Source: an optimization exercise on an open RTL-to-GDS flow (aim: small area and a short achievable clock period). Production flows keep margins and buffers that such runs may drop.
At most, simulation tests tie the RTL to the original design; equivalence was not proved.
Not every run is shown, and edits may drop behaviour that the tests do not exercise.
For runs 2 and 3, only the layout was checked, not whether the RTL still works.
No activity file was given, so power comes from the tool's default toggle rates.

<file path="flow/design.v">
module SatTruncFP
  #(
    parameter	NB_XI  	= 20,
    parameter	NBF_XI	= 12,
    parameter	NB_XO	= 8,
    parameter	NBF_XO	= 6
    )
   (
    input [(NB_XI)-1:0]  i_data,
    output [(NB_XO)-1:0] o_data
    );
   localparam	NBI_XI	=	NB_XI	-	NBF_XI;
   localparam	NBI_XO	=	NB_XO	-	NBF_XO;
   wire [NB_XO-1:0] 	 aux_Sat;
   wire [NBF_XO-1:0] 	 aux_trunc;
   wire 		 condicion;
   wire [NB_XO-1:0] 	 resultado1;
   wire [NB_XO-1:0] 	 resultado2;
	generate
	   if (NBF_XI >= NBF_XO)
	     begin
		assign	aux_trunc = i_data[(NBF_XI-1):(NBF_XI - NBF_XO)];
	     end
	   else
	     begin
		assign	aux_trunc = {i_data[NBF_XI-1:0],{(NBF_XO - NBF_XI){1'b0}}};
	     end
	   if (NBI_XI > NBI_XO)
	     begin
		assign	condicion		=	(i_data[(NB_XI-2)-:(NBI_XI-NBI_XO)] == {(NBI_XI-NBI_XO){i_data[NB_XI-1]}});
		assign	resultado1		=	{i_data[(NB_XI-1)],{(NB_XO-1){~i_data[(NB_XI-1)]}}};
		assign	resultado2		=	{i_data[(NB_XI-1)],i_data[NBF_XI +:NBI_XO-1],aux_trunc};
		assign	aux_Sat			=	condicion	?	resultado2	:	resultado1;
	     end
	   else
	     begin
		if (NBI_XO == NBI_XI)
                  assign  aux_Sat = {i_data[(NB_XI-1)-:NBI_XI],aux_trunc};
		else
		  assign  aux_Sat	= {{(NBI_XO - NBI_XI){i_data[NB_XI-1]}},i_data[(NB_XI-1)-:NBI_XI],aux_trunc};
	     end
	endgenerate
   assign	o_data=aux_Sat;
endmodule
module adder_mult(
        i_clock,
        i_reset,
        i_enable,
        i_data0,
        i_data1,
        o_data
    );
parameter NB_DATA0      = 8;     
parameter NBF_DATA0     = 6;     
parameter NB_DATA1      = 8;     
parameter NBF_DATA1     = 6;     
parameter NB_DATA_OUT   = 16;    
localparam NBI_DATA0    = NB_DATA0 - NBF_DATA0;  
localparam NBI_DATA1    = NB_DATA1 - NBF_DATA1;  
input                                   i_clock;     
input                                   i_reset;     
input                                   i_enable;    
input       signed  [NB_DATA0-1 : 0]    i_data0;     
input       signed  [NB_DATA1-1 : 0]    i_data1;     
output  reg signed  [NB_DATA_OUT-1 : 0] o_data;      
wire signed [(  (NBI_DATA1 <= NBI_DATA0 && NBF_DATA1 <= NBF_DATA0) ? NB_DATA0-1 :
                (NBI_DATA1 <= NBI_DATA0 && NBF_DATA0 <= NBF_DATA1) ? NBI_DATA0+NBF_DATA1-1 :
                (NBI_DATA0 <= NBI_DATA1 && NBF_DATA1 <= NBF_DATA0) ? NBI_DATA1+NBF_DATA0-1 :
                NB_DATA1-1 ) 
            : 0] w_data0;
wire signed [(  (NBI_DATA1 <= NBI_DATA0 && NBF_DATA1 <= NBF_DATA0) ? NB_DATA0-1 :
                (NBI_DATA1 <= NBI_DATA0 && NBF_DATA0 <= NBF_DATA1) ? NBI_DATA0+NBF_DATA1-1 :
                (NBI_DATA0 <= NBI_DATA1 && NBF_DATA1 <= NBF_DATA0) ? NBI_DATA1+NBF_DATA0-1 :
                NB_DATA1-1 ) : 0] w_data1;
assign w_data0 =    (NBI_DATA1 <= NBI_DATA0 && NBF_DATA1 <= NBF_DATA0) ? i_data0 :
                    (NBI_DATA1 <= NBI_DATA0 && NBF_DATA0 <= NBF_DATA1) ? {i_data0, {NBF_DATA1-NBF_DATA0{1'b0}}} :
                    (NBI_DATA0 <= NBI_DATA1 && NBF_DATA1 <= NBF_DATA0) ? {{NBI_DATA1-NBI_DATA0{i_data0[NB_DATA0-1]}}, i_data0} :
                    {{NBI_DATA1-NBI_DATA0{i_data0[NB_DATA0-1]}}, i_data0, {NBF_DATA1-NBF_DATA0{1'b0}}}; 
assign w_data1 =    (NBI_DATA1 <= NBI_DATA0 && NBF_DATA1 <= NBF_DATA0) ? {{NBI_DATA0-NBI_DATA1{i_data1[NB_DATA1-1]}},i_data1,{NBF_DATA0-NBF_DATA1{1'b0}}} :
                    (NBI_DATA1 <= NBI_DATA0 && NBF_DATA0 <= NBF_DATA1) ? {{NBI_DATA0-NBI_DATA1{i_data1[NB_DATA1-1]}}, i_data1} :
                    (NBI_DATA0 <= NBI_DATA1 && NBF_DATA1 <= NBF_DATA0) ? {i_data1, {NBF_DATA0-NBF_DATA1{1'b0}}} :
                    i_data1; 
always @(posedge i_clock or posedge i_reset) begin
    if (i_reset == 1'b1) begin
        o_data <= {NB_DATA_OUT{1'b0}};     
    end
    else begin
        if (i_enable == 1'b0) begin
            o_data <= w_data0 + w_data1;
        end
        else begin
            o_data <= i_data0 * i_data1;
        end
    end
end
endmodule
module fir_filter(
        i_clock,
        i_en,
        i_reset,
        i_signal,
        o_signal
    );
parameter WW_INPUT   = 8;
parameter WW_OUTPUT  = 8;
input                               i_clock;
input                               i_en;
input                               i_reset;
input   signed [WW_INPUT-1 : 0]     i_signal;
output  signed [WW_OUTPUT-1 : 0]    o_signal;
localparam WW_COEFF = 8;
integer i;       
genvar  igen;    
reg     signed [WW_INPUT-1 : 0]             register    [14:1];
wire    signed [WW_COEFF-1 : 0]             coeff       [14:0];
wire    signed [WW_INPUT+WW_COEFF-1 : 0]    prod        [14:0];
wire    signed [WW_INPUT+WW_COEFF+1-1 : 0]  sum         [8:1]; 
wire    signed [WW_INPUT+WW_COEFF+2-1 : 0]  sum1        [4:1]; 
wire    signed [WW_INPUT+WW_COEFF+3-1 : 0]  sum2        [2:1]; 
wire    signed [WW_INPUT+WW_COEFF+4-1 : 0]  sum3; 
reg     signed [WW_INPUT+WW_COEFF-1 : 0]    prod_d      [14:0];
reg     signed [WW_INPUT+WW_COEFF+4-1 : 0]  sum3_d;
reg     signed [WW_INPUT+WW_COEFF+1-1 : 0]  sum_d       [8:1];
assign coeff[ 0] = 8'hFF;
assign coeff[ 1] = 8'hFF;
assign coeff[ 2] = 8'hFF;
assign coeff[ 3] = 8'h00;
assign coeff[ 4] = 8'h03;
assign coeff[ 5] = 8'h08;
assign coeff[ 6] = 8'h0D;
assign coeff[ 7] = 8'h10;
assign coeff[ 8] = 8'h0D;
assign coeff[ 9] = 8'h08;
assign coeff[10] = 8'h03;
assign coeff[11] = 8'h00;
assign coeff[12] = 8'hFF;
assign coeff[13] = 8'hFF;
assign coeff[14] = 8'hFF;
always @(posedge i_clock) begin
    if (i_reset == 1'b1) begin
        for (i=1; i<=14; i=i+1) begin
            register[i] <= {WW_INPUT{1'b0}};  
        end
    end 
    else begin
        if (i_en == 1'b1) begin
            register[ 1] <= i_signal;
            for (i=2; i<=14; i=i+1) begin
                register[i] <= register[i-1];
            end
        end
    end
end
generate
    assign prod[ 0] = coeff[ 0] * i_signal;
    for (igen=1; igen<=14; igen=igen+1) begin
        assign prod[igen] = coeff[igen] * register[igen];
    end
endgenerate
always @(posedge i_clock) begin
    for (i=0; i<=14; i=i+1) begin
        prod_d[i] <= prod[i];
    end
end
assign sum[ 1] = prod_d[ 0] + prod_d[ 1];    
assign sum[ 2] = prod_d[ 2] + prod_d[ 3];
assign sum[ 3] = prod_d[ 4] + prod_d[ 5];
assign sum[ 4] = prod_d[ 6] + prod_d[ 7];
assign sum[ 5] = prod_d[08] + prod_d[ 9];
assign sum[ 6] = prod_d[10] + prod_d[11];
assign sum[ 7] = prod_d[12] + prod_d[13];
assign sum[ 8] = {prod_d[14][WW_INPUT+WW_COEFF-1],prod_d[14]};
always @(posedge i_clock) begin
    for (i=1; i<=8; i=i+1) begin
        sum_d[i] <= sum[i];
    end
end
assign sum1[ 1] = sum_d[ 1] + sum_d[ 2];     
assign sum1[ 2] = sum_d[ 3] + sum_d[ 4];
assign sum1[ 3] = sum_d[ 5] + sum_d[ 6];
assign sum1[ 4] = sum_d[ 7] + sum_d[ 8];
assign sum2[ 1] = sum1[ 1] + sum1[ 2];       
assign sum2[ 2] = sum1[ 3] + sum1[ 4];
assign sum3 = sum2[ 1] + sum2[ 2];           
always @(posedge i_clock)
    sum3_d <= sum3;
SatTruncFP #
    (
    .NB_XI(WW_INPUT+WW_COEFF+4),
    .NBF_XI((WW_INPUT-2)*2),
    .NB_XO(WW_OUTPUT),
    .NBF_XO(WW_OUTPUT-2)
    )
inst_SatTruncFP_dataB
    (
    .i_data(sum3_d),
    .o_data(o_signal)
    );
endmodule
module fir_dual_arith(
    i_clock,
    i_reset,
    i_enable,
    i_op,
    i_sample0,
    i_sample1,
    o_data0,
    o_data1
    );
parameter   NB_DATA     = 8;
parameter   NBF_DATA    = 6;
parameter   NB_LOG_DATA = 16;
input                       i_clock;     
input                       i_reset;     
input                       i_enable;    
input                       i_op;        
input   [NB_DATA-1 : 0]     i_sample0;   
input   [NB_DATA-1 : 0]     i_sample1;   
output  [NB_LOG_DATA-1 : 0] o_data0;     
output  [NB_LOG_DATA-1 : 0] o_data1;     
wire    [NB_DATA-1 : 0]     w_filtered_signal0;
wire    [NB_DATA-1 : 0]     w_filtered_signal1;
fir_filter #
    (
    .WW_INPUT(NB_DATA),
    .WW_OUTPUT(NB_DATA)
    )
u_fir_filter0
    (
    .i_clock(i_clock),
    .i_en(i_enable),
    .i_reset(~i_reset),
    .i_signal(i_sample0),
    .o_signal(w_filtered_signal0)
    );
fir_filter #
    (
    .WW_INPUT(NB_DATA),
    .WW_OUTPUT(NB_DATA)
    )
u_fir_filter1
    (
    .i_clock(i_clock),
    .i_en(i_enable),
    .i_reset(~i_reset),
    .i_signal(i_sample1),
    .o_signal(w_filtered_signal1)
    );
adder_mult #
    (
    .NB_DATA0(NB_DATA),
    .NBF_DATA0(NBF_DATA),
    .NB_DATA1(NB_DATA),
    .NBF_DATA1(NBF_DATA),
    .NB_DATA_OUT(NB_LOG_DATA)
    )
u_adder_mult
    (
    .i_clock(i_clock),
    .i_reset(~i_reset),
    .i_enable(i_op),
    .i_data0(w_filtered_signal0),
    .i_data1(w_filtered_signal1),
    .o_data(o_data1)
    );
assign o_data0[NB_LOG_DATA/2-1:0]           = w_filtered_signal0;
assign o_data0[NB_LOG_DATA-1:NB_LOG_DATA/2] = w_filtered_signal1;
endmodule
</file>
<file path="flow/run.sh">
#!/bin/bash
# synth_recipe.tcl (not shown) runs the flow's synth.tcl, then flattens the netlist and writes it again
# the make line also repeats each setting of config.mk as NAME=value (left out here)
make -C /OpenROAD-flow-scripts/flow DESIGN_CONFIG=/design/flow/config.mk WORK_HOME=/design/flow/orfs CLKGATE_MAP_FILE= SYNTH_SCRIPT=/design/flow/synth_recipe.tcl finish
</file>
<file path="flow/config.mk">
export PLATFORM = sky130hd
export DESIGN_NAME = fir_dual_arith
export DESIGN_NICKNAME = fir_dual_arith
export VERILOG_FILES = /design/flow/design.v
export SDC_FILE = /design/flow/constraint.sdc
export NUM_CORES = 4
export LEC_CHECK = 0
export CAP_MARGIN = 20
export CORE_MARGIN = 2
export CORE_UTILIZATION = 40
export SLEW_MARGIN = 20
</file>
<file path="flow/constraint.sdc">
create_clock -name core_clock -period 6.5 [get_ports {i_clock}]
set_input_delay 1.3000 -clock core_clock [delete_from_list [all_inputs] [get_ports {i_clock}]]
set_output_delay 1.3000 -clock core_clock [all_outputs]
set_load 0.01 [all_outputs]
</file>
==> run_1/route_heat.png <==
The bar under the picture is 100 um long. 33 x 33 tiles, from black (low) to pale yellow (high), scaled to the fullest tile. Values are wire area over tile area, all layers added.
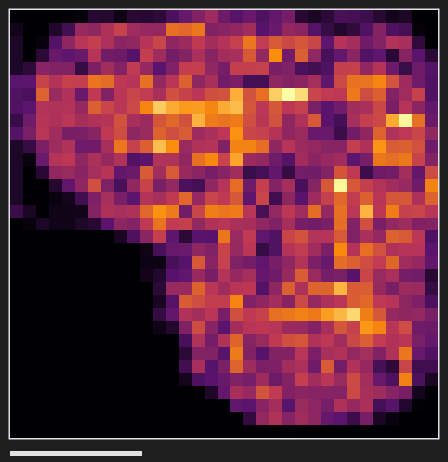
- fullest tile: 0.37
- mean over tiles: 0.12
- tiles over half the peak: 22%

==> run_1/critical_path.png <==
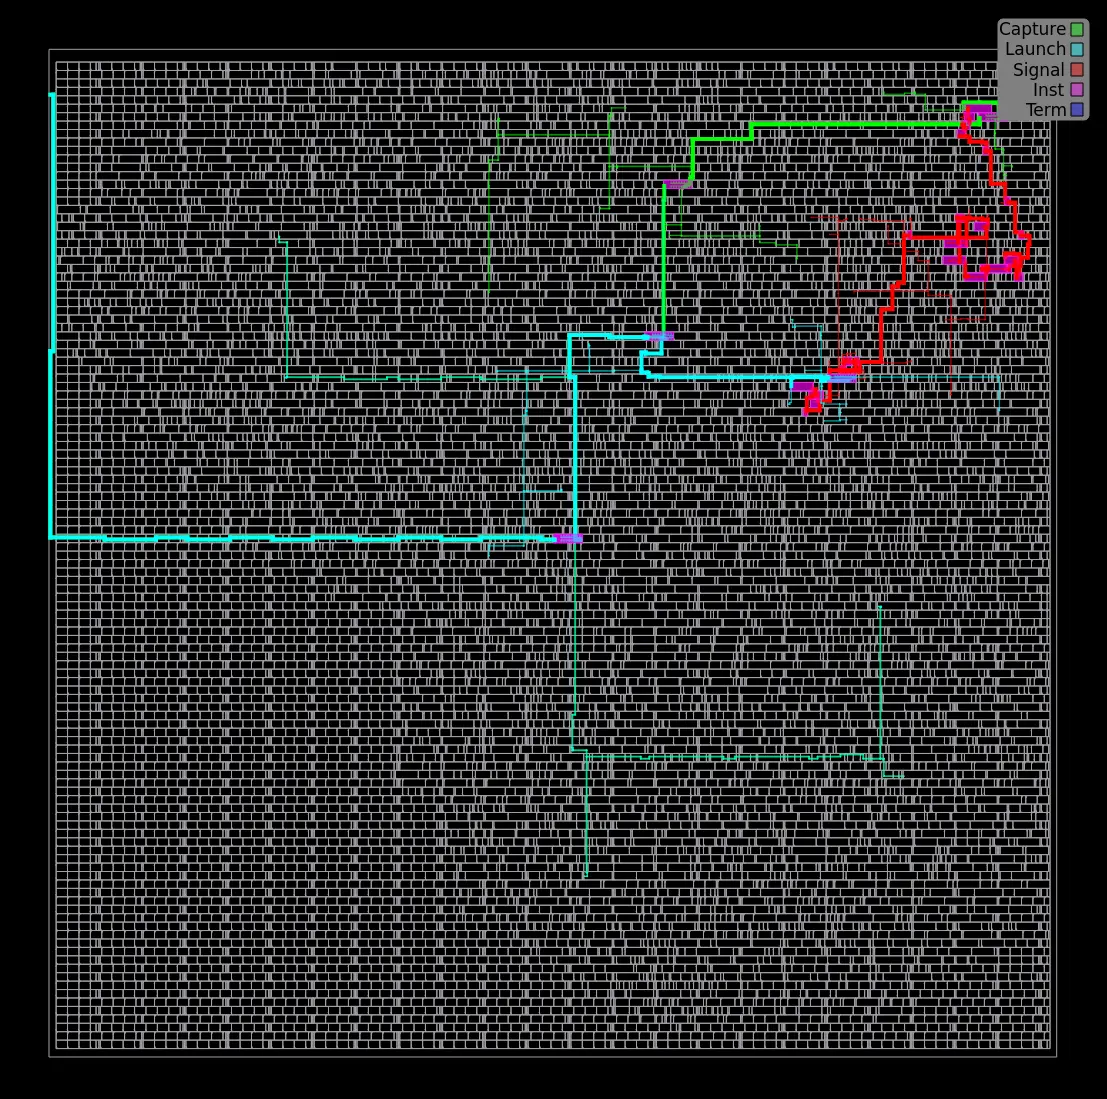
TNS Setup: 0 ns
Core Util, Final: 0.456

==> summary.txt, run 1 <==
Outcome
  – Status: complete, no violations

Routing
  – Via density: ~4.6
  – First-pass iteration count of the detailed router: 5
  – Remaining DRCs: 0
  – DR vias: around 24k
  – DRT Wirelength: 81400 um
  – First-iteration detailed-routing DRC count: between 900 and 1k
  – WL/cell: about 15 um
  – Top routing layer used: met5
  – Post-Route M1 WL: a little over 40000 um

Logic synthesis
  – Primary FF master, synth: dfxtp_1
  – Post-Synth Adder-Cell Area: 0.257
  – Simple-Gate Fraction of Synth Area: 0.0879
  – Synth cell types: 64
  – Count leader, synth: dfxtp_1
  – Most frequent cells after synthesis: 844 x dfxtp_1, 564 x inv_1, 362 x ha_1, 304 x fa_1, 255 x nor2b_1
  – Cell taking the most area after synthesis: dfxtp_1
  – Synth Net Count: 4483
  – Mean Syn Cell Area: 10.9 sq um
  – Top-area cell type share of the netlist area: 0.410
  – #FFs+latches synth: 860
  – Mux cell area share after synthesis: 0.0546
  – Seq/Total Area, Yosys: 0.419
  – Ys async rst share: 0.0186
  – Number of enable flip-flop cells after synthesis: 0
  – Synth Area in Compound Gates: 0.0675
  – Netlist Area Pre-Place: 0.0412 sq mm

Timing
  – Slew @ Worst Pin: around 0.99 ns
  – Final setup fails: 0
  – Final max-slew violation count: 0
  – Unrepaired setup endpoints after global routing: no
  – Final Cycle Share: 0.917
  – Hold slack: 0.307 ns
  – Final Hold Viols: 0
  – Worst rel slew slack: 0.342
  – Fmax achieved: approximately 170 MHz
  – Worst setup margin: approximately 0.54 ns
  – Skew final: just over 0.03 ns
  – Final min period: around 6.0 ns

Floorplanning
  – Vert. Die Dim: approximately 330 um
  – Starting Density: 0.404
  – Tap Cells: 1368
  – Die X: about 330 um
  – Site Rows: about 120

Global routing
  – Routing usage on met2: 0.252
  – Gr busiest metal: met2
  – Vias in the first global route: 25.0k
  – Initial antenna violation count: 2
  – Largest net degree at the start of global routing: 102
  – Overall routing resource usage: 0.158
  – Congestion Overflow GR: 0
  – Met3 Use GR: 0.0260
  – First-pass GRT wire length: 134000 um

Layout
  – # diodes: 1
  – Final non-filler cell total: around 5.3k
  – Inverters, non-clock: around 570
  – Final nets: between 4k and 5k
  – Multi-input gate area: around 0.022 sq mm
  – Share of layout cells above drive strength 1: 0.0508
  – Layout clock buffer count: approximately 130
  – FF+latch count: 860
  – Largest regs: u_fir_filter0.prod_d: 168 flops, u_fir_filter1.prod_d: 168 flops
  – Buffers outside the clock class: between 60 and 70
  – Largest cell class: multi-input gates
  – Fill count: about 9.5k
  – #MultiIn Comb: 2290
  – Flip-flop and latch share of the layout cell area: 0.371
  – Reg area: 0.0173 sq mm
  – Synth-to-Final Area Change: 12.9%

Clock network
  – Clock Tree Root: clkbuf_16
  – H-tree depth: 3
  – Clk latency of the worst-skew pair: about 0.67 ns
  – # clock sinks: 860
  – Post-CTS Hold Fix Bufs: 0
  – Cts bufs inserted: a little over 90
  – Post-CTS resize count: 0
  – CTS tree: done
  – Clk buf depth: 3
  – Worst-path clk slew: approximately 0.06 ns

Power and ir drop
  – Sw Ratio: 0.378
  – Peak supply drop: between 1.5 and 2 mV
  – Flop pwr share: 0.247
  – Combinational power: roughly 13 mW
  – Top pwr grp: combinational cells
  – Clk pwr share: 0.229
  – Seq. pwr: approximately 6 mW
  – Clk power: about 5.5 mW
  – Lkg Pwr: 22.2 nW
  – Internal power: 14.8 mW

Worst setup path
  – Endpoint class of the critical path: flip-flop
  – Worst Path Class, Setup: reg -> reg
  – Max FO, Critical Path: 14
  – Data required time of the critical path: 7.05 ns
  – Worst setup endpoint: u_adder_mult.o_data[14]$_DFF_PN0_
  – Worst r2r dst: u_adder_mult.o_data[14]$_DFF_PN0_
  – R2r setup slk: 0.54 ns
  – Worst setup SP type: flip-flop
  – Cell count of the worst reg-to-reg path: 25
  – Worst setup startpoint: u_fir_filter1.sum3_d[19]$_DFF_P_
  – Crit path DAT: between 6 and 7 ns
  – Critical R2R Launch: u_fir_filter1.sum3_d[19]$_DFF_P_

Placement
  – Final HPWL DP: between 60000 and 70000 um
  – RD Place Congestion: 0.833
  – Pre-CTS WS: ~0.43 ns
  – Post-placement cell count: slightly above 5k
  – Number of port buffers: between 50 and 60

Worst hold path
  – Worst-case hold path end point: u_fir_filter1.sum_d[6][10]$_DFF_P_
  – Worst Min Path Start: u_fir_filter1.prod_d[10][10]$_DFF_P_
  – Tightest Hold Check Type: reg -> reg

Job
  – Total of max-cap violations: 0
==> run_1/gates.png <==
The bar under the picture is 100 um long.
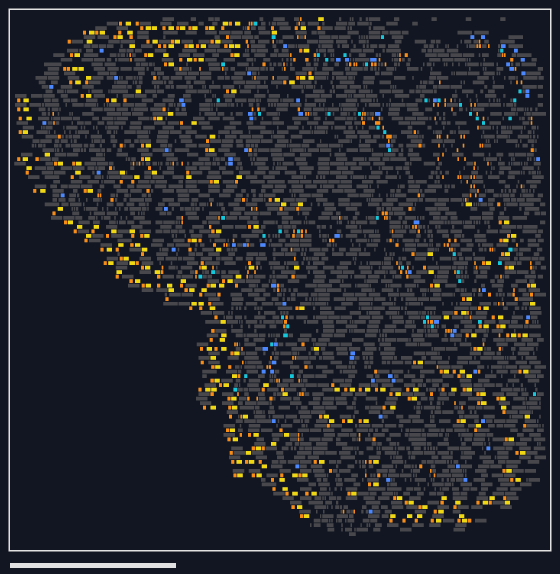
- yellow: mux cells (cells 225; where all over the die)
- cyan: and/or cells (cells 50)
- orange: nor cells (cells 478; where all over the die)
- blue: non-inverting ao/oa cells (cells 71; where all over the die)

## run 1: critical path, stage by stage, from the launching register on
cell and delay [ns]:
dfxtp_1 0.32, buf_4 0.22, nor3_1 0.08, nand2_1 0.07
o21ai_2 0.11, nor2_1 0.37, a21oi_1 0.08, buf_4 0.18
inv_1 0.16, ha_1 0.23, inv_1 0.08, fa_1 0.54
inv_1 0.05, fa_1 0.46, fa_1 0.54, inv_1 0.05
fa_1 0.52, inv_1 0.04, ha_1 0.33, a21boi_0 0.16
o21ai_0 0.25, a21oi_1 0.13, o21ai_0 0.23, a211oi_1 0.12
or3_1 0.31, a31o_2 0.23
## run 1: layout by cell type, fill, tap and decap left out, types with 35 or more instances in the layout
cell             count
ha_1               362
dfxtp_1            844
a21o_1              40
clkbuf_16           95
nand2_1             95
nor3_1              44
a21oi_1            210
nor2_1             175
fa_1               304
mux2i_1            224
clkdlybuf4s50_1     49
nor2b_1            255
o21bai_1            35
xnor2_1            191
o21ai_0             67
xor2_1              63
inv_1              564
## run 1: stage by stage
step / instance area [sq um] / power (mW)
after CTS: 46600 / 24.2
after detailed placement: 43300 / 18.6
final: 46600 / 23.8
after floorplan: 41200 / 15.9
after global routing: 46600 / 26.3
after global placement: 43300 / 18.4
==> run_1/closeup.png <==
The bar under the picture is 10 um long. Region (148, 148) to (178, 178) um. Cells in grey, sequential cells in the stronger grey; small squares are vias.
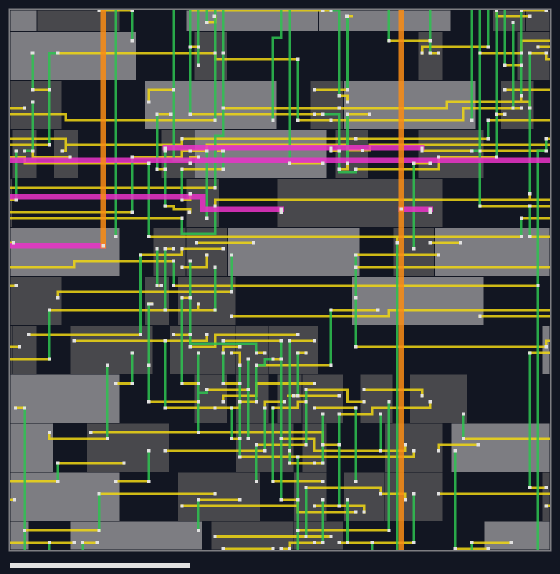

## Run 2: files that changed since run 1, shown whole
==> flow/design.v <==
module SatTruncFP(i_z, o_f);
    input [9:0] i_z;
    output [7:0] o_f;
    assign o_f = i_z[9] ? 8'h80 : i_z[8] ? 8'h7f : {~i_z[7], i_z[6:0]};
endmodule
module adder_mult(i_clock, i_reset, i_op, i_f0, i_f1, i_d0, i_d1, o_data);
    input i_clock;
    input i_reset;       
    input i_op;          
    input [7:0] i_f0, i_f1;    
    input [7:0] i_d0, i_d1;    
    output reg [15:0] o_data;
    wire [7:0] a = i_f0;
    wire [7:0] b = i_f1;
    reg [29:0] mcs;
    wire m0 = a[0] & b[0];
    wire m1 = a[0] & b[1];
    wire m2 = a[0] & b[2];
    wire m3 = a[0] & b[3];
    wire m4 = a[0] & b[4];
    wire m5 = a[0] & b[5];
    wire m6 = a[0] & b[6];
    wire m7 = ~(a[0] & b[7]);
    wire m8 = a[1] & b[0];
    wire m9 = a[1] & b[1];
    wire m10 = a[1] & b[2];
    wire m11 = a[1] & b[3];
    wire m12 = a[1] & b[4];
    wire m13 = a[1] & b[5];
    wire m14 = a[1] & b[6];
    wire m15 = ~(a[1] & b[7]);
    wire m16 = a[2] & b[0];
    wire m17 = a[2] & b[1];
    wire m18 = a[2] & b[2];
    wire m19 = a[2] & b[3];
    wire m20 = a[2] & b[4];
    wire m21 = a[2] & b[5];
    wire m22 = a[2] & b[6];
    wire m23 = ~(a[2] & b[7]);
    wire m24 = a[3] & b[0];
    wire m25 = a[3] & b[1];
    wire m26 = a[3] & b[2];
    wire m27 = a[3] & b[3];
    wire m28 = a[3] & b[4];
    wire m29 = a[3] & b[5];
    wire m30 = a[3] & b[6];
    wire m31 = ~(a[3] & b[7]);
    wire m32 = a[4] & b[0];
    wire m33 = a[4] & b[1];
    wire m34 = a[4] & b[2];
    wire m35 = a[4] & b[3];
    wire m36 = a[4] & b[4];
    wire m37 = a[4] & b[5];
    wire m38 = a[4] & b[6];
    wire m39 = ~(a[4] & b[7]);
    wire m40 = a[5] & b[0];
    wire m41 = a[5] & b[1];
    wire m42 = a[5] & b[2];
    wire m43 = a[5] & b[3];
    wire m44 = a[5] & b[4];
    wire m45 = a[5] & b[5];
    wire m46 = a[5] & b[6];
    wire m47 = ~(a[5] & b[7]);
    wire m48 = a[6] & b[0];
    wire m49 = a[6] & b[1];
    wire m50 = a[6] & b[2];
    wire m51 = a[6] & b[3];
    wire m52 = a[6] & b[4];
    wire m53 = a[6] & b[5];
    wire m54 = a[6] & b[6];
    wire m55 = ~(a[6] & b[7]);
    wire m56 = ~(a[7] & b[0]);
    wire m57 = ~(a[7] & b[1]);
    wire m58 = ~(a[7] & b[2]);
    wire m59 = ~(a[7] & b[3]);
    wire m60 = ~(a[7] & b[4]);
    wire m61 = ~(a[7] & b[5]);
    wire m62 = ~(a[7] & b[6]);
    wire m63 = a[7] & b[7];
    wire m64 = m2 ^ m9 ^ m16;
    wire m65 = (m2 & m9) | (m2 & m16) | (m9 & m16);
    wire m66 = m3 ^ m10 ^ m17;
    wire m67 = (m3 & m10) | (m3 & m17) | (m10 & m17);
    wire m68 = m24 ^ m65 ^ m66;
    wire m69 = (m24 & m65) | (m24 & m66) | (m65 & m66);
    wire m70 = m4 ^ m11 ^ m18;
    wire m71 = (m4 & m11) | (m4 & m18) | (m11 & m18);
    wire m72 = m25 ^ m32 ^ m67;
    wire m73 = (m25 & m32) | (m25 & m67) | (m32 & m67);
    wire m74 = m70 ^ m69 ^ m72;
    wire m75 = (m70 & m69) | (m70 & m72) | (m69 & m72);
    wire m76 = m5 ^ m12 ^ m19;
    wire m77 = (m5 & m12) | (m5 & m19) | (m12 & m19);
    wire m78 = m26 ^ m33 ^ m40;
    wire m79 = (m26 & m33) | (m26 & m40) | (m33 & m40);
    wire m80 = m71 ^ m76 ^ m78;
    wire m81 = (m71 & m76) | (m71 & m78) | (m76 & m78);
    wire m82 = m6 ^ m13 ^ m20;
    wire m83 = (m6 & m13) | (m6 & m20) | (m13 & m20);
    wire m84 = m27 ^ m34 ^ m41;
    wire m85 = (m27 & m34) | (m27 & m41) | (m34 & m41);
    wire m86 = m48 ^ m77 ^ m79;
    wire m87 = (m48 & m77) | (m48 & m79) | (m77 & m79);
    wire m88 = m82 ^ m84 ^ m81;
    wire m89 = (m82 & m84) | (m82 & m81) | (m84 & m81);
    wire m90 = m7 ^ m14 ^ m21;
    wire m91 = (m7 & m14) | (m7 & m21) | (m14 & m21);
    wire m92 = m28 ^ m35 ^ m42;
    wire m93 = (m28 & m35) | (m28 & m42) | (m35 & m42);
    wire m94 = m49 ^ m56 ^ m83;
    wire m95 = (m49 & m56) | (m49 & m83) | (m56 & m83);
    wire m96 = m85 ^ m90 ^ m92;
    wire m97 = (m85 & m90) | (m85 & m92) | (m90 & m92);
    wire m98 = m87 ^ m94 ^ m96;
    wire m99 = (m87 & m94) | (m87 & m96) | (m94 & m96);
    wire m100 = m15 ^ m22 ^ m29;
    wire m101 = (m15 & m22) | (m15 & m29) | (m22 & m29);
    wire m102 = m36 ^ m43 ^ m50;
    wire m103 = (m36 & m43) | (m36 & m50) | (m43 & m50);
    wire m104 = m57 ^ m91 ^ m93;
    wire m105 = (m57 & m91) | (m57 & m93) | (m91 & m93);
    wire m106 = m100 ^ m102 ^ m95;
    wire m107 = (m100 & m102) | (m100 & m95) | (m102 & m95);
    wire m108 = m23 ^ m30 ^ m37;
    wire m109 = (m23 & m30) | (m23 & m37) | (m30 & m37);
    wire m110 = m44 ^ m51 ^ m58;
    wire m111 = (m44 & m51) | (m44 & m58) | (m51 & m58);
    wire m112 = m101 ^ m103 ^ m108;
    wire m113 = (m101 & m103) | (m101 & m108) | (m103 & m108);
    wire m114 = m110 ^ m105 ^ m112;
    wire m115 = (m110 & m105) | (m110 & m112) | (m105 & m112);
    wire m116 = m31 ^ m38 ^ m45;
    wire m117 = (m31 & m38) | (m31 & m45) | (m38 & m45);
    wire m118 = m52 ^ m59 ^ m109;
    wire m119 = (m52 & m59) | (m52 & m109) | (m59 & m109);
    wire m120 = m111 ^ m116 ^ m113;
    wire m121 = (m111 & m116) | (m111 & m113) | (m116 & m113);
    wire m122 = m39 ^ m46 ^ m53;
    wire m123 = (m39 & m46) | (m39 & m53) | (m46 & m53);
    wire m124 = m60 ^ m117 ^ m122;
    wire m125 = (m60 & m117) | (m60 & m122) | (m117 & m122);
    wire m126 = m47 ^ m54 ^ m61;
    wire m127 = (m47 & m54) | (m47 & m61) | (m54 & m61);
    wire m128 = m123 ^ m126 ^ m125;
    wire m129 = (m123 & m126) | (m123 & m125) | (m126 & m125);
    wire m130 = m55 ^ m62 ^ m127;
    wire m131 = (m55 & m62) | (m55 & m127) | (m62 & m127);
    always @(posedge i_clock) begin
        mcs[0] <= m0;
        mcs[1] <= m1;
        mcs[2] <= m8;
        mcs[3] <= m64;
        mcs[4] <= m68;
        mcs[5] <= m74;
        mcs[6] <= m73;
        mcs[7] <= m80;
        mcs[8] <= m75;
        mcs[9] <= m86;
        mcs[10] <= m88;
        mcs[11] <= m89;
        mcs[12] <= m98;
        mcs[13] <= m97;
        mcs[14] <= m104;
        mcs[15] <= m99;
        mcs[16] <= m106;
        mcs[17] <= m107;
        mcs[18] <= m114;
        mcs[19] <= m118;
        mcs[20] <= m115;
        mcs[21] <= m120;
        mcs[22] <= m119;
        mcs[23] <= m124;
        mcs[24] <= m121;
        mcs[25] <= m128;
        mcs[26] <= m129;
        mcs[27] <= m130;
        mcs[28] <= m63;
        mcs[29] <= m131;
    end
    wire n132 = mcs[6] ^ mcs[7];
    wire n133 = mcs[6] & mcs[7];
    wire n134 = mcs[9] ^ mcs[10];
    wire n135 = mcs[9] & mcs[10];
    wire n136 = mcs[11] ^ mcs[12];
    wire n137 = mcs[11] & mcs[12];
    wire n138 = mcs[13] ^ mcs[14] ^ mcs[15];
    wire n139 = (mcs[13] & mcs[14]) | (mcs[13] & mcs[15]) | (mcs[14] & mcs[15]);
    wire n140 = mcs[16] ^ n137 ^ n138;
    wire n141 = (mcs[16] & n137) | (mcs[16] & n138) | (n137 & n138);
    wire n142 = mcs[17] ^ mcs[18] ^ n139;
    wire n143 = (mcs[17] & mcs[18]) | (mcs[17] & n139) | (mcs[18] & n139);
    wire n144 = mcs[19] ^ mcs[20] ^ mcs[21];
    wire n145 = (mcs[19] & mcs[20]) | (mcs[19] & mcs[21]) | (mcs[20] & mcs[21]);
    wire n146 = mcs[22] ^ mcs[23] ^ mcs[24];
    wire n147 = (mcs[22] & mcs[23]) | (mcs[22] & mcs[24]) | (mcs[23] & mcs[24]);
    wire [15:0] prod = {1'b1, mcs[28], mcs[26], mcs[25], n145, n143, n141, n140, n135, n133, mcs[8], mcs[5], mcs[4], mcs[3], mcs[1], mcs[0]} + {1'b0, mcs[29], mcs[27], n147, n146, n144, n142, 1'b1, n136, n134, n132, 1'b0, 1'b0, 1'b0, mcs[2], 1'b0};
    wire [15:0] sum = {{8{i_d0[7]}}, i_d0} + {{8{i_d1[7]}}, i_d1};
    always @(posedge i_clock or negedge i_reset) begin
        if (!i_reset) o_data <= 16'd0;
        else o_data <= i_op ? prod : sum;
    end
endmodule
module fir_filter(i_clock, i_reset, i_en, i_signal, o_signal);
    input i_clock;
    input i_reset;       
    input i_en;
    input [7:0] i_signal;
    output reg [7:0] o_signal;
    reg [7:0] dl1;
    reg [7:0] dl2;
    reg [7:0] dl3;
    reg [7:0] dl4;
    reg [7:0] dl5;
    reg [7:0] dl6;
    reg [7:0] dl7;
    reg [7:0] dl8;
    reg [7:0] dl9;
    reg [7:0] dl10;
    reg [7:0] dl11;
    reg [7:0] dl12;
    reg [7:0] dl13;
    reg [7:0] dl14;
    wire [7:0] xe0 = i_signal ^ 8'h7f;
    always @(posedge i_clock) begin
        if (!i_reset) begin
            dl1 <= 8'h7f;
            dl2 <= 8'h7f;
            dl3 <= 8'h80;
            dl4 <= 8'h80;
            dl5 <= 8'h80;
            dl6 <= 8'h80;
            dl7 <= 8'h80;
            dl8 <= 8'h80;
            dl9 <= 8'h80;
            dl10 <= 8'h80;
            dl11 <= 8'h80;
            dl12 <= 8'h7f;
            dl13 <= 8'h7f;
            dl14 <= 8'h7f;
        end else if (i_en) begin
            dl1 <= xe0;
            dl2 <= dl1;
            dl3 <= dl2 ^ 8'hff;
            dl4 <= dl3;
            dl5 <= dl4;
            dl6 <= dl5;
            dl7 <= dl6;
            dl8 <= dl7;
            dl9 <= dl8;
            dl10 <= dl9;
            dl11 <= dl10;
            dl12 <= dl11 ^ 8'hff;
            dl13 <= dl12;
            dl14 <= dl13;
        end
    end
    reg [42:0] cs;
    wire p0 = dl1[0] ^ dl2[0] ^ dl4[0];
    wire p1 = (dl1[0] & dl2[0]) | (dl1[0] & dl4[0]) | (dl2[0] & dl4[0]);
    wire p2 = dl6[0] ^ dl8[0] ^ dl10[0];
    wire p3 = (dl6[0] & dl8[0]) | (dl6[0] & dl10[0]) | (dl8[0] & dl10[0]);
    wire p4 = dl12[0] ^ dl13[0] ^ dl14[0];
    wire p5 = (dl12[0] & dl13[0]) | (dl12[0] & dl14[0]) | (dl13[0] & dl14[0]);
    wire p6 = p0 ^ p2 ^ p4;
    wire p7 = (p0 & p2) | (p0 & p4) | (p2 & p4);
    wire p8 = dl1[1] ^ dl2[1] ^ dl4[1];
    wire p9 = (dl1[1] & dl2[1]) | (dl1[1] & dl4[1]) | (dl2[1] & dl4[1]);
    wire p10 = dl4[0] ^ dl6[1] ^ dl8[1];
    wire p11 = (dl4[0] & dl6[1]) | (dl4[0] & dl8[1]) | (dl6[1] & dl8[1]);
    wire p12 = dl10[1] ^ dl10[0] ^ dl12[1];
    wire p13 = (dl10[1] & dl10[0]) | (dl10[1] & dl12[1]) | (dl10[0] & dl12[1]);
    wire p14 = dl13[1] ^ dl14[1] ^ p1;
    wire p15 = (dl13[1] & dl14[1]) | (dl13[1] & p1) | (dl14[1] & p1);
    wire p16 = p3 ^ p5 ^ p8;
    wire p17 = (p3 & p5) | (p3 & p8) | (p5 & p8);
    wire p18 = p10 ^ p12 ^ xe0[1];
    wire p19 = (p10 & p12) | (p10 & xe0[1]) | (p12 & xe0[1]);
    wire p20 = p7 ^ p14 ^ p16;
    wire p21 = (p7 & p14) | (p7 & p16) | (p14 & p16);
    wire p22 = dl1[2] ^ dl2[2] ^ dl4[2];
    wire p23 = (dl1[2] & dl2[2]) | (dl1[2] & dl4[2]) | (dl2[2] & dl4[2]);
    wire p24 = dl4[1] ^ dl6[2] ^ dl6[0];
    wire p25 = (dl4[1] & dl6[2]) | (dl4[1] & dl6[0]) | (dl6[2] & dl6[0]);
    wire p26 = dl8[2] ^ dl8[0] ^ dl10[2];
    wire p27 = (dl8[2] & dl8[0]) | (dl8[2] & dl10[2]) | (dl8[0] & dl10[2]);
    wire p28 = dl10[1] ^ dl12[2] ^ dl13[2];
    wire p29 = (dl10[1] & dl12[2]) | (dl10[1] & dl13[2]) | (dl12[2] & dl13[2]);
    wire p30 = dl14[2] ^ p9 ^ p11;
    wire p31 = (dl14[2] & p9) | (dl14[2] & p11) | (p9 & p11);
    wire p32 = p13 ^ p22 ^ p24;
    wire p33 = (p13 & p22) | (p13 & p24) | (p22 & p24);
    wire p34 = p26 ^ p28 ^ xe0[2];
    wire p35 = (p26 & p28) | (p26 & xe0[2]) | (p28 & xe0[2]);
    wire p36 = p15 ^ p17 ^ p30;
    wire p37 = (p15 & p17) | (p15 & p30) | (p17 & p30);
    wire p38 = p32 ^ p19 ^ p34;
    wire p39 = (p32 & p19) | (p32 & p34) | (p19 & p34);
    wire p40 = dl1[3] ^ dl2[3] ^ dl4[3];
    wire p41 = (dl1[3] & dl2[3]) | (dl1[3] & dl4[3]) | (dl2[3] & dl4[3]);
    wire p42 = dl4[2] ^ dl5[0] ^ dl6[3];
    wire p43 = (dl4[2] & dl5[0]) | (dl4[2] & dl6[3]) | (dl5[0] & dl6[3]);
    wire p44 = dl6[1] ^ dl6[0] ^ dl8[3];
    wire p45 = (dl6[1] & dl6[0]) | (dl6[1] & dl8[3]) | (dl6[0] & dl8[3]);
    wire p46 = dl8[1] ^ dl8[0] ^ dl9[0];
    wire p47 = (dl8[1] & dl8[0]) | (dl8[1] & dl9[0]) | (dl8[0] & dl9[0]);
    wire p48 = dl10[3] ^ dl10[2] ^ dl12[3];
    wire p49 = (dl10[3] & dl10[2]) | (dl10[3] & dl12[3]) | (dl10[2] & dl12[3]);
    wire p50 = dl13[3] ^ dl14[3] ^ p23;
    wire p51 = (dl13[3] & dl14[3]) | (dl13[3] & p23) | (dl14[3] & p23);
    wire p52 = p25 ^ p27 ^ p29;
    wire p53 = (p25 & p27) | (p25 & p29) | (p27 & p29);
    wire p54 = p40 ^ p42 ^ p44;
    wire p55 = (p40 & p42) | (p40 & p44) | (p42 & p44);
    wire p56 = p46 ^ p48 ^ xe0[3];
    wire p57 = (p46 & p48) | (p46 & xe0[3]) | (p48 & xe0[3]);
    wire p58 = p31 ^ p33 ^ p50;
    wire p59 = (p31 & p33) | (p31 & p50) | (p33 & p50);
    wire p60 = p52 ^ p54 ^ p35;
    wire p61 = (p52 & p54) | (p52 & p35) | (p54 & p35);
    wire p62 = p56 ^ p37 ^ p58;
    wire p63 = (p56 & p37) | (p56 & p58) | (p37 & p58);
    wire p64 = dl1[4] ^ dl2[4] ^ dl4[4];
    wire p65 = (dl1[4] & dl2[4]) | (dl1[4] & dl4[4]) | (dl2[4] & dl4[4]);
    wire p66 = dl4[3] ^ dl5[1] ^ dl6[4];
    wire p67 = (dl4[3] & dl5[1]) | (dl4[3] & dl6[4]) | (dl5[1] & dl6[4]);
    wire p68 = dl6[2] ^ dl6[1] ^ dl7[0];
    wire p69 = (dl6[2] & dl6[1]) | (dl6[2] & dl7[0]) | (dl6[1] & dl7[0]);
    wire p70 = dl8[4] ^ dl8[2] ^ dl8[1];
    wire p71 = (dl8[4] & dl8[2]) | (dl8[4] & dl8[1]) | (dl8[2] & dl8[1]);
    wire p72 = dl9[1] ^ dl10[4] ^ dl10[3];
    wire p73 = (dl9[1] & dl10[4]) | (dl9[1] & dl10[3]) | (dl10[4] & dl10[3]);
    wire p74 = dl12[4] ^ dl13[4] ^ dl14[4];
    wire p75 = (dl12[4] & dl13[4]) | (dl12[4] & dl14[4]) | (dl13[4] & dl14[4]);
    wire p76 = p41 ^ p43 ^ p45;
    wire p77 = (p41 & p43) | (p41 & p45) | (p43 & p45);
    wire p78 = p47 ^ p49 ^ p64;
    wire p79 = (p47 & p49) | (p47 & p64) | (p49 & p64);
    wire p80 = p66 ^ p68 ^ p70;
    wire p81 = (p66 & p68) | (p66 & p70) | (p68 & p70);
    wire p82 = p72 ^ p74 ^ xe0[4];
    wire p83 = (p72 & p74) | (p72 & xe0[4]) | (p74 & xe0[4]);
    wire p84 = p51 ^ p53 ^ p55;
    wire p85 = (p51 & p53) | (p51 & p55) | (p53 & p55);
    wire p86 = p76 ^ p78 ^ p80;
    wire p87 = (p76 & p78) | (p76 & p80) | (p78 & p80);
    wire p88 = p57 ^ p82 ^ p59;
    wire p89 = (p57 & p82) | (p57 & p59) | (p82 & p59);
    wire p90 = dl1[5] ^ dl2[5] ^ dl4[5];
    wire p91 = (dl1[5] & dl2[5]) | (dl1[5] & dl4[5]) | (dl2[5] & dl4[5]);
    wire p92 = dl4[4] ^ dl5[2] ^ dl6[5];
    wire p93 = (dl4[4] & dl5[2]) | (dl4[4] & dl6[5]) | (dl5[2] & dl6[5]);
    wire p94 = dl6[3] ^ dl6[2] ^ dl7[1];
    wire p95 = (dl6[3] & dl6[2]) | (dl6[3] & dl7[1]) | (dl6[2] & dl7[1]);
    wire p96 = dl8[5] ^ dl8[3] ^ dl8[2];
    wire p97 = (dl8[5] & dl8[3]) | (dl8[5] & dl8[2]) | (dl8[3] & dl8[2]);
    wire p98 = dl9[2] ^ dl10[5] ^ dl10[4];
    wire p99 = (dl9[2] & dl10[5]) | (dl9[2] & dl10[4]) | (dl10[5] & dl10[4]);
    wire p100 = dl12[5] ^ dl13[5] ^ dl14[5];
    wire p101 = (dl12[5] & dl13[5]) | (dl12[5] & dl14[5]) | (dl13[5] & dl14[5]);
    wire p102 = p65 ^ p67 ^ p69;
    wire p103 = (p65 & p67) | (p65 & p69) | (p67 & p69);
    wire p104 = p71 ^ p73 ^ p75;
    wire p105 = (p71 & p73) | (p71 & p75) | (p73 & p75);
    wire p106 = p90 ^ p92 ^ p94;
    wire p107 = (p90 & p92) | (p90 & p94) | (p92 & p94);
    wire p108 = p96 ^ p98 ^ p100;
    wire p109 = (p96 & p98) | (p96 & p100) | (p98 & p100);
    wire p110 = xe0[5] ^ p77 ^ p79;
    wire p111 = (xe0[5] & p77) | (xe0[5] & p79) | (p77 & p79);
    wire p112 = p81 ^ p102 ^ p104;
    wire p113 = (p81 & p102) | (p81 & p104) | (p102 & p104);
    wire p114 = p106 ^ p108 ^ p83;
    wire p115 = (p106 & p108) | (p106 & p83) | (p108 & p83);
    wire p116 = p85 ^ p87 ^ p110;
    wire p117 = (p85 & p87) | (p85 & p110) | (p87 & p110);
    wire p118 = dl1[6] ^ dl2[6] ^ dl4[6];
    wire p119 = (dl1[6] & dl2[6]) | (dl1[6] & dl4[6]) | (dl2[6] & dl4[6]);
    wire p120 = dl4[5] ^ dl5[3] ^ dl6[6];
    wire p121 = (dl4[5] & dl5[3]) | (dl4[5] & dl6[6]) | (dl5[3] & dl6[6]);
    wire p122 = dl6[4] ^ dl6[3] ^ dl7[2];
    wire p123 = (dl6[4] & dl6[3]) | (dl6[4] & dl7[2]) | (dl6[3] & dl7[2]);
    wire p124 = dl8[6] ^ dl8[4] ^ dl8[3];
    wire p125 = (dl8[6] & dl8[4]) | (dl8[6] & dl8[3]) | (dl8[4] & dl8[3]);
    wire p126 = dl9[3] ^ dl10[6] ^ dl10[5];
    wire p127 = (dl9[3] & dl10[6]) | (dl9[3] & dl10[5]) | (dl10[6] & dl10[5]);
    wire p128 = dl12[6] ^ dl13[6] ^ dl14[6];
    wire p129 = (dl12[6] & dl13[6]) | (dl12[6] & dl14[6]) | (dl13[6] & dl14[6]);
    wire p130 = p91 ^ p93 ^ p95;
    wire p131 = (p91 & p93) | (p91 & p95) | (p93 & p95);
    wire p132 = p97 ^ p99 ^ p101;
    wire p133 = (p97 & p99) | (p97 & p101) | (p99 & p101);
    wire p134 = p118 ^ p120 ^ p122;
    wire p135 = (p118 & p120) | (p118 & p122) | (p120 & p122);
    wire p136 = p124 ^ p126 ^ p128;
    wire p137 = (p124 & p126) | (p124 & p128) | (p126 & p128);
    wire p138 = xe0[6] ^ p103 ^ p105;
    wire p139 = (xe0[6] & p103) | (xe0[6] & p105) | (p103 & p105);
    wire p140 = p107 ^ p109 ^ p130;
    wire p141 = (p107 & p109) | (p107 & p130) | (p109 & p130);
    wire p142 = p132 ^ p134 ^ p136;
    wire p143 = (p132 & p134) | (p132 & p136) | (p134 & p136);
    wire p144 = p111 ^ p113 ^ p138;
    wire p145 = (p111 & p113) | (p111 & p138) | (p113 & p138);
    wire p146 = dl1[7] ^ dl2[7] ^ dl4[7];
    wire p147 = (dl1[7] & dl2[7]) | (dl1[7] & dl4[7]) | (dl2[7] & dl4[7]);
    wire p148 = dl4[6] ^ dl5[4] ^ dl6[7];
    wire p149 = (dl4[6] & dl5[4]) | (dl4[6] & dl6[7]) | (dl5[4] & dl6[7]);
    wire p150 = dl6[5] ^ dl6[4] ^ dl7[3];
    wire p151 = (dl6[5] & dl6[4]) | (dl6[5] & dl7[3]) | (dl6[4] & dl7[3]);
    wire p152 = dl8[7] ^ dl8[5] ^ dl8[4];
    wire p153 = (dl8[7] & dl8[5]) | (dl8[7] & dl8[4]) | (dl8[5] & dl8[4]);
    wire p154 = dl9[4] ^ dl10[7] ^ dl10[6];
    wire p155 = (dl9[4] & dl10[7]) | (dl9[4] & dl10[6]) | (dl10[7] & dl10[6]);
    wire p156 = dl12[7] ^ dl13[7] ^ dl14[7];
    wire p157 = (dl12[7] & dl13[7]) | (dl12[7] & dl14[7]) | (dl13[7] & dl14[7]);
    wire p158 = p119 ^ p121 ^ p123;
    wire p159 = (p119 & p121) | (p119 & p123) | (p121 & p123);
    wire p160 = p125 ^ p127 ^ p129;
    wire p161 = (p125 & p127) | (p125 & p129) | (p127 & p129);
    wire p162 = p146 ^ p148 ^ p150;
    wire p163 = (p146 & p148) | (p146 & p150) | (p148 & p150);
    wire p164 = p152 ^ p154 ^ p156;
    wire p165 = (p152 & p154) | (p152 & p156) | (p154 & p156);
    wire p166 = xe0[7] ^ p131 ^ p133;
    wire p167 = (xe0[7] & p131) | (xe0[7] & p133) | (p131 & p133);
    wire p168 = p135 ^ p137 ^ p158;
    wire p169 = (p135 & p137) | (p135 & p158) | (p137 & p158);
    wire p170 = p160 ^ p162 ^ p164;
    wire p171 = (p160 & p162) | (p160 & p164) | (p162 & p164);
    wire p172 = p139 ^ p141 ^ p143;
    wire p173 = (p139 & p141) | (p139 & p143) | (p141 & p143);
    wire p174 = p166 ^ p168 ^ p170;
    wire p175 = (p166 & p168) | (p166 & p170) | (p168 & p170);
    wire p176 = dl4[7] ^ dl5[5] ^ dl6[6];
    wire p177 = (dl4[7] & dl5[5]) | (dl4[7] & dl6[6]) | (dl5[5] & dl6[6]);
    wire p178 = dl6[5] ^ dl7[4] ^ dl8[6];
    wire p179 = (dl6[5] & dl7[4]) | (dl6[5] & dl8[6]) | (dl7[4] & dl8[6]);
    wire p180 = dl8[5] ^ dl9[5] ^ dl10[7];
    wire p181 = (dl8[5] & dl9[5]) | (dl8[5] & dl10[7]) | (dl9[5] & dl10[7]);
    wire p182 = p147 ^ p149 ^ p151;
    wire p183 = (p147 & p149) | (p147 & p151) | (p149 & p151);
    wire p184 = p153 ^ p155 ^ p157;
    wire p185 = (p153 & p155) | (p153 & p157) | (p155 & p157);
    wire p186 = p176 ^ p178 ^ p180;
    wire p187 = (p176 & p178) | (p176 & p180) | (p178 & p180);
    wire p188 = p159 ^ p161 ^ p163;
    wire p189 = (p159 & p161) | (p159 & p163) | (p161 & p163);
    wire p190 = p165 ^ p182 ^ p184;
    wire p191 = (p165 & p182) | (p165 & p184) | (p182 & p184);
    wire p192 = p186 ^ p167 ^ p169;
    wire p193 = (p186 & p167) | (p186 & p169) | (p167 & p169);
    wire p194 = p171 ^ p188 ^ p190;
    wire p195 = (p171 & p188) | (p171 & p190) | (p188 & p190);
    wire p196 = dl5[6] ^ dl6[7] ^ dl6[6];
    wire p197 = (dl5[6] & dl6[7]) | (dl5[6] & dl6[6]) | (dl6[7] & dl6[6]);
    wire p198 = dl7[5] ^ dl8[7] ^ dl8[6];
    wire p199 = (dl7[5] & dl8[7]) | (dl7[5] & dl8[6]) | (dl8[7] & dl8[6]);
    wire p200 = dl9[6] ^ p177 ^ p179;
    wire p201 = (dl9[6] & p177) | (dl9[6] & p179) | (p177 & p179);
    wire p202 = p181 ^ p196 ^ p198;
    wire p203 = (p181 & p196) | (p181 & p198) | (p196 & p198);
    wire p204 = p183 ^ p185 ^ p187;
    wire p205 = (p183 & p185) | (p183 & p187) | (p185 & p187);
    wire p206 = p200 ^ p202 ^ p189;
    wire p207 = (p200 & p202) | (p200 & p189) | (p202 & p189);
    wire p208 = dl5[7] ^ dl6[7] ^ dl7[6];
    wire p209 = (dl5[7] & dl6[7]) | (dl5[7] & dl7[6]) | (dl6[7] & dl7[6]);
    wire p210 = dl8[7] ^ dl9[7] ^ p197;
    wire p211 = (dl8[7] & dl9[7]) | (dl8[7] & p197) | (dl9[7] & p197);
    wire p212 = p199 ^ p208 ^ p201;
    wire p213 = (p199 & p208) | (p199 & p201) | (p208 & p201);
    wire p214 = p203 ^ p210 ^ p205;
    wire p215 = (p203 & p210) | (p203 & p205) | (p210 & p205);
    wire p216 = dl7[7] ^ p209 ^ p211;
    wire p217 = (dl7[7] & p209) | (dl7[7] & p211) | (p209 & p211);
    always @(posedge i_clock) begin
        cs[0] <= xe0[0];
        cs[1] <= p6;
        cs[2] <= p18;
        cs[3] <= p20;
        cs[4] <= p21;
        cs[5] <= p36;
        cs[6] <= p38;
        cs[7] <= p39;
        cs[8] <= p60;
        cs[9] <= p62;
        cs[10] <= p84;
        cs[11] <= p86;
        cs[12] <= p61;
        cs[13] <= p63;
        cs[14] <= p88;
        cs[15] <= p112;
        cs[16] <= p114;
        cs[17] <= p89;
        cs[18] <= p116;
        cs[19] <= p140;
        cs[20] <= p142;
        cs[21] <= p115;
        cs[22] <= p117;
        cs[23] <= p144;
        cs[24] <= p145;
        cs[25] <= p172;
        cs[26] <= p174;
        cs[27] <= p173;
        cs[28] <= p175;
        cs[29] <= p192;
        cs[30] <= p194;
        cs[31] <= p191;
        cs[32] <= p204;
        cs[33] <= p193;
        cs[34] <= p195;
        cs[35] <= p206;
        cs[36] <= p212;
        cs[37] <= p207;
        cs[38] <= p214;
        cs[39] <= p213;
        cs[40] <= p216;
        cs[41] <= p215;
        cs[42] <= p217;
    end
    wire q218 = cs[2] ^ cs[3];
    wire q219 = cs[2] & cs[3];
    wire q220 = cs[4] ^ cs[5] ^ cs[6];
    wire q221 = (cs[4] & cs[5]) | (cs[4] & cs[6]) | (cs[5] & cs[6]);
    wire q222 = q219 ^ q220;
    wire q223 = q219 & q220;
    wire q224 = cs[7] ^ cs[8] ^ cs[9];
    wire q225 = (cs[7] & cs[8]) | (cs[7] & cs[9]) | (cs[8] & cs[9]);
    wire q226 = q221 ^ q224;
    wire q227 = q221 & q224;
    wire q228 = cs[10] ^ cs[11] ^ cs[12];
    wire q229 = (cs[10] & cs[11]) | (cs[10] & cs[12]) | (cs[11] & cs[12]);
    wire q230 = cs[13] ^ cs[14] ^ q225;
    wire q231 = (cs[13] & cs[14]) | (cs[13] & q225) | (cs[14] & q225);
    wire q232 = q228 ^ q227;
    wire q233 = q228 & q227;
    wire q234 = cs[15] ^ cs[16] ^ cs[17];
    wire q235 = (cs[15] & cs[16]) | (cs[15] & cs[17]) | (cs[16] & cs[17]);
    wire q236 = cs[18] ^ q229 ^ q234;
    wire q237 = (cs[18] & q229) | (cs[18] & q234) | (q229 & q234);
    wire q238 = q231 ^ q236;
    wire q239 = q231 & q236;
    wire q240 = cs[19] ^ cs[20] ^ cs[21];
    wire q241 = (cs[19] & cs[20]) | (cs[19] & cs[21]) | (cs[20] & cs[21]);
    wire q242 = cs[22] ^ cs[23] ^ q235;
    wire q243 = (cs[22] & cs[23]) | (cs[22] & q235) | (cs[23] & q235);
    wire q244 = q240 ^ q237 ^ q242;
    wire q245 = (q240 & q237) | (q240 & q242) | (q237 & q242);
    wire q246 = cs[24] ^ cs[25] ^ cs[26];
    wire q247 = (cs[24] & cs[25]) | (cs[24] & cs[26]) | (cs[25] & cs[26]);
    wire q248 = q241 ^ q246 ^ q243;
    wire q249 = (q241 & q246) | (q241 & q243) | (q246 & q243);
    wire q250 = cs[27] ^ cs[28] ^ cs[29];
    wire q251 = (cs[27] & cs[28]) | (cs[27] & cs[29]) | (cs[28] & cs[29]);
    wire q252 = cs[30] ^ q247 ^ q250;
    wire q253 = (cs[30] & q247) | (cs[30] & q250) | (q247 & q250);
    wire q254 = q252 ^ q249;
    wire q255 = q252 & q249;
    wire q256 = cs[31] ^ cs[32] ^ cs[33];
    wire q257 = (cs[31] & cs[32]) | (cs[31] & cs[33]) | (cs[32] & cs[33]);
    wire q258 = cs[34] ^ cs[35] ^ q251;
    wire q259 = (cs[34] & cs[35]) | (cs[34] & q251) | (cs[35] & q251);
    wire q260 = q256 ^ q253 ^ q258;
    wire q261 = (q256 & q253) | (q256 & q258) | (q253 & q258);
    wire q262 = cs[36] ^ cs[37] ^ cs[38];
    wire q263 = (cs[36] & cs[37]) | (cs[36] & cs[38]) | (cs[37] & cs[38]);
    wire q264 = q257 ^ q262 ^ q259;
    wire q265 = (q257 & q262) | (q257 & q259) | (q262 & q259);
    wire q266 = q261 ^ q264;
    wire q267 = q261 & q264;
    wire q268 = cs[39] ^ cs[40] ^ cs[41];
    wire q269 = (cs[39] & cs[40]) | (cs[39] & cs[41]) | (cs[40] & cs[41]);
    wire q270 = q263 ^ q268 ^ q265;
    wire q271 = (q263 & q268) | (q263 & q265) | (q268 & q265);
    wire q272 = q267 ^ q270;
    wire q273 = q267 & q270;
    wire q274 = cs[42] ^ q269 ^ q271;
    wire q275 = (cs[42] & q269) | (cs[42] & q271) | (q269 & q271);
    wire q276 = q273 ^ q274;
    wire q277 = q273 & q274;
    wire q278 = q275 ^ q277;
    wire q279 = q275 & q277;
    wire [15:0] z = {1'b1, q279, q278, q276, q272, q266, q255, q254, q245, q239, q233, q230, q223, q222, q218, cs[0]} + {1'b0, 1'b1, 1'b1, 1'b1, 1'b1, 1'b1, q260, 1'b1, q248, q244, q238, q232, q226, 1'b1, 1'b1, cs[1]};
    wire [7:0] f;
    SatTruncFP u_sat(.i_z(z[15:6]), .o_f(f));
    always @(posedge i_clock) o_signal <= f;
endmodule
module fir_dual_arith(i_clock, i_reset, i_enable, i_op, i_sample0, i_sample1, o_data0, o_data1);
    input i_clock;
    input i_reset;       
    input i_enable;
    input i_op;
    input [7:0] i_sample0;
    input [7:0] i_sample1;
    output [15:0] o_data0;
    output [15:0] o_data1;
    wire [7:0] w_f0, w_f1;
    fir_filter u_fir_filter0(.i_clock(i_clock), .i_reset(i_reset), .i_en(i_enable), .i_signal(i_sample0), .o_signal(w_f0));
    fir_filter u_fir_filter1(.i_clock(i_clock), .i_reset(i_reset), .i_en(i_enable), .i_signal(i_sample1), .o_signal(w_f1));
    wire [7:0] w_s0 = w_f0;
    wire [7:0] w_s1 = w_f1;
    reg [15:0] r_data0;
    always @(posedge i_clock) r_data0 <= {w_s1, w_s0};
    assign o_data0 = r_data0;
    adder_mult u_adder_mult(.i_clock(i_clock), .i_reset(i_reset), .i_op(i_op), .i_f0(w_s0), .i_f1(w_s1),
        .i_d0(r_data0[7:0]), .i_d1(r_data0[15:8]), .o_data(o_data1));
endmodule
==> flow/config.mk <==
export PLATFORM = sky130hd
export DESIGN_NAME = fir_dual_arith
export DESIGN_NICKNAME = fir_dual_arith
export VERILOG_FILES = /design/flow/design.v
export SDC_FILE = /design/flow/constraint.sdc
export NUM_CORES = 4
export LEC_CHECK = 0
export CAP_MARGIN = 20
export CORE_MARGIN = 2
export CORE_UTILIZATION = 40
export SETUP_SLACK_MARGIN = 4.0
export SLEW_MARGIN = 20
==> run_2/closeup.png <==
The bar under the picture is 10 um long. Region (102, 102) to (132, 132) um. Cells in grey, sequential cells in the stronger grey; small squares are vias.
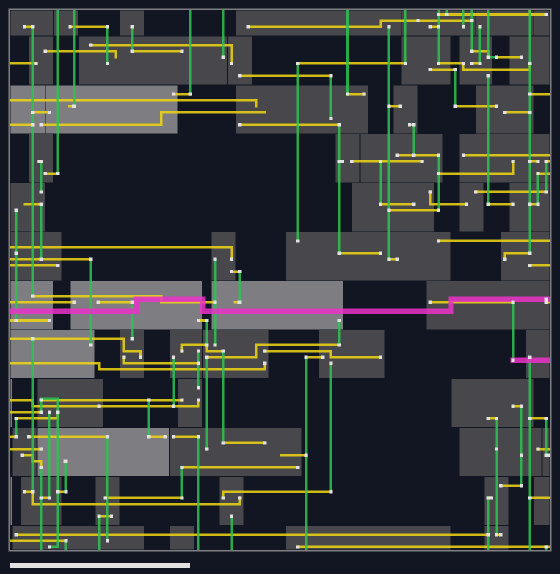
- magenta: M3
- yellow: M1
- green: M2
- sequential cells in the window: 5
- cells with their middle in the window: 49
- most frequent: inv_1 (11), dfxtp_1 (5)

==> run 2 against run 1 <==
  * Still clean on timing, DRC and antenna
  * Critical path depth down 10
  * Via count down 49%
  * Final area down 47%
  * Setup slack better by 2.5 ns
  * Register-to-register slack better by 2.5 ns
  * Final cell count down 49%
  * Clock skew down 0.019 ns
  * Die area down 48%
  * Sequential share of layout area down 4.7 points
  * Sequential power down 47%
  * Global-route usage down 0.92 points
  * Largest power group unchanged
  * Highest routed layer is now met4
==> summary.txt, run 2 <==
Timing
  – TNS Setup: 0 ns (unchanged)
  – Unrepaired setup endpoints after global routing: yes
  – Final Cycle Share: 0.535 (-0.382)
  – Worst setup margin: 3.02 ns (+2.48 ns)
  – Final min period: 3.48 ns (-2.48 ns)
  – Hold slack: 0.473 ns (+0.165 ns)
  – Final max-slew violation count: 0 (unchanged)
  – Slew @ Worst Pin: 0.894 ns (-0.0925 ns)
  – Skew final: 0.0121 ns (-0.0189 ns)
  – Worst rel slew slack: 0.404 (+0.0617)
  – Final Hold Viols: 0 (unchanged)
  – Fmax achieved: 287 MHz (+71%)
  – Final setup fails: 0 (unchanged)

Floorplanning
  – Site Rows: 84 (-28%)
  – Vert. Die Dim: 234 um (-28%)
  – Starting Density: 0.403 (-0.000654)
  – Die X: 234 um (-28%)
  – Die ar.: ~0.055 sq mm

Worst setup path
  – Worst r2r dst: u_fir_filter1.o_signal[1]$_SDFF_PN0_
  – Data required time of the critical path: 6.93 ns (-0.12 ns)
  – Cell count of the worst reg-to-reg path: 15 (-40%)
  – Worst Path Class, Setup: reg -> reg
  – Endpoint class of the critical path: flip-flop
  – Worst setup SP type: flip-flop
  – Critical Path Slowest Stage Cell: fa_1
  – Worst Path Buf+Inv: 4 (-3)
  – Critical path's largest stage delay: 0.47 ns (-0.07 ns)
  – Crit path DAT: 3.91 ns (-2.60 ns)
  – Delay-heaviest family, CP: adder cells
  – Critical R2R Launch: u_fir_filter1.cs[29]$_DFF_P_
  – Max FO, Critical Path: 4 (-10)
  – Cells along the critical path: fa_2, inv_2, fa_2, inv_2, fa_2, inv_2, fa_2, inv_2, fa_1, ha_4, ha_4, or4_4, a211oi_4, xnor2_2, a21oi_1

Clock network
  – Clk latency of the worst-skew pair: 0.55 ns (-0.12 ns)
  – H-tree depth: 2 (-1)
  – Worst-path clk slew: 0.06 ns (about the same)
  – Post-CTS Hold Fix Bufs: 0 (unchanged)
  – Clock Tree Root: clkbuf_16
  – # clock sinks: 388 (-55%)
  – Clk buf depth: 3 (unchanged)
  – Cts bufs inserted: 41 (-56%)
  – Post-CTS resize count: 189 (+189)
  – CTS tree: done

Logic synthesis
  – Netlist Area Pre-Place: 0.0211 sq mm (-49%)
  – Synth cell types: 55 (-14%)
  – Top-area cell type share of the netlist area: 0.353 (-0.0571)
  – Count leader, synth: inv_1
  – Post-Synth Adder-Cell Area: 0.319 (+0.0613)
  – Mux cell area share after synthesis: 0.0825 (+0.0279)
  – #FFs+latches synth: 388 (-55%)
  – Cell taking the most area after synthesis: dfxtp_1
  – Mean Syn Cell Area: 11.0 sq um (+1.3%)
  – Primary FF master, synth: dfxtp_1
  – Most frequent cells after synthesis: 396 x inv_1, 372 x dfxtp_1, 300 x fa_1, 173 x mux2i_1, 159 x nand2_1
  – Simple-Gate Fraction of Synth Area: 0.0904 (+0.00254)
  – Number of enable flip-flop cells after synthesis: 0 (unchanged)
  – Synth Area in Compound Gates: 0.0450 (-0.0226)
  – Ys async rst share: 0.0412 (+0.0226)
  – Seq/Total Area, Yosys: 0.372 (-0.0479)
  – Synth Net Count: 2297 (-49%)

Global routing
  – Met3 Use GR: 0.0231 (-0.00294)
  – Met1 Resource Use GR: 0.201
  – Gr busiest metal: met2
  – Routing usage on met2: 0.246 (-0.00664)
  – Overall routing resource usage: 0.148 (-0.00918)
  – First-pass GRT wire length: 65100 um (-51%)
  – Vias in the first global route: 13.0k (-48%)
  – Largest net degree at the start of global routing: 155 (+52%)
  – Initial antenna violation count: 0 (-2)
  – Congestion Overflow GR: 0 (unchanged)

Routing
  – First-iteration detailed-routing DRC count: 523 (-46%)
  – Met2 wire len: 18300 um
  – Via density: 4.54 (-0.48%)
  – Top routing layer used: met4
  – DR vias: 12.4k (-49%)
  – DRT Wirelength: 39000 um (-52%)
  – Remaining DRCs: 0 (unchanged)
  – Post-Route M1 WL: 18600 um (-54%)
  – First-pass iteration count of the detailed router: 5 (unchanged)
  – WL/cell: 14.3 um (-6.4%)

Layout
  – Commonest non-fill, non-tap cell in the layout: inv_1
  – Final nets: 2390 (-48%)
  – Core Util, Final: 0.472 (+0.0153)
  – Final instance area: 0.0247 sq mm (-47%)
  – Most frequent cells in the layout: 360 x inv_1, 305 x dfxtp_1, 256 x fa_1, 173 x mux2i_1, 158 x nand2_1
  – Largest regs: u_fir_filter0.cs: 43 flops, u_fir_filter1.cs: 43 flops, u_adder_mult.mcs: 30 flops
  – Final non-filler cell total: 2726 (-49%)
  – Share of layout cells above drive strength 1: 0.158 (+0.107)
  – Synth-to-Final Area Change: 16.9%

Placement
  – Final HPWL DP: 28100 um (-55%)
  – Pre-CTS WS: 2.76 ns (+2.33 ns)
  – Post-placement cell count: 2604 (-49%)
  – Number of port buffers: 51 (unchanged)
  – RD Place Congestion: 0.791 (-5.0%)

Power and ir drop
  – Lkg Pwr: 11.1 nW (-50%)
  – Peak supply drop: 0.252 mV (-83%)
  – Power Total: 10.0 mW (-58%)

Outcome
  – Status: complete, no violations

Worst hold path
  – Worst-case hold path end point: u_fir_filter1.dl4[7]$_SDFFE_PN1P_
  – Tightest Hold Check Type: reg -> reg
  – Worst Min Path Start: u_fir_filter1.dl3[7]$_SDFFE_PN1P_

Job
  – Total of max-cap violations: 0 (unchanged)
==> run_2/ff_map.png <==
Other sequential cells in the stronger grey, the rest of the logic in the fainter grey.
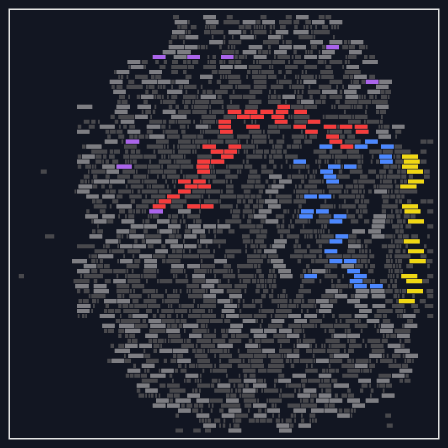
- yellow: u_adder_mult.o_data (flops 16; where middle right)
- purple: u_fir_filter1.dl10 (flops 8)
- blue: u_adder_mult.mcs (flops 30; where middle right)
- red: u_fir_filter1.cs (flops 43)
- not coloured: 291

-- run 2: report_power, final --
group | internal (mW) | switching [mW]
combinational | 2.27 | 2.36
sequential | 2.79 | 0.299
clock | 1.37 | 0.940
total | 6.43 | 3.60
-- run 2: worst max path at each step --
stage                                 startpoint  depth (start not counted)                              endpoint  slack (ns)
global route        u_fir_filter1.cs[29]$_DFF_P_                         15  u_fir_filter1.o_signal[1]$_SDFF_PN0_        2.91
finish              u_fir_filter1.cs[29]$_DFF_P_                         15  u_fir_filter1.o_signal[1]$_SDFF_PN0_        3.02
CTS                 u_fir_filter1.cs[29]$_DFF_P_                         15  u_fir_filter1.o_signal[1]$_SDFF_PN0_        2.95
global placement                            i_op                          5     u_adder_mult.o_data[15]$_DFF_PN0_        2.91
floorplan           u_fir_filter1.cs[29]$_DFF_P_                         15  u_fir_filter1.o_signal[0]$_SDFF_PN0_        3.05
detailed placement                          i_op                          5     u_adder_mult.o_data[15]$_DFF_PN0_        2.76
-- run 2: cell type report --
type / count / area, sq um
inverters: 397 / 1500
flip-flops and latches: 388 / 8020
well taps: 688 / 861
clock inverters: 10 / 130
repair buffers: 108 / 1020
clock buffers: 59 / 1170
fillers: 4708 / 27600
multi-input cells: 1076 / 12000
==> run_2/critical_path.png <==
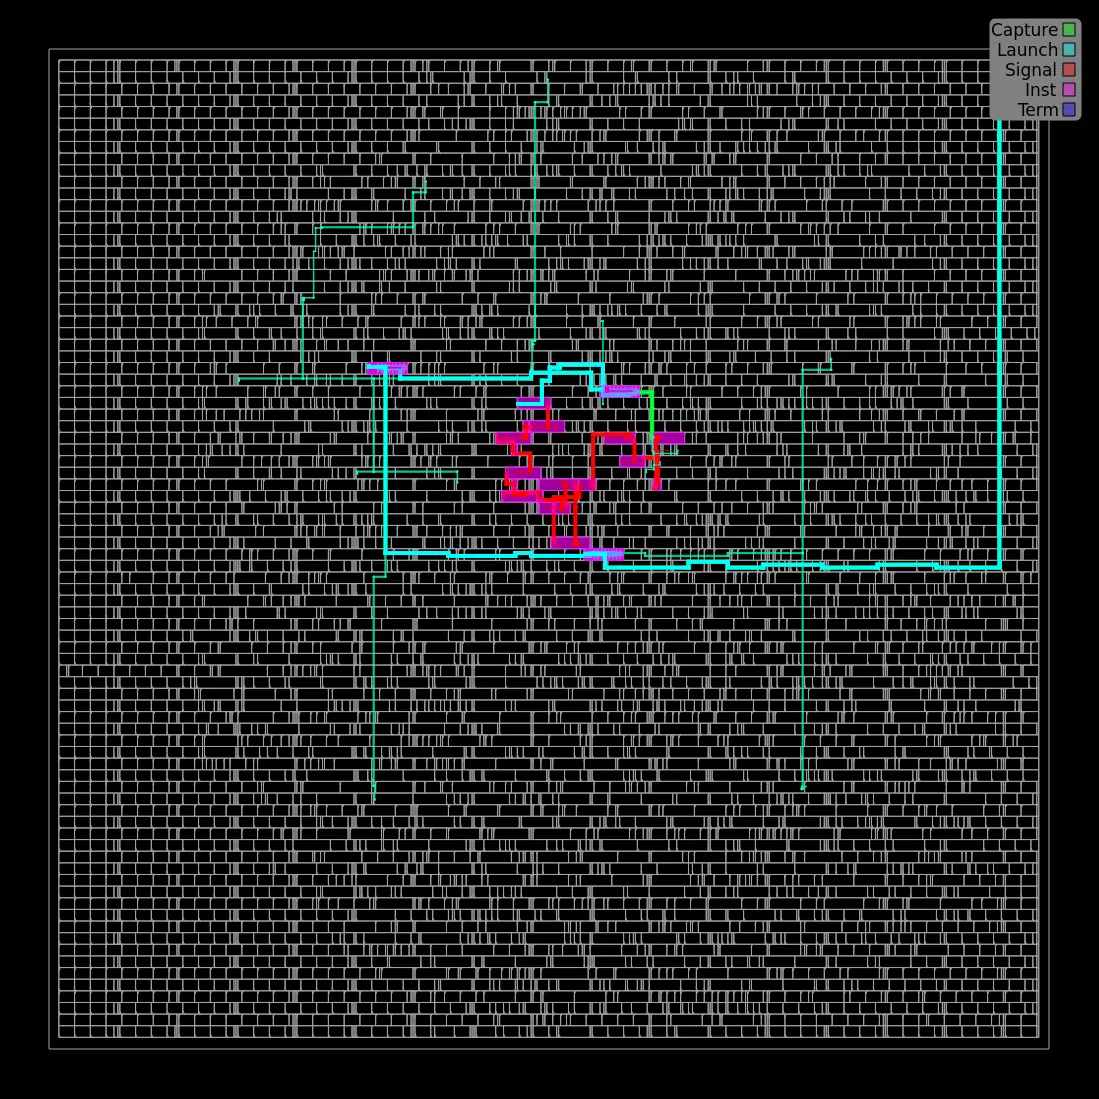

## Run 3: large edit since run 2, in outline
flow/design.v: 607 -> 635 lines; modules unchanged: 1
  adder_mult: edited, 197 -> 207 lines
  fir_filter: edited, 385 -> 402 lines
  fir_dual_arith: edited, 20 -> 21 lines
==> module fir_dual_arith as of run 3 <==
module fir_dual_arith(i_clock, i_reset, i_enable, i_op, i_sample0, i_sample1, o_data0, o_data1);
    input i_clock;
    input i_reset;       
    input i_enable;
    input i_op;
    input [7:0] i_sample0;
    input [7:0] i_sample1;
    output [15:0] o_data0;
    output [15:0] o_data1;
    wire [9:0] w_f0, w_f1;
    fir_filter u_fir_filter0(.i_clock(i_clock), .i_reset(i_reset), .i_en(i_enable), .i_signal(i_sample0), .o_signal(w_f0));
    fir_filter u_fir_filter1(.i_clock(i_clock), .i_reset(i_reset), .i_en(i_enable), .i_signal(i_sample1), .o_signal(w_f1));
    wire [7:0] w_s0, w_s1;
    SatTruncFP u_sat0(.i_z(w_f0), .o_f(w_s0));
    SatTruncFP u_sat1(.i_z(w_f1), .o_f(w_s1));
    reg [15:0] r_data0;
    always @(posedge i_clock) r_data0 <= {w_s1, w_s0};
    assign o_data0 = r_data0;
    adder_mult u_adder_mult(.i_clock(i_clock), .i_reset(i_reset), .i_op(i_op), .i_f0(w_s0), .i_f1(w_s1),
        .i_d0(r_data0[7:0]), .i_d1(r_data0[15:8]), .o_data(o_data1));
endmodule
==> module adder_mult as of run 3 <==
module adder_mult(i_clock, i_reset, i_op, i_f0, i_f1, i_d0, i_d1, o_data);
    input i_clock;
    input i_reset;       
    input i_op;          
    input [7:0] i_f0, i_f1;    
    input [7:0] i_d0, i_d1;    
    output reg [15:0] o_data;
    wire [7:0] a = i_f0;
    wire [7:0] b = i_f1;
    reg [39:0] mcs;
    wire m0 = a[0] & b[0];
    wire m1 = a[0] & b[1];
    wire m2 = a[0] & b[2];
    wire m3 = a[0] & b[3];
    wire m4 = a[0] & b[4];
    wire m5 = a[0] & b[5];
    wire m6 = a[0] & b[6];
    wire m7 = ~(a[0] & b[7]);
    wire m8 = a[1] & b[0];
    wire m9 = a[1] & b[1];
    wire m10 = a[1] & b[2];
    wire m11 = a[1] & b[3];
    wire m12 = a[1] & b[4];
    wire m13 = a[1] & b[5];
    wire m14 = a[1] & b[6];
    wire m15 = ~(a[1] & b[7]);
    wire m16 = a[2] & b[0];
    wire m17 = a[2] & b[1];
    wire m18 = a[2] & b[2];
    wire m19 = a[2] & b[3];
    wire m20 = a[2] & b[4];
    wire m21 = a[2] & b[5];
    wire m22 = a[2] & b[6];
    wire m23 = ~(a[2] & b[7]);
    wire m24 = a[3] & b[0];
    wire m25 = a[3] & b[1];
    wire m26 = a[3] & b[2];
    wire m27 = a[3] & b[3];
    wire m28 = a[3] & b[4];
    wire m29 = a[3] & b[5];
    wire m30 = a[3] & b[6];
    wire m31 = ~(a[3] & b[7]);
    wire m32 = a[4] & b[0];
    wire m33 = a[4] & b[1];
    wire m34 = a[4] & b[2];
    wire m35 = a[4] & b[3];
    wire m36 = a[4] & b[4];
    wire m37 = a[4] & b[5];
    wire m38 = a[4] & b[6];
    wire m39 = ~(a[4] & b[7]);
    wire m40 = a[5] & b[0];
    wire m41 = a[5] & b[1];
    wire m42 = a[5] & b[2];
    wire m43 = a[5] & b[3];
    wire m44 = a[5] & b[4];
    wire m45 = a[5] & b[5];
    wire m46 = a[5] & b[6];
    wire m47 = ~(a[5] & b[7]);
    wire m48 = a[6] & b[0];
    wire m49 = a[6] & b[1];
    wire m50 = a[6] & b[2];
    wire m51 = a[6] & b[3];
    wire m52 = a[6] & b[4];
    wire m53 = a[6] & b[5];
    wire m54 = a[6] & b[6];
    wire m55 = ~(a[6] & b[7]);
    wire m56 = ~(a[7] & b[0]);
    wire m57 = ~(a[7] & b[1]);
    wire m58 = ~(a[7] & b[2]);
    wire m59 = ~(a[7] & b[3]);
    wire m60 = ~(a[7] & b[4]);
    wire m61 = ~(a[7] & b[5]);
    wire m62 = ~(a[7] & b[6]);
    wire m63 = a[7] & b[7];
    wire m64 = m6 ^ m13;
    wire m65 = m6 & m13;
    wire m66 = m7 ^ m14 ^ m21;
    wire m67 = (m7 & m14) | (m7 & m21) | (m14 & m21);
    wire m68 = m28 ^ m35;
    wire m69 = m28 & m35;
    wire m70 = ~(m15 ^ m22);
    wire m71 = m15 | m22;
    wire m72 = m29 ^ m36 ^ m43;
    wire m73 = (m29 & m36) | (m29 & m43) | (m36 & m43);
    wire m74 = m23 ^ m30 ^ m37;
    wire m75 = (m23 & m30) | (m23 & m37) | (m30 & m37);
    wire m76 = m4 ^ m11;
    wire m77 = m4 & m11;
    wire m78 = m5 ^ m12 ^ m19;
    wire m79 = (m5 & m12) | (m5 & m19) | (m12 & m19);
    wire m80 = m26 ^ m33;
    wire m81 = m26 & m33;
    wire m82 = m20 ^ m27 ^ m34;
    wire m83 = (m20 & m27) | (m20 & m34) | (m27 & m34);
    wire m84 = m41 ^ m48 ^ m64;
    wire m85 = (m41 & m48) | (m41 & m64) | (m48 & m64);
    wire m86 = m42 ^ m49 ^ m56;
    wire m87 = (m42 & m49) | (m42 & m56) | (m49 & m56);
    wire m88 = m65 ^ m68 ^ m66;
    wire m89 = (m65 & m68) | (m65 & m66) | (m68 & m66);
    wire m90 = m50 ^ m57 ^ m69;
    wire m91 = (m50 & m57) | (m50 & m69) | (m57 & m69);
    wire m92 = m67 ^ m70 ^ m72;
    wire m93 = (m67 & m70) | (m67 & m72) | (m70 & m72);
    wire m94 = m44 ^ m51 ^ m58;
    wire m95 = (m44 & m51) | (m44 & m58) | (m51 & m58);
    wire m96 = m71 ^ m73 ^ m74;
    wire m97 = (m71 & m73) | (m71 & m74) | (m73 & m74);
    wire m98 = m31 ^ m38 ^ m45;
    wire m99 = (m31 & m38) | (m31 & m45) | (m38 & m45);
    wire m100 = m52 ^ m59 ^ m75;
    wire m101 = (m52 & m59) | (m52 & m75) | (m59 & m75);
    wire m102 = m39 ^ m46 ^ m53;
    wire m103 = (m39 & m46) | (m39 & m53) | (m46 & m53);
    wire m104 = m3 ^ m10;
    wire m105 = m3 & m10;
    wire m106 = m18 ^ m25 ^ m32;
    wire m107 = (m18 & m25) | (m18 & m32) | (m25 & m32);
    wire m108 = m40 ^ m77 ^ m80;
    wire m109 = (m40 & m77) | (m40 & m80) | (m77 & m80);
    wire m110 = m81 ^ m79 ^ m82;
    wire m111 = (m81 & m79) | (m81 & m82) | (m79 & m82);
    wire m112 = m83 ^ m86 ^ m85;
    wire m113 = (m83 & m86) | (m83 & m85) | (m86 & m85);
    wire m114 = m87 ^ m90 ^ m89;
    wire m115 = (m87 & m90) | (m87 & m89) | (m90 & m89);
    wire m116 = m94 ^ m91 ^ m93;
    wire m117 = (m94 & m91) | (m94 & m93) | (m91 & m93);
    wire m118 = m95 ^ m98 ^ m97;
    wire m119 = (m95 & m98) | (m95 & m97) | (m98 & m97);
    wire m120 = m60 ^ m99 ^ m102;
    wire m121 = (m60 & m99) | (m60 & m102) | (m99 & m102);
    wire m122 = m47 ^ m54 ^ m61;
    wire m123 = (m47 & m54) | (m47 & m61) | (m54 & m61);
    always @(posedge i_clock) begin
        mcs[0] <= m0;
        mcs[1] <= m1;
        mcs[2] <= m8;
        mcs[3] <= m2;
        mcs[4] <= m9;
        mcs[5] <= m16;
        mcs[6] <= m104;
        mcs[7] <= m17;
        mcs[8] <= m24;
        mcs[9] <= m105;
        mcs[10] <= m106;
        mcs[11] <= m76;
        mcs[12] <= m107;
        mcs[13] <= m108;
        mcs[14] <= m78;
        mcs[15] <= m109;
        mcs[16] <= m110;
        mcs[17] <= m84;
        mcs[18] <= m111;
        mcs[19] <= m112;
        mcs[20] <= m88;
        mcs[21] <= m113;
        mcs[22] <= m114;
        mcs[23] <= m92;
        mcs[24] <= m115;
        mcs[25] <= m116;
        mcs[26] <= m96;
        mcs[27] <= m117;
        mcs[28] <= m118;
        mcs[29] <= m100;
        mcs[30] <= m119;
        mcs[31] <= m120;
        mcs[32] <= m101;
        mcs[33] <= m121;
        mcs[34] <= m122;
        mcs[35] <= m103;
        mcs[36] <= m123;
        mcs[37] <= m55;
        mcs[38] <= m62;
        mcs[39] <= m63;
    end
    wire n124 = mcs[3] ^ mcs[4];
    wire n125 = mcs[3] & mcs[4];
    wire n126 = mcs[6] ^ mcs[7] ^ mcs[8];
    wire n127 = (mcs[6] & mcs[7]) | (mcs[6] & mcs[8]) | (mcs[7] & mcs[8]);
    wire n128 = mcs[9] ^ mcs[10] ^ mcs[11];
    wire n129 = (mcs[9] & mcs[10]) | (mcs[9] & mcs[11]) | (mcs[10] & mcs[11]);
    wire n130 = mcs[12] ^ mcs[13] ^ mcs[14];
    wire n131 = (mcs[12] & mcs[13]) | (mcs[12] & mcs[14]) | (mcs[13] & mcs[14]);
    wire n132 = mcs[15] ^ mcs[16] ^ mcs[17];
    wire n133 = (mcs[15] & mcs[16]) | (mcs[15] & mcs[17]) | (mcs[16] & mcs[17]);
    wire n134 = mcs[18] ^ mcs[19] ^ mcs[20];
    wire n135 = (mcs[18] & mcs[19]) | (mcs[18] & mcs[20]) | (mcs[19] & mcs[20]);
    wire n136 = mcs[21] ^ mcs[22] ^ mcs[23];
    wire n137 = (mcs[21] & mcs[22]) | (mcs[21] & mcs[23]) | (mcs[22] & mcs[23]);
    wire n138 = mcs[24] ^ mcs[25] ^ mcs[26];
    wire n139 = (mcs[24] & mcs[25]) | (mcs[24] & mcs[26]) | (mcs[25] & mcs[26]);
    wire n140 = mcs[27] ^ mcs[28] ^ mcs[29];
    wire n141 = (mcs[27] & mcs[28]) | (mcs[27] & mcs[29]) | (mcs[28] & mcs[29]);
    wire n142 = mcs[30] ^ mcs[31] ^ mcs[32];
    wire n143 = (mcs[30] & mcs[31]) | (mcs[30] & mcs[32]) | (mcs[31] & mcs[32]);
    wire n144 = mcs[33] ^ mcs[34] ^ mcs[35];
    wire n145 = (mcs[33] & mcs[34]) | (mcs[33] & mcs[35]) | (mcs[34] & mcs[35]);
    wire n146 = mcs[36] ^ mcs[37] ^ mcs[38];
    wire n147 = (mcs[36] & mcs[37]) | (mcs[36] & mcs[38]) | (mcs[37] & mcs[38]);
    wire [15:0] prod = {1'b1, n147, n145, n143, n141, n139, n137, n135, n133, n131, n129, n127, n125, n124, mcs[1], mcs[0]} + {1'b0, mcs[39], n146, n144, n142, n140, n138, n136, n134, n132, n130, n128, n126, mcs[5], mcs[2], 1'b0};
    wire [15:0] sum = {{8{i_d0[7]}}, i_d0} + {{8{i_d1[7]}}, i_d1};
    always @(posedge i_clock or negedge i_reset) begin
        if (!i_reset) o_data <= 16'd0;
        else o_data <= i_op ? prod : sum;
    end
endmodule
==> run_3/critical_path.png <==
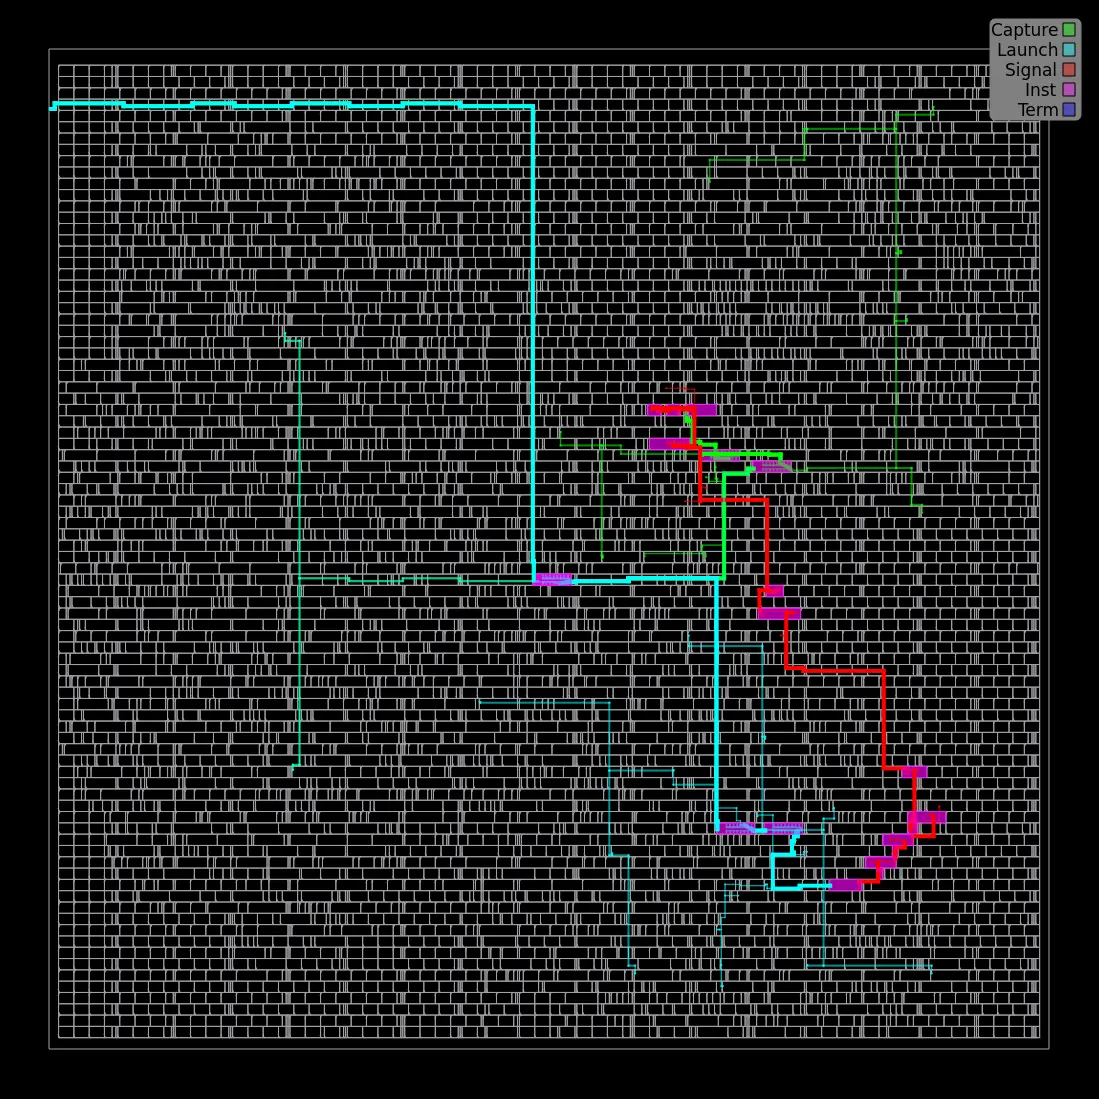
worst setup margin: 3.55 ns
Core Util, Final: 0.475
Final min period: 2.95 ns
final non-filler cell total: 2954

==> run_3/gates.png <==
The bar under the picture is 50 um long.
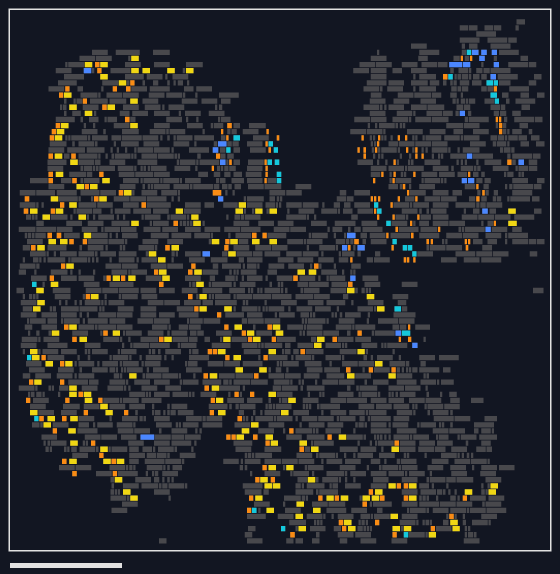
- cyan: and/or cells (cells 29)
- yellow: mux cells (cells 168)
- blue: non-inverting ao/oa cells (cells 28)
- orange: nor cells (cells 208; where all over the die)

==> run 3 against run 2 <==
  * Sequential share of layout area increased by 0.11 points
  * Still clean
  * Die area increased by 5.9%
  * Critical endpoint is now u_fir_filter1.o_signal[8]$_DFF_P_
  * Worst hold slack got worse by 0.0064 ns
  * Clock skew decreased by 0.0033 ns
  * Synthesized cell count increased by 9.3%
  * Clock power increased by 14%
==> summary.txt, run 3 <==
Power and ir drop
  – Lkg Pwr: 12.0 nW (+8.0%)
  – Power Total: 10.9 mW (+8.7%)
  – Clk pwr share: 0.241 (+0.011)
  – Peak supply drop: 0.270 mV (+7.0%)
  – Combinational power: 5.08 mW (+9.5%)
  – Sw Ratio: 0.362 (+0.00312)
  – Switch Pwr: 3.95 mW (+9.7%)
  – Flop pwr share: 0.293 (-0.015)
  – Seq. pwr: 3.20 mW (+4%)
  – Clk power: 2.63 mW (+14%)
  – Comb power frac: 0.465 (+0.003)
  – Internal power: 6.96 mW (+8.2%)
  – Top pwr grp: combinational cells

Placement
  – Final HPWL DP: 30800 um (+9.6%)
  – Post-placement cell count: 2833 (+8.8%)
  – Pre-CTS WS: 3.06 ns (+0.298 ns)

Logic synthesis
  – Synth cell types: 59 (+7.3%)
  – Simple-Gate Fraction of Synth Area: 0.0905 (+0.000104)
  – Count leader, synth: inv_1
  – Mean Syn Cell Area: 10.7 sq um (-3.0%)
  – Cell taking the most area after synthesis: dfxtp_1
  – Synth Net Count: 2495 (+8.6%)
  – #FFs+latches synth: 416 (+7.2%)
  – Synth Area in Compound Gates: 0.0493 (+0.00429)
  – Number of enable flip-flop cells after synthesis: 0 (unchanged)
  – Netlist Area Pre-Place: 0.0224 sq mm (+6.0%)
  – Top-area cell type share of the netlist area: 0.358 (+0.00517)
  – Primary FF master, synth: dfxtp_1
  – Seq/Total Area, Yosys: 0.376 (+0.00410)

Clock network
  – Cts bufs inserted: 47 (+15%)
  – Clock Tree Root: clkbuf_16
  – H-tree depth: 2 (unchanged)
  – # clock sinks: 416 (+7.2%)
  – Worst-path clk slew: 0.06 ns (about the same)
  – Post-CTS Hold Fix Bufs: 0 (unchanged)
  – Clk latency of the worst-skew pair: 0.57 ns (+0.02 ns)

Global routing
  – First-pass GRT wire length: 71800 um (+10%)
  – Gr busiest metal: met2
  – Overall routing resource usage: 0.155 (+0.00627)
  – Met3 Use GR: 0.0230 (-0.000113)
  – Met1 Resource Use GR: 0.197 (-0.00411)
  – Initial antenna violation count: 0 (unchanged)

Worst setup path
  – Cells along the critical path: inv_2, fa_1, inv_1, fa_1, ha_4, nand4_1, a21oi_4, a2111oi_4, buf_6, o311ai_4, a21oi_2, xnor2_1
  – Max FO, Critical Path: 4 (unchanged)
  – Worst Path Buf+Inv: 3 (-1)
  – Worst setup SP type: flip-flop
  – Cell count of the worst reg-to-reg path: 12 (-3)
  – Critical path's largest stage delay: 0.52 ns (+0.05 ns)
  – Worst r2r dst: u_fir_filter1.o_signal[8]$_DFF_P_
  – Data required time of the critical path: 6.95 ns (+0.02 ns)
  – Worst Path Class, Setup: reg -> reg
  – Critical Path Slowest Stage Cell: fa_1
  – Crit path DAT: 3.40 ns (-0.51 ns)
  – Endpoint class of the critical path: flip-flop
  – Worst setup endpoint: u_fir_filter1.o_signal[8]$_DFF_P_

Floorplanning
  – Die X: 241 um (+2.9%)
  – Vert. Die Dim: 241 um (+2.9%)

Routing
  – Via density: 4.48 (-1.3%)
  – First-iteration detailed-routing DRC count: 456 (-13%)
  – Remaining DRCs: 0 (unchanged)
  – DR vias: 13.2k (+6.9%)
  – First-pass iteration count of the detailed router: 5 (unchanged)
  – DRT Wirelength: 42000 um (+7.7%)
  – WL/cell: 14.2 um (-0.64%)

Timing
  – Final setup fails: 0 (unchanged)
  – Final Hold Viols: 0 (unchanged)
  – Final max-slew violation count: 0 (unchanged)
  – Hold slack: 0.467 ns (-0.00638 ns)
  – TNS Setup: 0 ns (unchanged)
  – Skew final: 0.00886 ns (-0.00328 ns)

Worst hold path
  – Worst Min Path Start: u_adder_mult.mcs[0]$_DFF_P_
  – Tightest Hold Check Type: reg -> reg

Layout
  – Final instance area: 0.0262 sq mm (+6.2%)
  – Fill count: 4989 (+6.0%)
  – Multi-input gate area: 0.0125 sq mm (+4.5%)
  – Largest regs: u_fir_filter0.cs: 50 flops, u_fir_filter1.cs: 50 flops, u_adder_mult.mcs: 40 flops
  – Most frequent cells in the layout: 422 x inv_1, 330 x dfxtp_1, 256 x fa_1, 167 x mux2i_1, 166 x nand2_1
  – Reg area: 0.00855 sq mm (+6.6%)

Outcome
  – Status: complete, no violations
==> run 3: cell families after synthesis <==
kind of cell | count (synthesis)
AND/OR/NAND/NOR | 418
buffers and inverters | 527
flip-flops | 416
AO/OA/AOI/OAI | 162
multiplexers | 168
XOR/XNOR | 28
adder cells (fa/ha/maj) | 378
==> run 3: worst reg2reg max path, delay by kind of cell, from the launching register on <==
family,cells,cell delay [ns]
buf+inv,3,0.23
fa+ha+maj,3,1.31
xor+xnor,1,0.13
flops,1,0.32
compound gates,4,0.70
simple gates,1,0.14
==> run 3: cell type report <==
type | instances | area share
multi-input cells | 1154 | 0.477
clock inverters | 15 | 0.00582
clock buffers | 68 | 0.0529
well taps | 748 | 0.0357
flip-flops and latches | 416 | 0.326
inverters | 460 | 0.0658
repair buffers | 93 | 0.0365
==> run 3: repair_timing <==
action	in CTS	in global routing
endpoints found under the setup margin	191	119
pin swaps	49	58
buffers inserted	29	8
cloned	0	1
resized for setup	227	71
==> run 3: layer usage <==
metal | wire length [um] | vias up
li1 | - | 6526
met1 | 18900 | 6477
met2 | 20900 | 160
met3 | 1270 | 65
met4 | 915 | 0
met5 | 0 | -
==> run_3/route_heat.png <==
The bar under the picture is 50 um long. 24 x 24 tiles, from black (low) to pale yellow (high), scaled to the fullest tile. Values are wire area over tile area, all layers added.
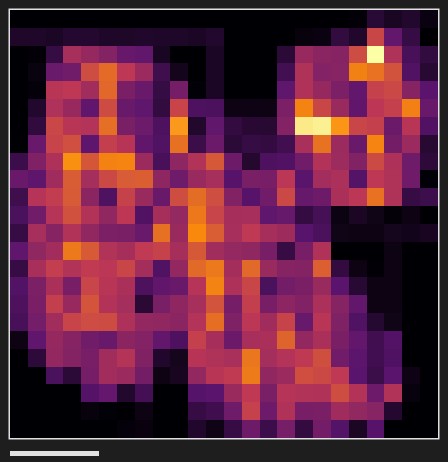

## Run 4: large edit since run 3, in outline
flow/design.v: 635 -> 602 lines; modules unchanged: 1
  adder_mult: edited, 207 -> 190 lines
  fir_filter: edited, 402 -> 387 lines
  fir_dual_arith: edited, 21 -> 20 lines
==> module fir_dual_arith as of run 4 <==
module fir_dual_arith(i_clock, i_reset, i_enable, i_op, i_sample0, i_sample1, o_data0, o_data1);
    input i_clock;
    input i_reset;       
    input i_enable;
    input i_op;
    input [7:0] i_sample0;
    input [7:0] i_sample1;
    output [15:0] o_data0;
    output [15:0] o_data1;
    wire [7:0] w_f0, w_f1;
    fir_filter u_fir_filter0(.i_clock(i_clock), .i_reset(i_reset), .i_en(i_enable), .i_signal(i_sample0), .o_signal(w_f0));
    fir_filter u_fir_filter1(.i_clock(i_clock), .i_reset(i_reset), .i_en(i_enable), .i_signal(i_sample1), .o_signal(w_f1));
    wire [7:0] w_s0 = w_f0;
    wire [7:0] w_s1 = w_f1;
    reg [15:0] r_data0;
    always @(posedge i_clock) r_data0 <= {w_s1, w_s0};
    assign o_data0 = r_data0;
    adder_mult u_adder_mult(.i_clock(i_clock), .i_reset(i_reset), .i_op(i_op), .i_f0(w_s0), .i_f1(w_s1),
        .i_d0(r_data0[7:0]), .i_d1(r_data0[15:8]), .o_data(o_data1));
endmodule
==> run_4/route_heat.png <==
The bar under the picture is 50 um long. 24 x 24 tiles, from black (low) to pale yellow (high), scaled to the fullest tile. Values are wire area over tile area, all layers added.
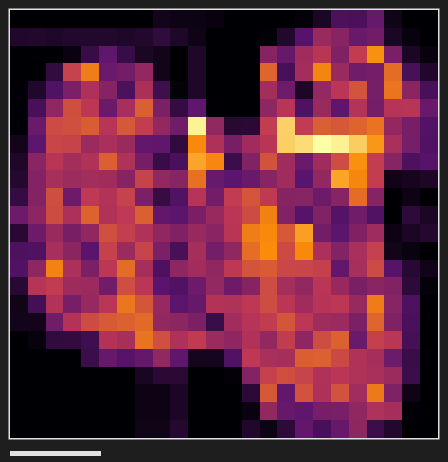
- mean over tiles: 0.11
- emptiest ninth of the die: lower left
- nearly empty tiles: 18%
- tiles over half the peak: 19%
- fullest tile: 0.37

==> run_4/gates.png <==
The bar under the picture is 50 um long.
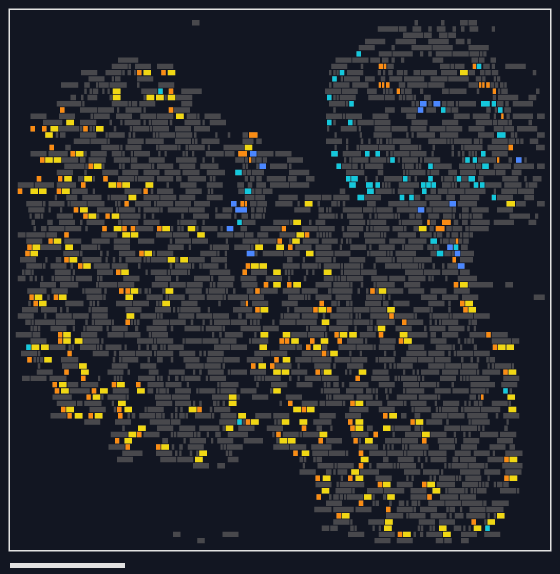
- cyan: and/or cells (cells 54)
- blue: non-inverting ao/oa cells (cells 15)
- orange: nor cells (cells 156; where all over the die)
- yellow: mux cells (cells 169)

==> run 4 against run 3 <==
  * Non-clock buffer count rose by 19
  * Sequential power fell by 4%
  * Worst hold slack got worse by 0.051 ns
  * Clock power fell by 4%
  * First-iteration DRC count rose by 4.2%
  * Combinational power fell by 8.1%
  * Total power fell by 5.9%
  * Flip-flop and latch count fell by 31
  * Critical path type unchanged
  * Largest cell class unchanged
  * Largest power group unchanged
==> summary.txt, run 4 <==
Outcome
  – Status: complete, no violations

Logic synthesis
  – Synth Net Count: 2369 (-5.1%)
  – Number of enable flip-flop cells after synthesis: 0 (unchanged)
  – Count leader, synth: inv_1
  – Cell taking the most area after synthesis: dfxtp_1
  – Seq/Total Area, Yosys: 0.364 (-0.0120)
  – Netlist Area Pre-Place: 0.0214 sq mm (-4.3%)

Layout
  – Fill count: 4791 (-4.0%)
  – Final instance area: 0.0251 sq mm (-4.3%)
  – Largest regs: u_fir_filter0.cs: 45 flops, u_fir_filter1.cs: 45 flops, u_adder_mult.mcs: 23 flops

Worst setup path
  – Worst setup SP type: flip-flop
  – Critical path's largest stage delay: 0.45 ns (-0.07 ns)
  – Worst r2r dst: u_fir_filter1.o_signal[2]$_SDFF_PN0_
  – Cell count of the worst reg-to-reg path: 12 (unchanged)
  – Critical Path Slowest Stage Cell: fa_1
  – Max FO, Critical Path: 4 (unchanged)
  – Endpoint class of the critical path: flip-flop

Timing
  – Final setup fails: 0 (unchanged)
  – Final min period: 3.37 ns (+0.415 ns)
  – Final Hold Viols: 0 (unchanged)

Global routing
  – Initial antenna violation count: 0 (unchanged)
  – Met1 Resource Use GR: 0.193 (-0.00454)
  – Gr busiest metal: met2
  – Overall routing resource usage: 0.150 (-0.00476)

Routing
  – Via density: 4.47 (-0.17%)
  – Remaining DRCs: 0 (unchanged)
  – WL/cell: 14.0 um (-1.3%)
  – Post-Route M1 WL: 18300 um (-2.9%)
  – Top routing layer used: met4
  – DRT Wirelength: 39500 um (-5.9%)
  – DR WL met3: 1250 um (-1.2%)

Power and ir drop
  – Seq. pwr: 3.08 mW (-4%)
  – Clk pwr share: 0.245 (+0.004)
  – Lkg Pwr: 11.4 nW (-5.3%)
  – Flop pwr share: 0.300 (+0.007)
  – Sw Ratio: 0.358 (-0.00416)

Worst hold path
  – Worst Min Path Start: u_fir_filter1.o_signal[2]$_SDFF_PN0_
  – Tightest Hold Check Type: reg -> reg

Placement
  – Pre-CTS WS: 3.06 ns (+0.00475 ns)
  – Final HPWL DP: 28500 um (-7.4%)

Clock network
  – # clock sinks: 385 (-7.5%)
  – Clk latency of the worst-skew pair: 0.58 ns (about the same)
run 4: cell families (layout without fill, tap and decap cells):
kind of cell,after synthesis,in the layout,synth area share
compound gates,144,144,0.0449
xor+xnor,24,24,0.00982
buf+inv,533,662,0.0953
mux,169,169,0.0791
fa+ha+maj,348,348,0.311
flops,385,385,0.364
simple gates,398,398,0.0959
run 4: through the flow:
step | hold slack (ns) | utilization
CTS | 0.437 | 0.467
global placement | 0.424 | 0.430
finish | 0.415 | 0.476
global route | 0.419 | 0.476
detailed placement | 0.428 | 0.430
floorplan | 0.378 | -
run 4: repair_timing:
action	CTS	global route
resized for setup	201	109
endpoints found under the setup margin	138	82
pin swaps	32	45
setup buffers	29	28
run 4: layout make-up:
| class | instances | area [sq um] | share of cell area |
|---|---|---|---|
| Clock buffer | 64 | 1280 | 0.0509 |
| Clock inverter | 16 | 205 | 0.00817 |
| Inverter | 470 | 1770 | 0.0705 |
| Multi-Input combinational cell | 1083 | 12000 | 0.477 |
| Sequential cell | 385 | 7980 | 0.318 |
| Tap cell | 688 | 861 | 0.0343 |
| Timing Repair Buffer | 112 | 1030 | 0.0410 |
==> run_4/layers.png <==
The bar under the picture is 50 um long. Two of the layers only.
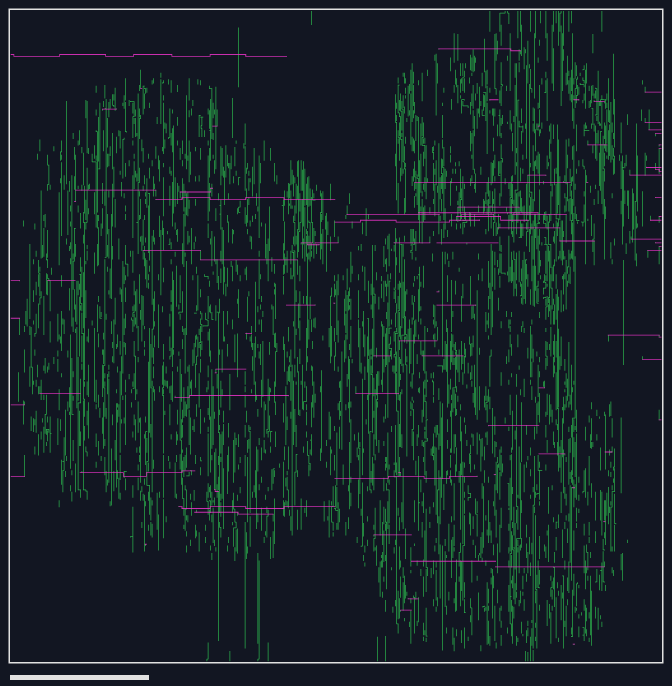

==> run 4 -> run 5 <==
--- a/flow/config.mk
+++ b/flow/config.mk
@@ -8,5 +8,4 @@
 export CAP_MARGIN = 20
 export CORE_MARGIN = 2
 export CORE_UTILIZATION = 40
-export SETUP_SLACK_MARGIN = 4.0
 export SLEW_MARGIN = 20
==> run_5/layers.png <==
The bar under the picture is 50 um long. Two of the layers only.
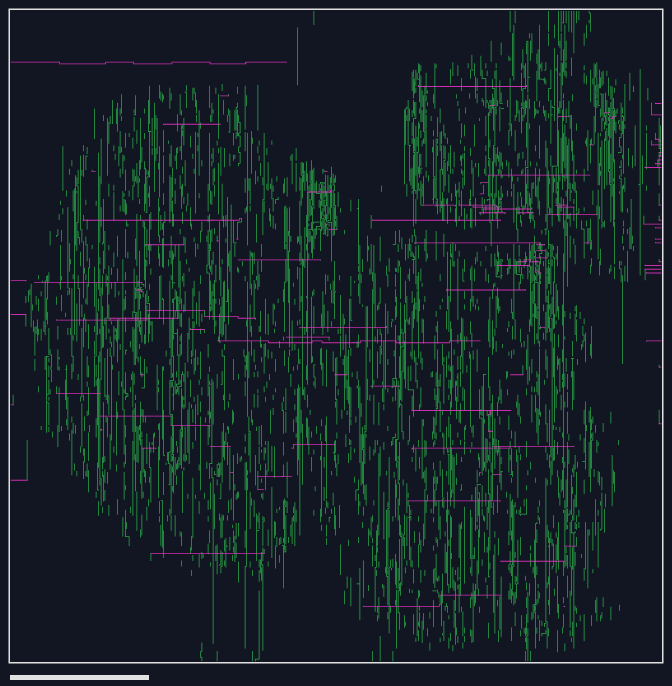
- green: M2 (wire length 18400 um)
- magenta: M3 (wire length 1330 um)

==> run 5 against run 4 <==
  * Register-to-register slack lost 0.50 ns
  * Via count shrank 1.3%
  * Final cell count shrank 2.1%
  * First-iteration DRC count grew 22%
  * Critical path depth is the same
  * Non-clock buffer count shrank 58
  * Combinational power shrank 15%
  * Critical endpoint is now u_fir_filter0.o_signal[6]$_SDFF_PN0_
==> summary.txt, run 5 <==
Global routing
  – Largest net degree at the start of global routing: approximately 140
  – Routing usage on met2: 0.249
  – Gr busiest metal: met2
  – Vias in the first global route: 13.4k
  – Met1 Resource Use GR: 0.194 (+0.00118)
  – Initial antenna violation count: 0 (unchanged)
  – Overall routing resource usage: 0.146 (-0.00367)
  – First-pass GRT wire length: between 60000 and 70000 um

Worst hold path
  – Worst Min Path Start: u_adder_mult.mcs[0]$_DFF_P_
  – Tightest Hold Check Type: reg -> reg
  – Hold Path Stages: 1

Layout
  – # diodes: 0
  – Most frequent cells in the layout: 469 x inv_1, 369 x dfxtp_1, 308 x fa_1, 170 x nand2_1, 168 x mux2i_1
  – Largest regs: u_fir_filter0.cs: 45 flops, u_fir_filter1.cs: 45 flops, u_adder_mult.mcs: 23 flops
  – Commonest non-fill, non-tap cell in the layout: inv_1
  – Share of layout cells above drive strength 1: 0.0464
  – Final nets: 2406
  – Synth-to-Final Area Change: 12.5%

Logic synthesis
  – Synth cell types: 52
  – Synth area leaders: dfxtp_1 34%, fa_1 29%, inv_1 8.2%
  – Seq/Total Area, Yosys: 0.364 (unchanged)
  – Mean Syn Cell Area: approximately 11 sq um
  – Synth Area in Compound Gates: 0.0449 (unchanged)
  – Post-Synth Adder-Cell Area: 0.311 (unchanged)
  – Simple-Gate Fraction of Synth Area: 0.0959 (unchanged)
  – Largest family of logic cells by synthesized area: adder cells
  – #FFs+latches synth: 385
  – Xor-xnor portion of the synthesized cell area: 0.00982 (unchanged)
  – Synth Net Count: 2369 (unchanged)
  – Most frequent cells after synthesis: 469 x inv_1, 369 x dfxtp_1, 308 x fa_1, 170 x nand2_1, 168 x mux2i_1
  – Count leader, synth: inv_1
  – Mux cell area share after synthesis: 0.0791 (unchanged)
  – Primary FF master, synth: dfxtp_1
  – Netlist Area Pre-Place: 0.0214 sq mm (unchanged)
  – Number of enable flip-flop cells after synthesis: 0 (unchanged)
  – Cells after Synth: between 2k and 2.5k
  – Cell taking the most area after synthesis: dfxtp_1
  – Ys async rst share: 0.0416

Clock network
  – Clk buf depth: 3
  – Post-CTS Hold Fix Bufs: 0
  – Post-CTS Setup Repair Bufs: 0 (-100%)
  – Worst-path clk slew: ~0.060 ns
  – Clk latency of the worst-skew pair: 0.57 ns (about the same)
  – Clock Tree Root: clkbuf_16
  – Cts bufs inserted: 44
  – Post-CTS resize count: 0 (-100%)
  – H-tree depth: 2
  – # clock sinks: 385 (unchanged)

Power and ir drop
  – Pwr/cell area: around 400 mW/mm^2
  – Switch Pwr: 3.41 mW
  – Comb power frac: 0.412
  – Lkg Pwr: 11.0 nW (-3.0%)
  – Flop pwr share: 0.319 (+0.019)
  – Clk pwr share: 0.268 (+0.023)
  – Sw Ratio: 0.354 (-0.00440)

Routing
  – Remaining antenna violation count: 0
  – Top routing layer used: met4
  – WL/cell: 13.9 um (-0.69%)
  – DRT Wirelength: 38400 um (-2.8%)
  – Remaining DRCs: 0 (unchanged)
  – DR WL met3: 1330 um (+6.0%)
  – DR vias: 12.4k
  – Post-Route M1 WL: 18000 um (-2.0%)
  – Via density: 4.51 (+0.84%)

Worst setup path
  – Cell count of the worst reg-to-reg path: 12 (unchanged)
  – Worst setup startpoint: u_fir_filter0.cs[29]$_DFF_P_
  – Cells along the critical path: fa_1, fa_1, fa_1, fa_1, fa_1, inv_1, fa_1, ha_1, and2_1, nand2_1, mux2i_1, a31o_1
  – Crit path DAT: approximately 4.4 ns
  – Delay-heaviest family, CP: adder cells
  – Worst Path Buf+Inv: 1
  – Critical path's largest stage delay: 0.50 ns (+0.05 ns)
  – Worst r2r dst: u_fir_filter0.o_signal[6]$_SDFF_PN0_
  – Critical Path Slowest Stage Cell: fa_1
  – Endpoint class of the critical path: flip-flop
  – Data required time of the critical path: ~7.0 ns
  – Worst setup SP type: flip-flop
  – Critical R2R Launch: u_fir_filter0.cs[29]$_DFF_P_
  – Max FO, Critical Path: 12 (+8)
  – Worst Path Class, Setup: reg -> reg

Floorplanning
  – Die ar.: roughly 0.055 sq mm
  – Core Area: 0.0528 sq mm
  – Starting Density: 0.406
  – I/O pin count: between 50 and 60
  – Die X: between 200 and 250 um

Timing
  – Unrepaired setup endpoints after global routing: no
  – Fmax achieved: 259 MHz
  – Final setup fails: 0 (unchanged)
  – Worst rel slew slack: 0.320
  – Skew final: 0.0157 ns
  – TNS Setup: 0 ns
  – Final Hold Viols: 0 (unchanged)
  – Final max-slew violation count: 0

Placement
  – RD Place Congestion: 0.815
  – Post-placement cell count: approximately 2.7k
  – Final HPWL DP: 28600 um (+0.17%)

Outcome
  – Status: complete, no violations
==> run_5/critical_path.png <==
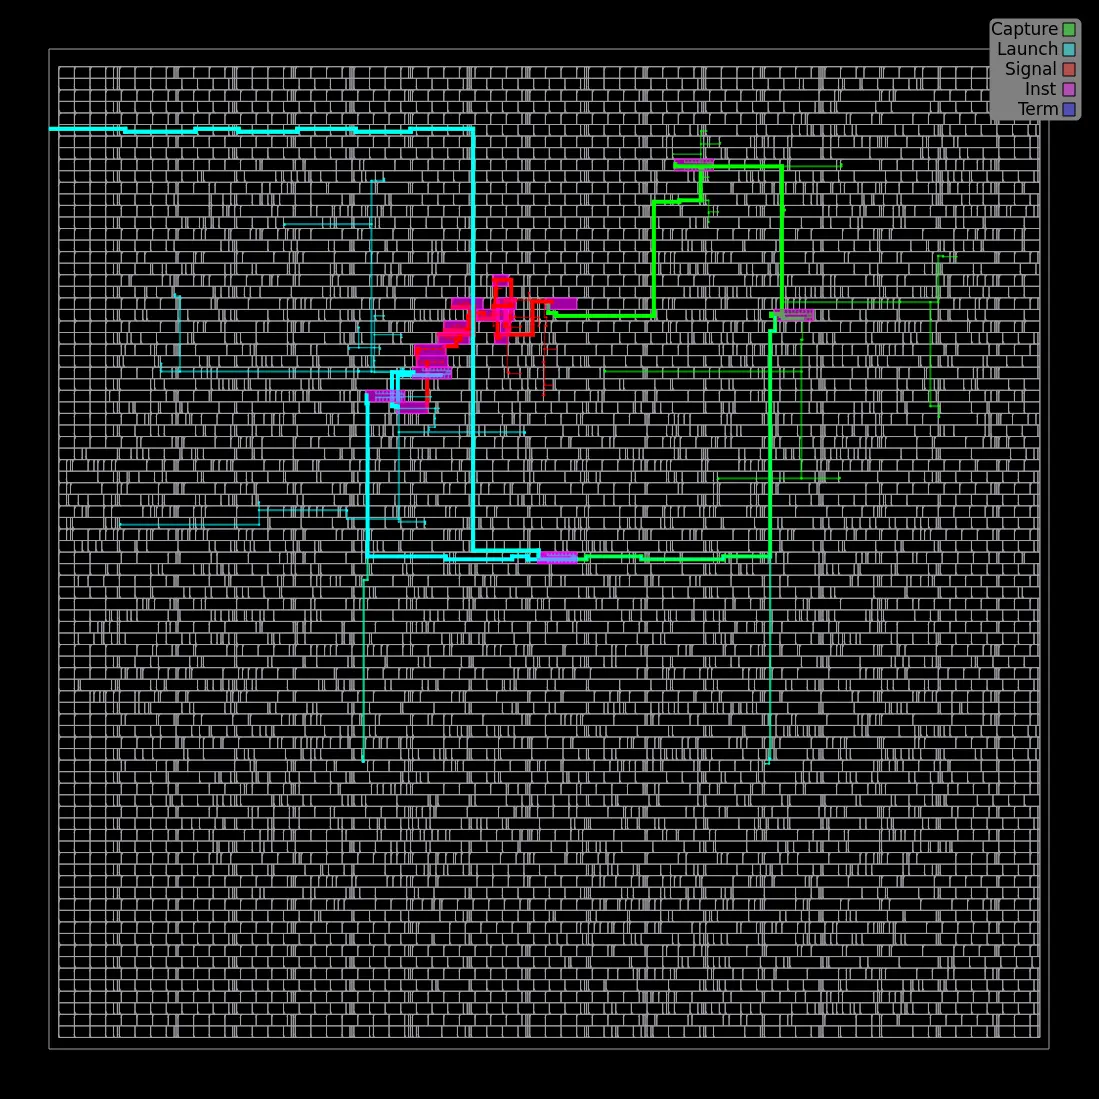
worst setup margin: 2.64 ns
final non-filler cell total: 2759
Final min period: 3.86 ns
Core Util, Final: 0.457

run 5: cell counts after synthesis:
Identical to the previous run, type by type.
run 5: power groups by stage:
stage | clock, mW | sequential (mW) | combinational [mW]
finish | 2.59 | 3.08 | 3.98
CTS | 2.66 | 3.09 | 4.06
detailed placement | 0 | 3.14 | 4.02
global route | 2.76 | 3.13 | 4.70
global placement | 0 | 3.13 | 3.94
floorplan | 0 | 3.07 | 3.02
run 5: metrics by stage:
step	utilization	hold slack, ns	worst slack [ns]	instance area (sq um)	power, mW
after detailed placement	0.428	0.448	2.66	22600	7.16
after global placement	0.428	0.445	2.77	22600	7.06
after CTS	0.457	0.467	2.63	24100	9.82
after floorplan	-	0.394	2.88	21400	6.09
after global routing	0.457	0.468	2.38	24100	10.6
final	0.457	0.463	2.64	24100	9.65
run 5: final cells by class:
type	count	area, sq um
well taps	688	861
multi-input cells	1083	11600
flip-flops and latches	385	7790
clock inverters	21	272
inverters	470	1760
repair buffers	54	564
clock buffers	58	1250
fillers	4919	28700

==> screenshots <==
Close-up of the layout.
picture 1
The bar under the picture is 10 um long. Region (105, 105) to (135, 135) um. Cells in grey, sequential cells in the stronger grey; small squares are vias.
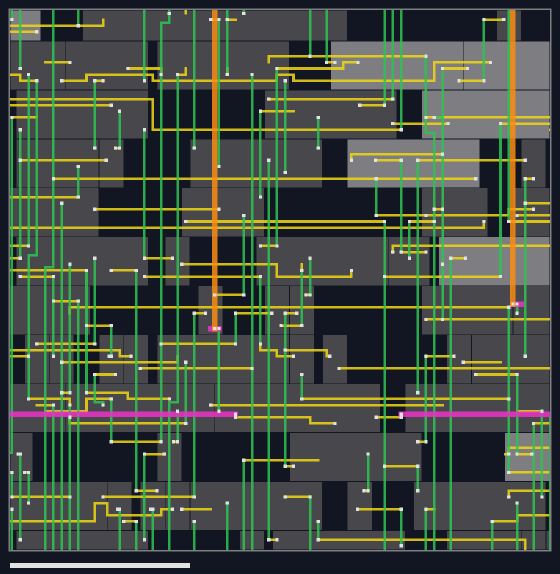
picture 2
The bar under the picture is 10 um long. Region (103, 103) to (133, 133) um. Cells in grey, sequential cells in the stronger grey; small squares are vias.
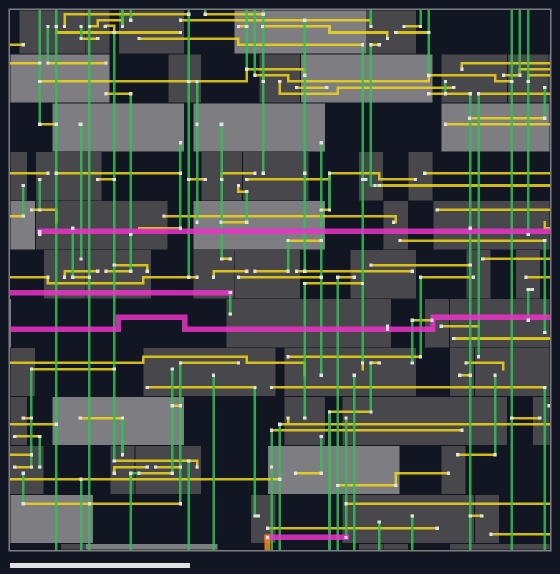
picture 3
The bar under the picture is 10 um long. Region (103, 103) to (133, 133) um. Cells in grey, sequential cells in the stronger grey; small squares are vias.
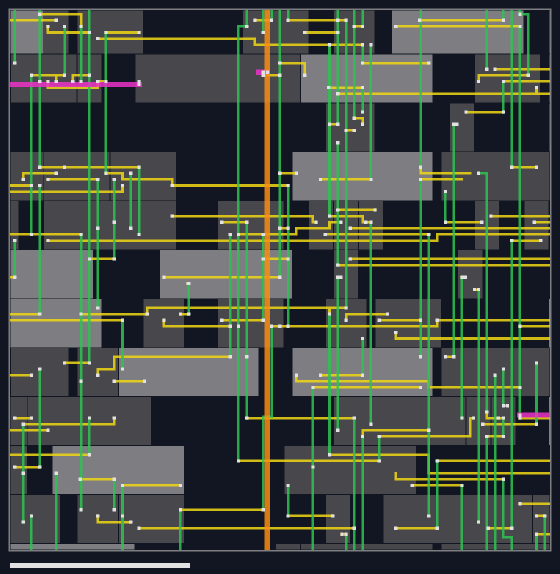
Picture 1 comes from run 3.
Picture 2 comes from run 5.
Picture 3 comes from run 4.

Key to picture 2:
- green: M2
- magenta: M3
- orange: M4
- yellow: M1
- netlist names of flops here include: u_fir_filter1.dl10 (2), u_fir_filter1.dl12 (2), u_fir_filter1.dl13 (2)
- sequential cells in the window: 10
- most frequent: inv_1 (11), dfxtp_1 (10), mux2i_1 (8)
- cells with their middle in the window: 51

## re-timing with driven ports
The results above use ideal ports. As a check the final layouts listed here were re-extracted and re-timed, cells and wires unchanged.
Step 1 assumes that a clkbuf_16 drives the clock port and a buf_2 every other input.
Step 2 also shifts input and output timing later by t, the mid clock arrival at the registers, as if the neighbouring blocks saw the same clock.
Slacks: ideal / step 1 / step 2; pairs: ideal / step 1.
run | t (ns) | setup slack, ns | worst setup path at the end | cell pins on the clock port's net
run 1 | 0.716 | 0.536 / 0.536 / 0.536 | register to register | 1
run 2 | 0.603 | 3.020 / 3.020 / 3.020 | register to register | 1
run 3 | 0.617 | 3.547 / 3.547 / 3.414 | input to register | 1
run 4 | 0.619 | 3.132 / 3.132 / 3.132 | register to register | 1
run 5 | 0.612 | 2.636 / 2.636 / 2.636 | register to register | 1
After both steps setup and hold are still met in every run listed. The setup slack of run 3, which loses most, moves by 0.000 ns with the drivers and by -0.133 ns with both steps.
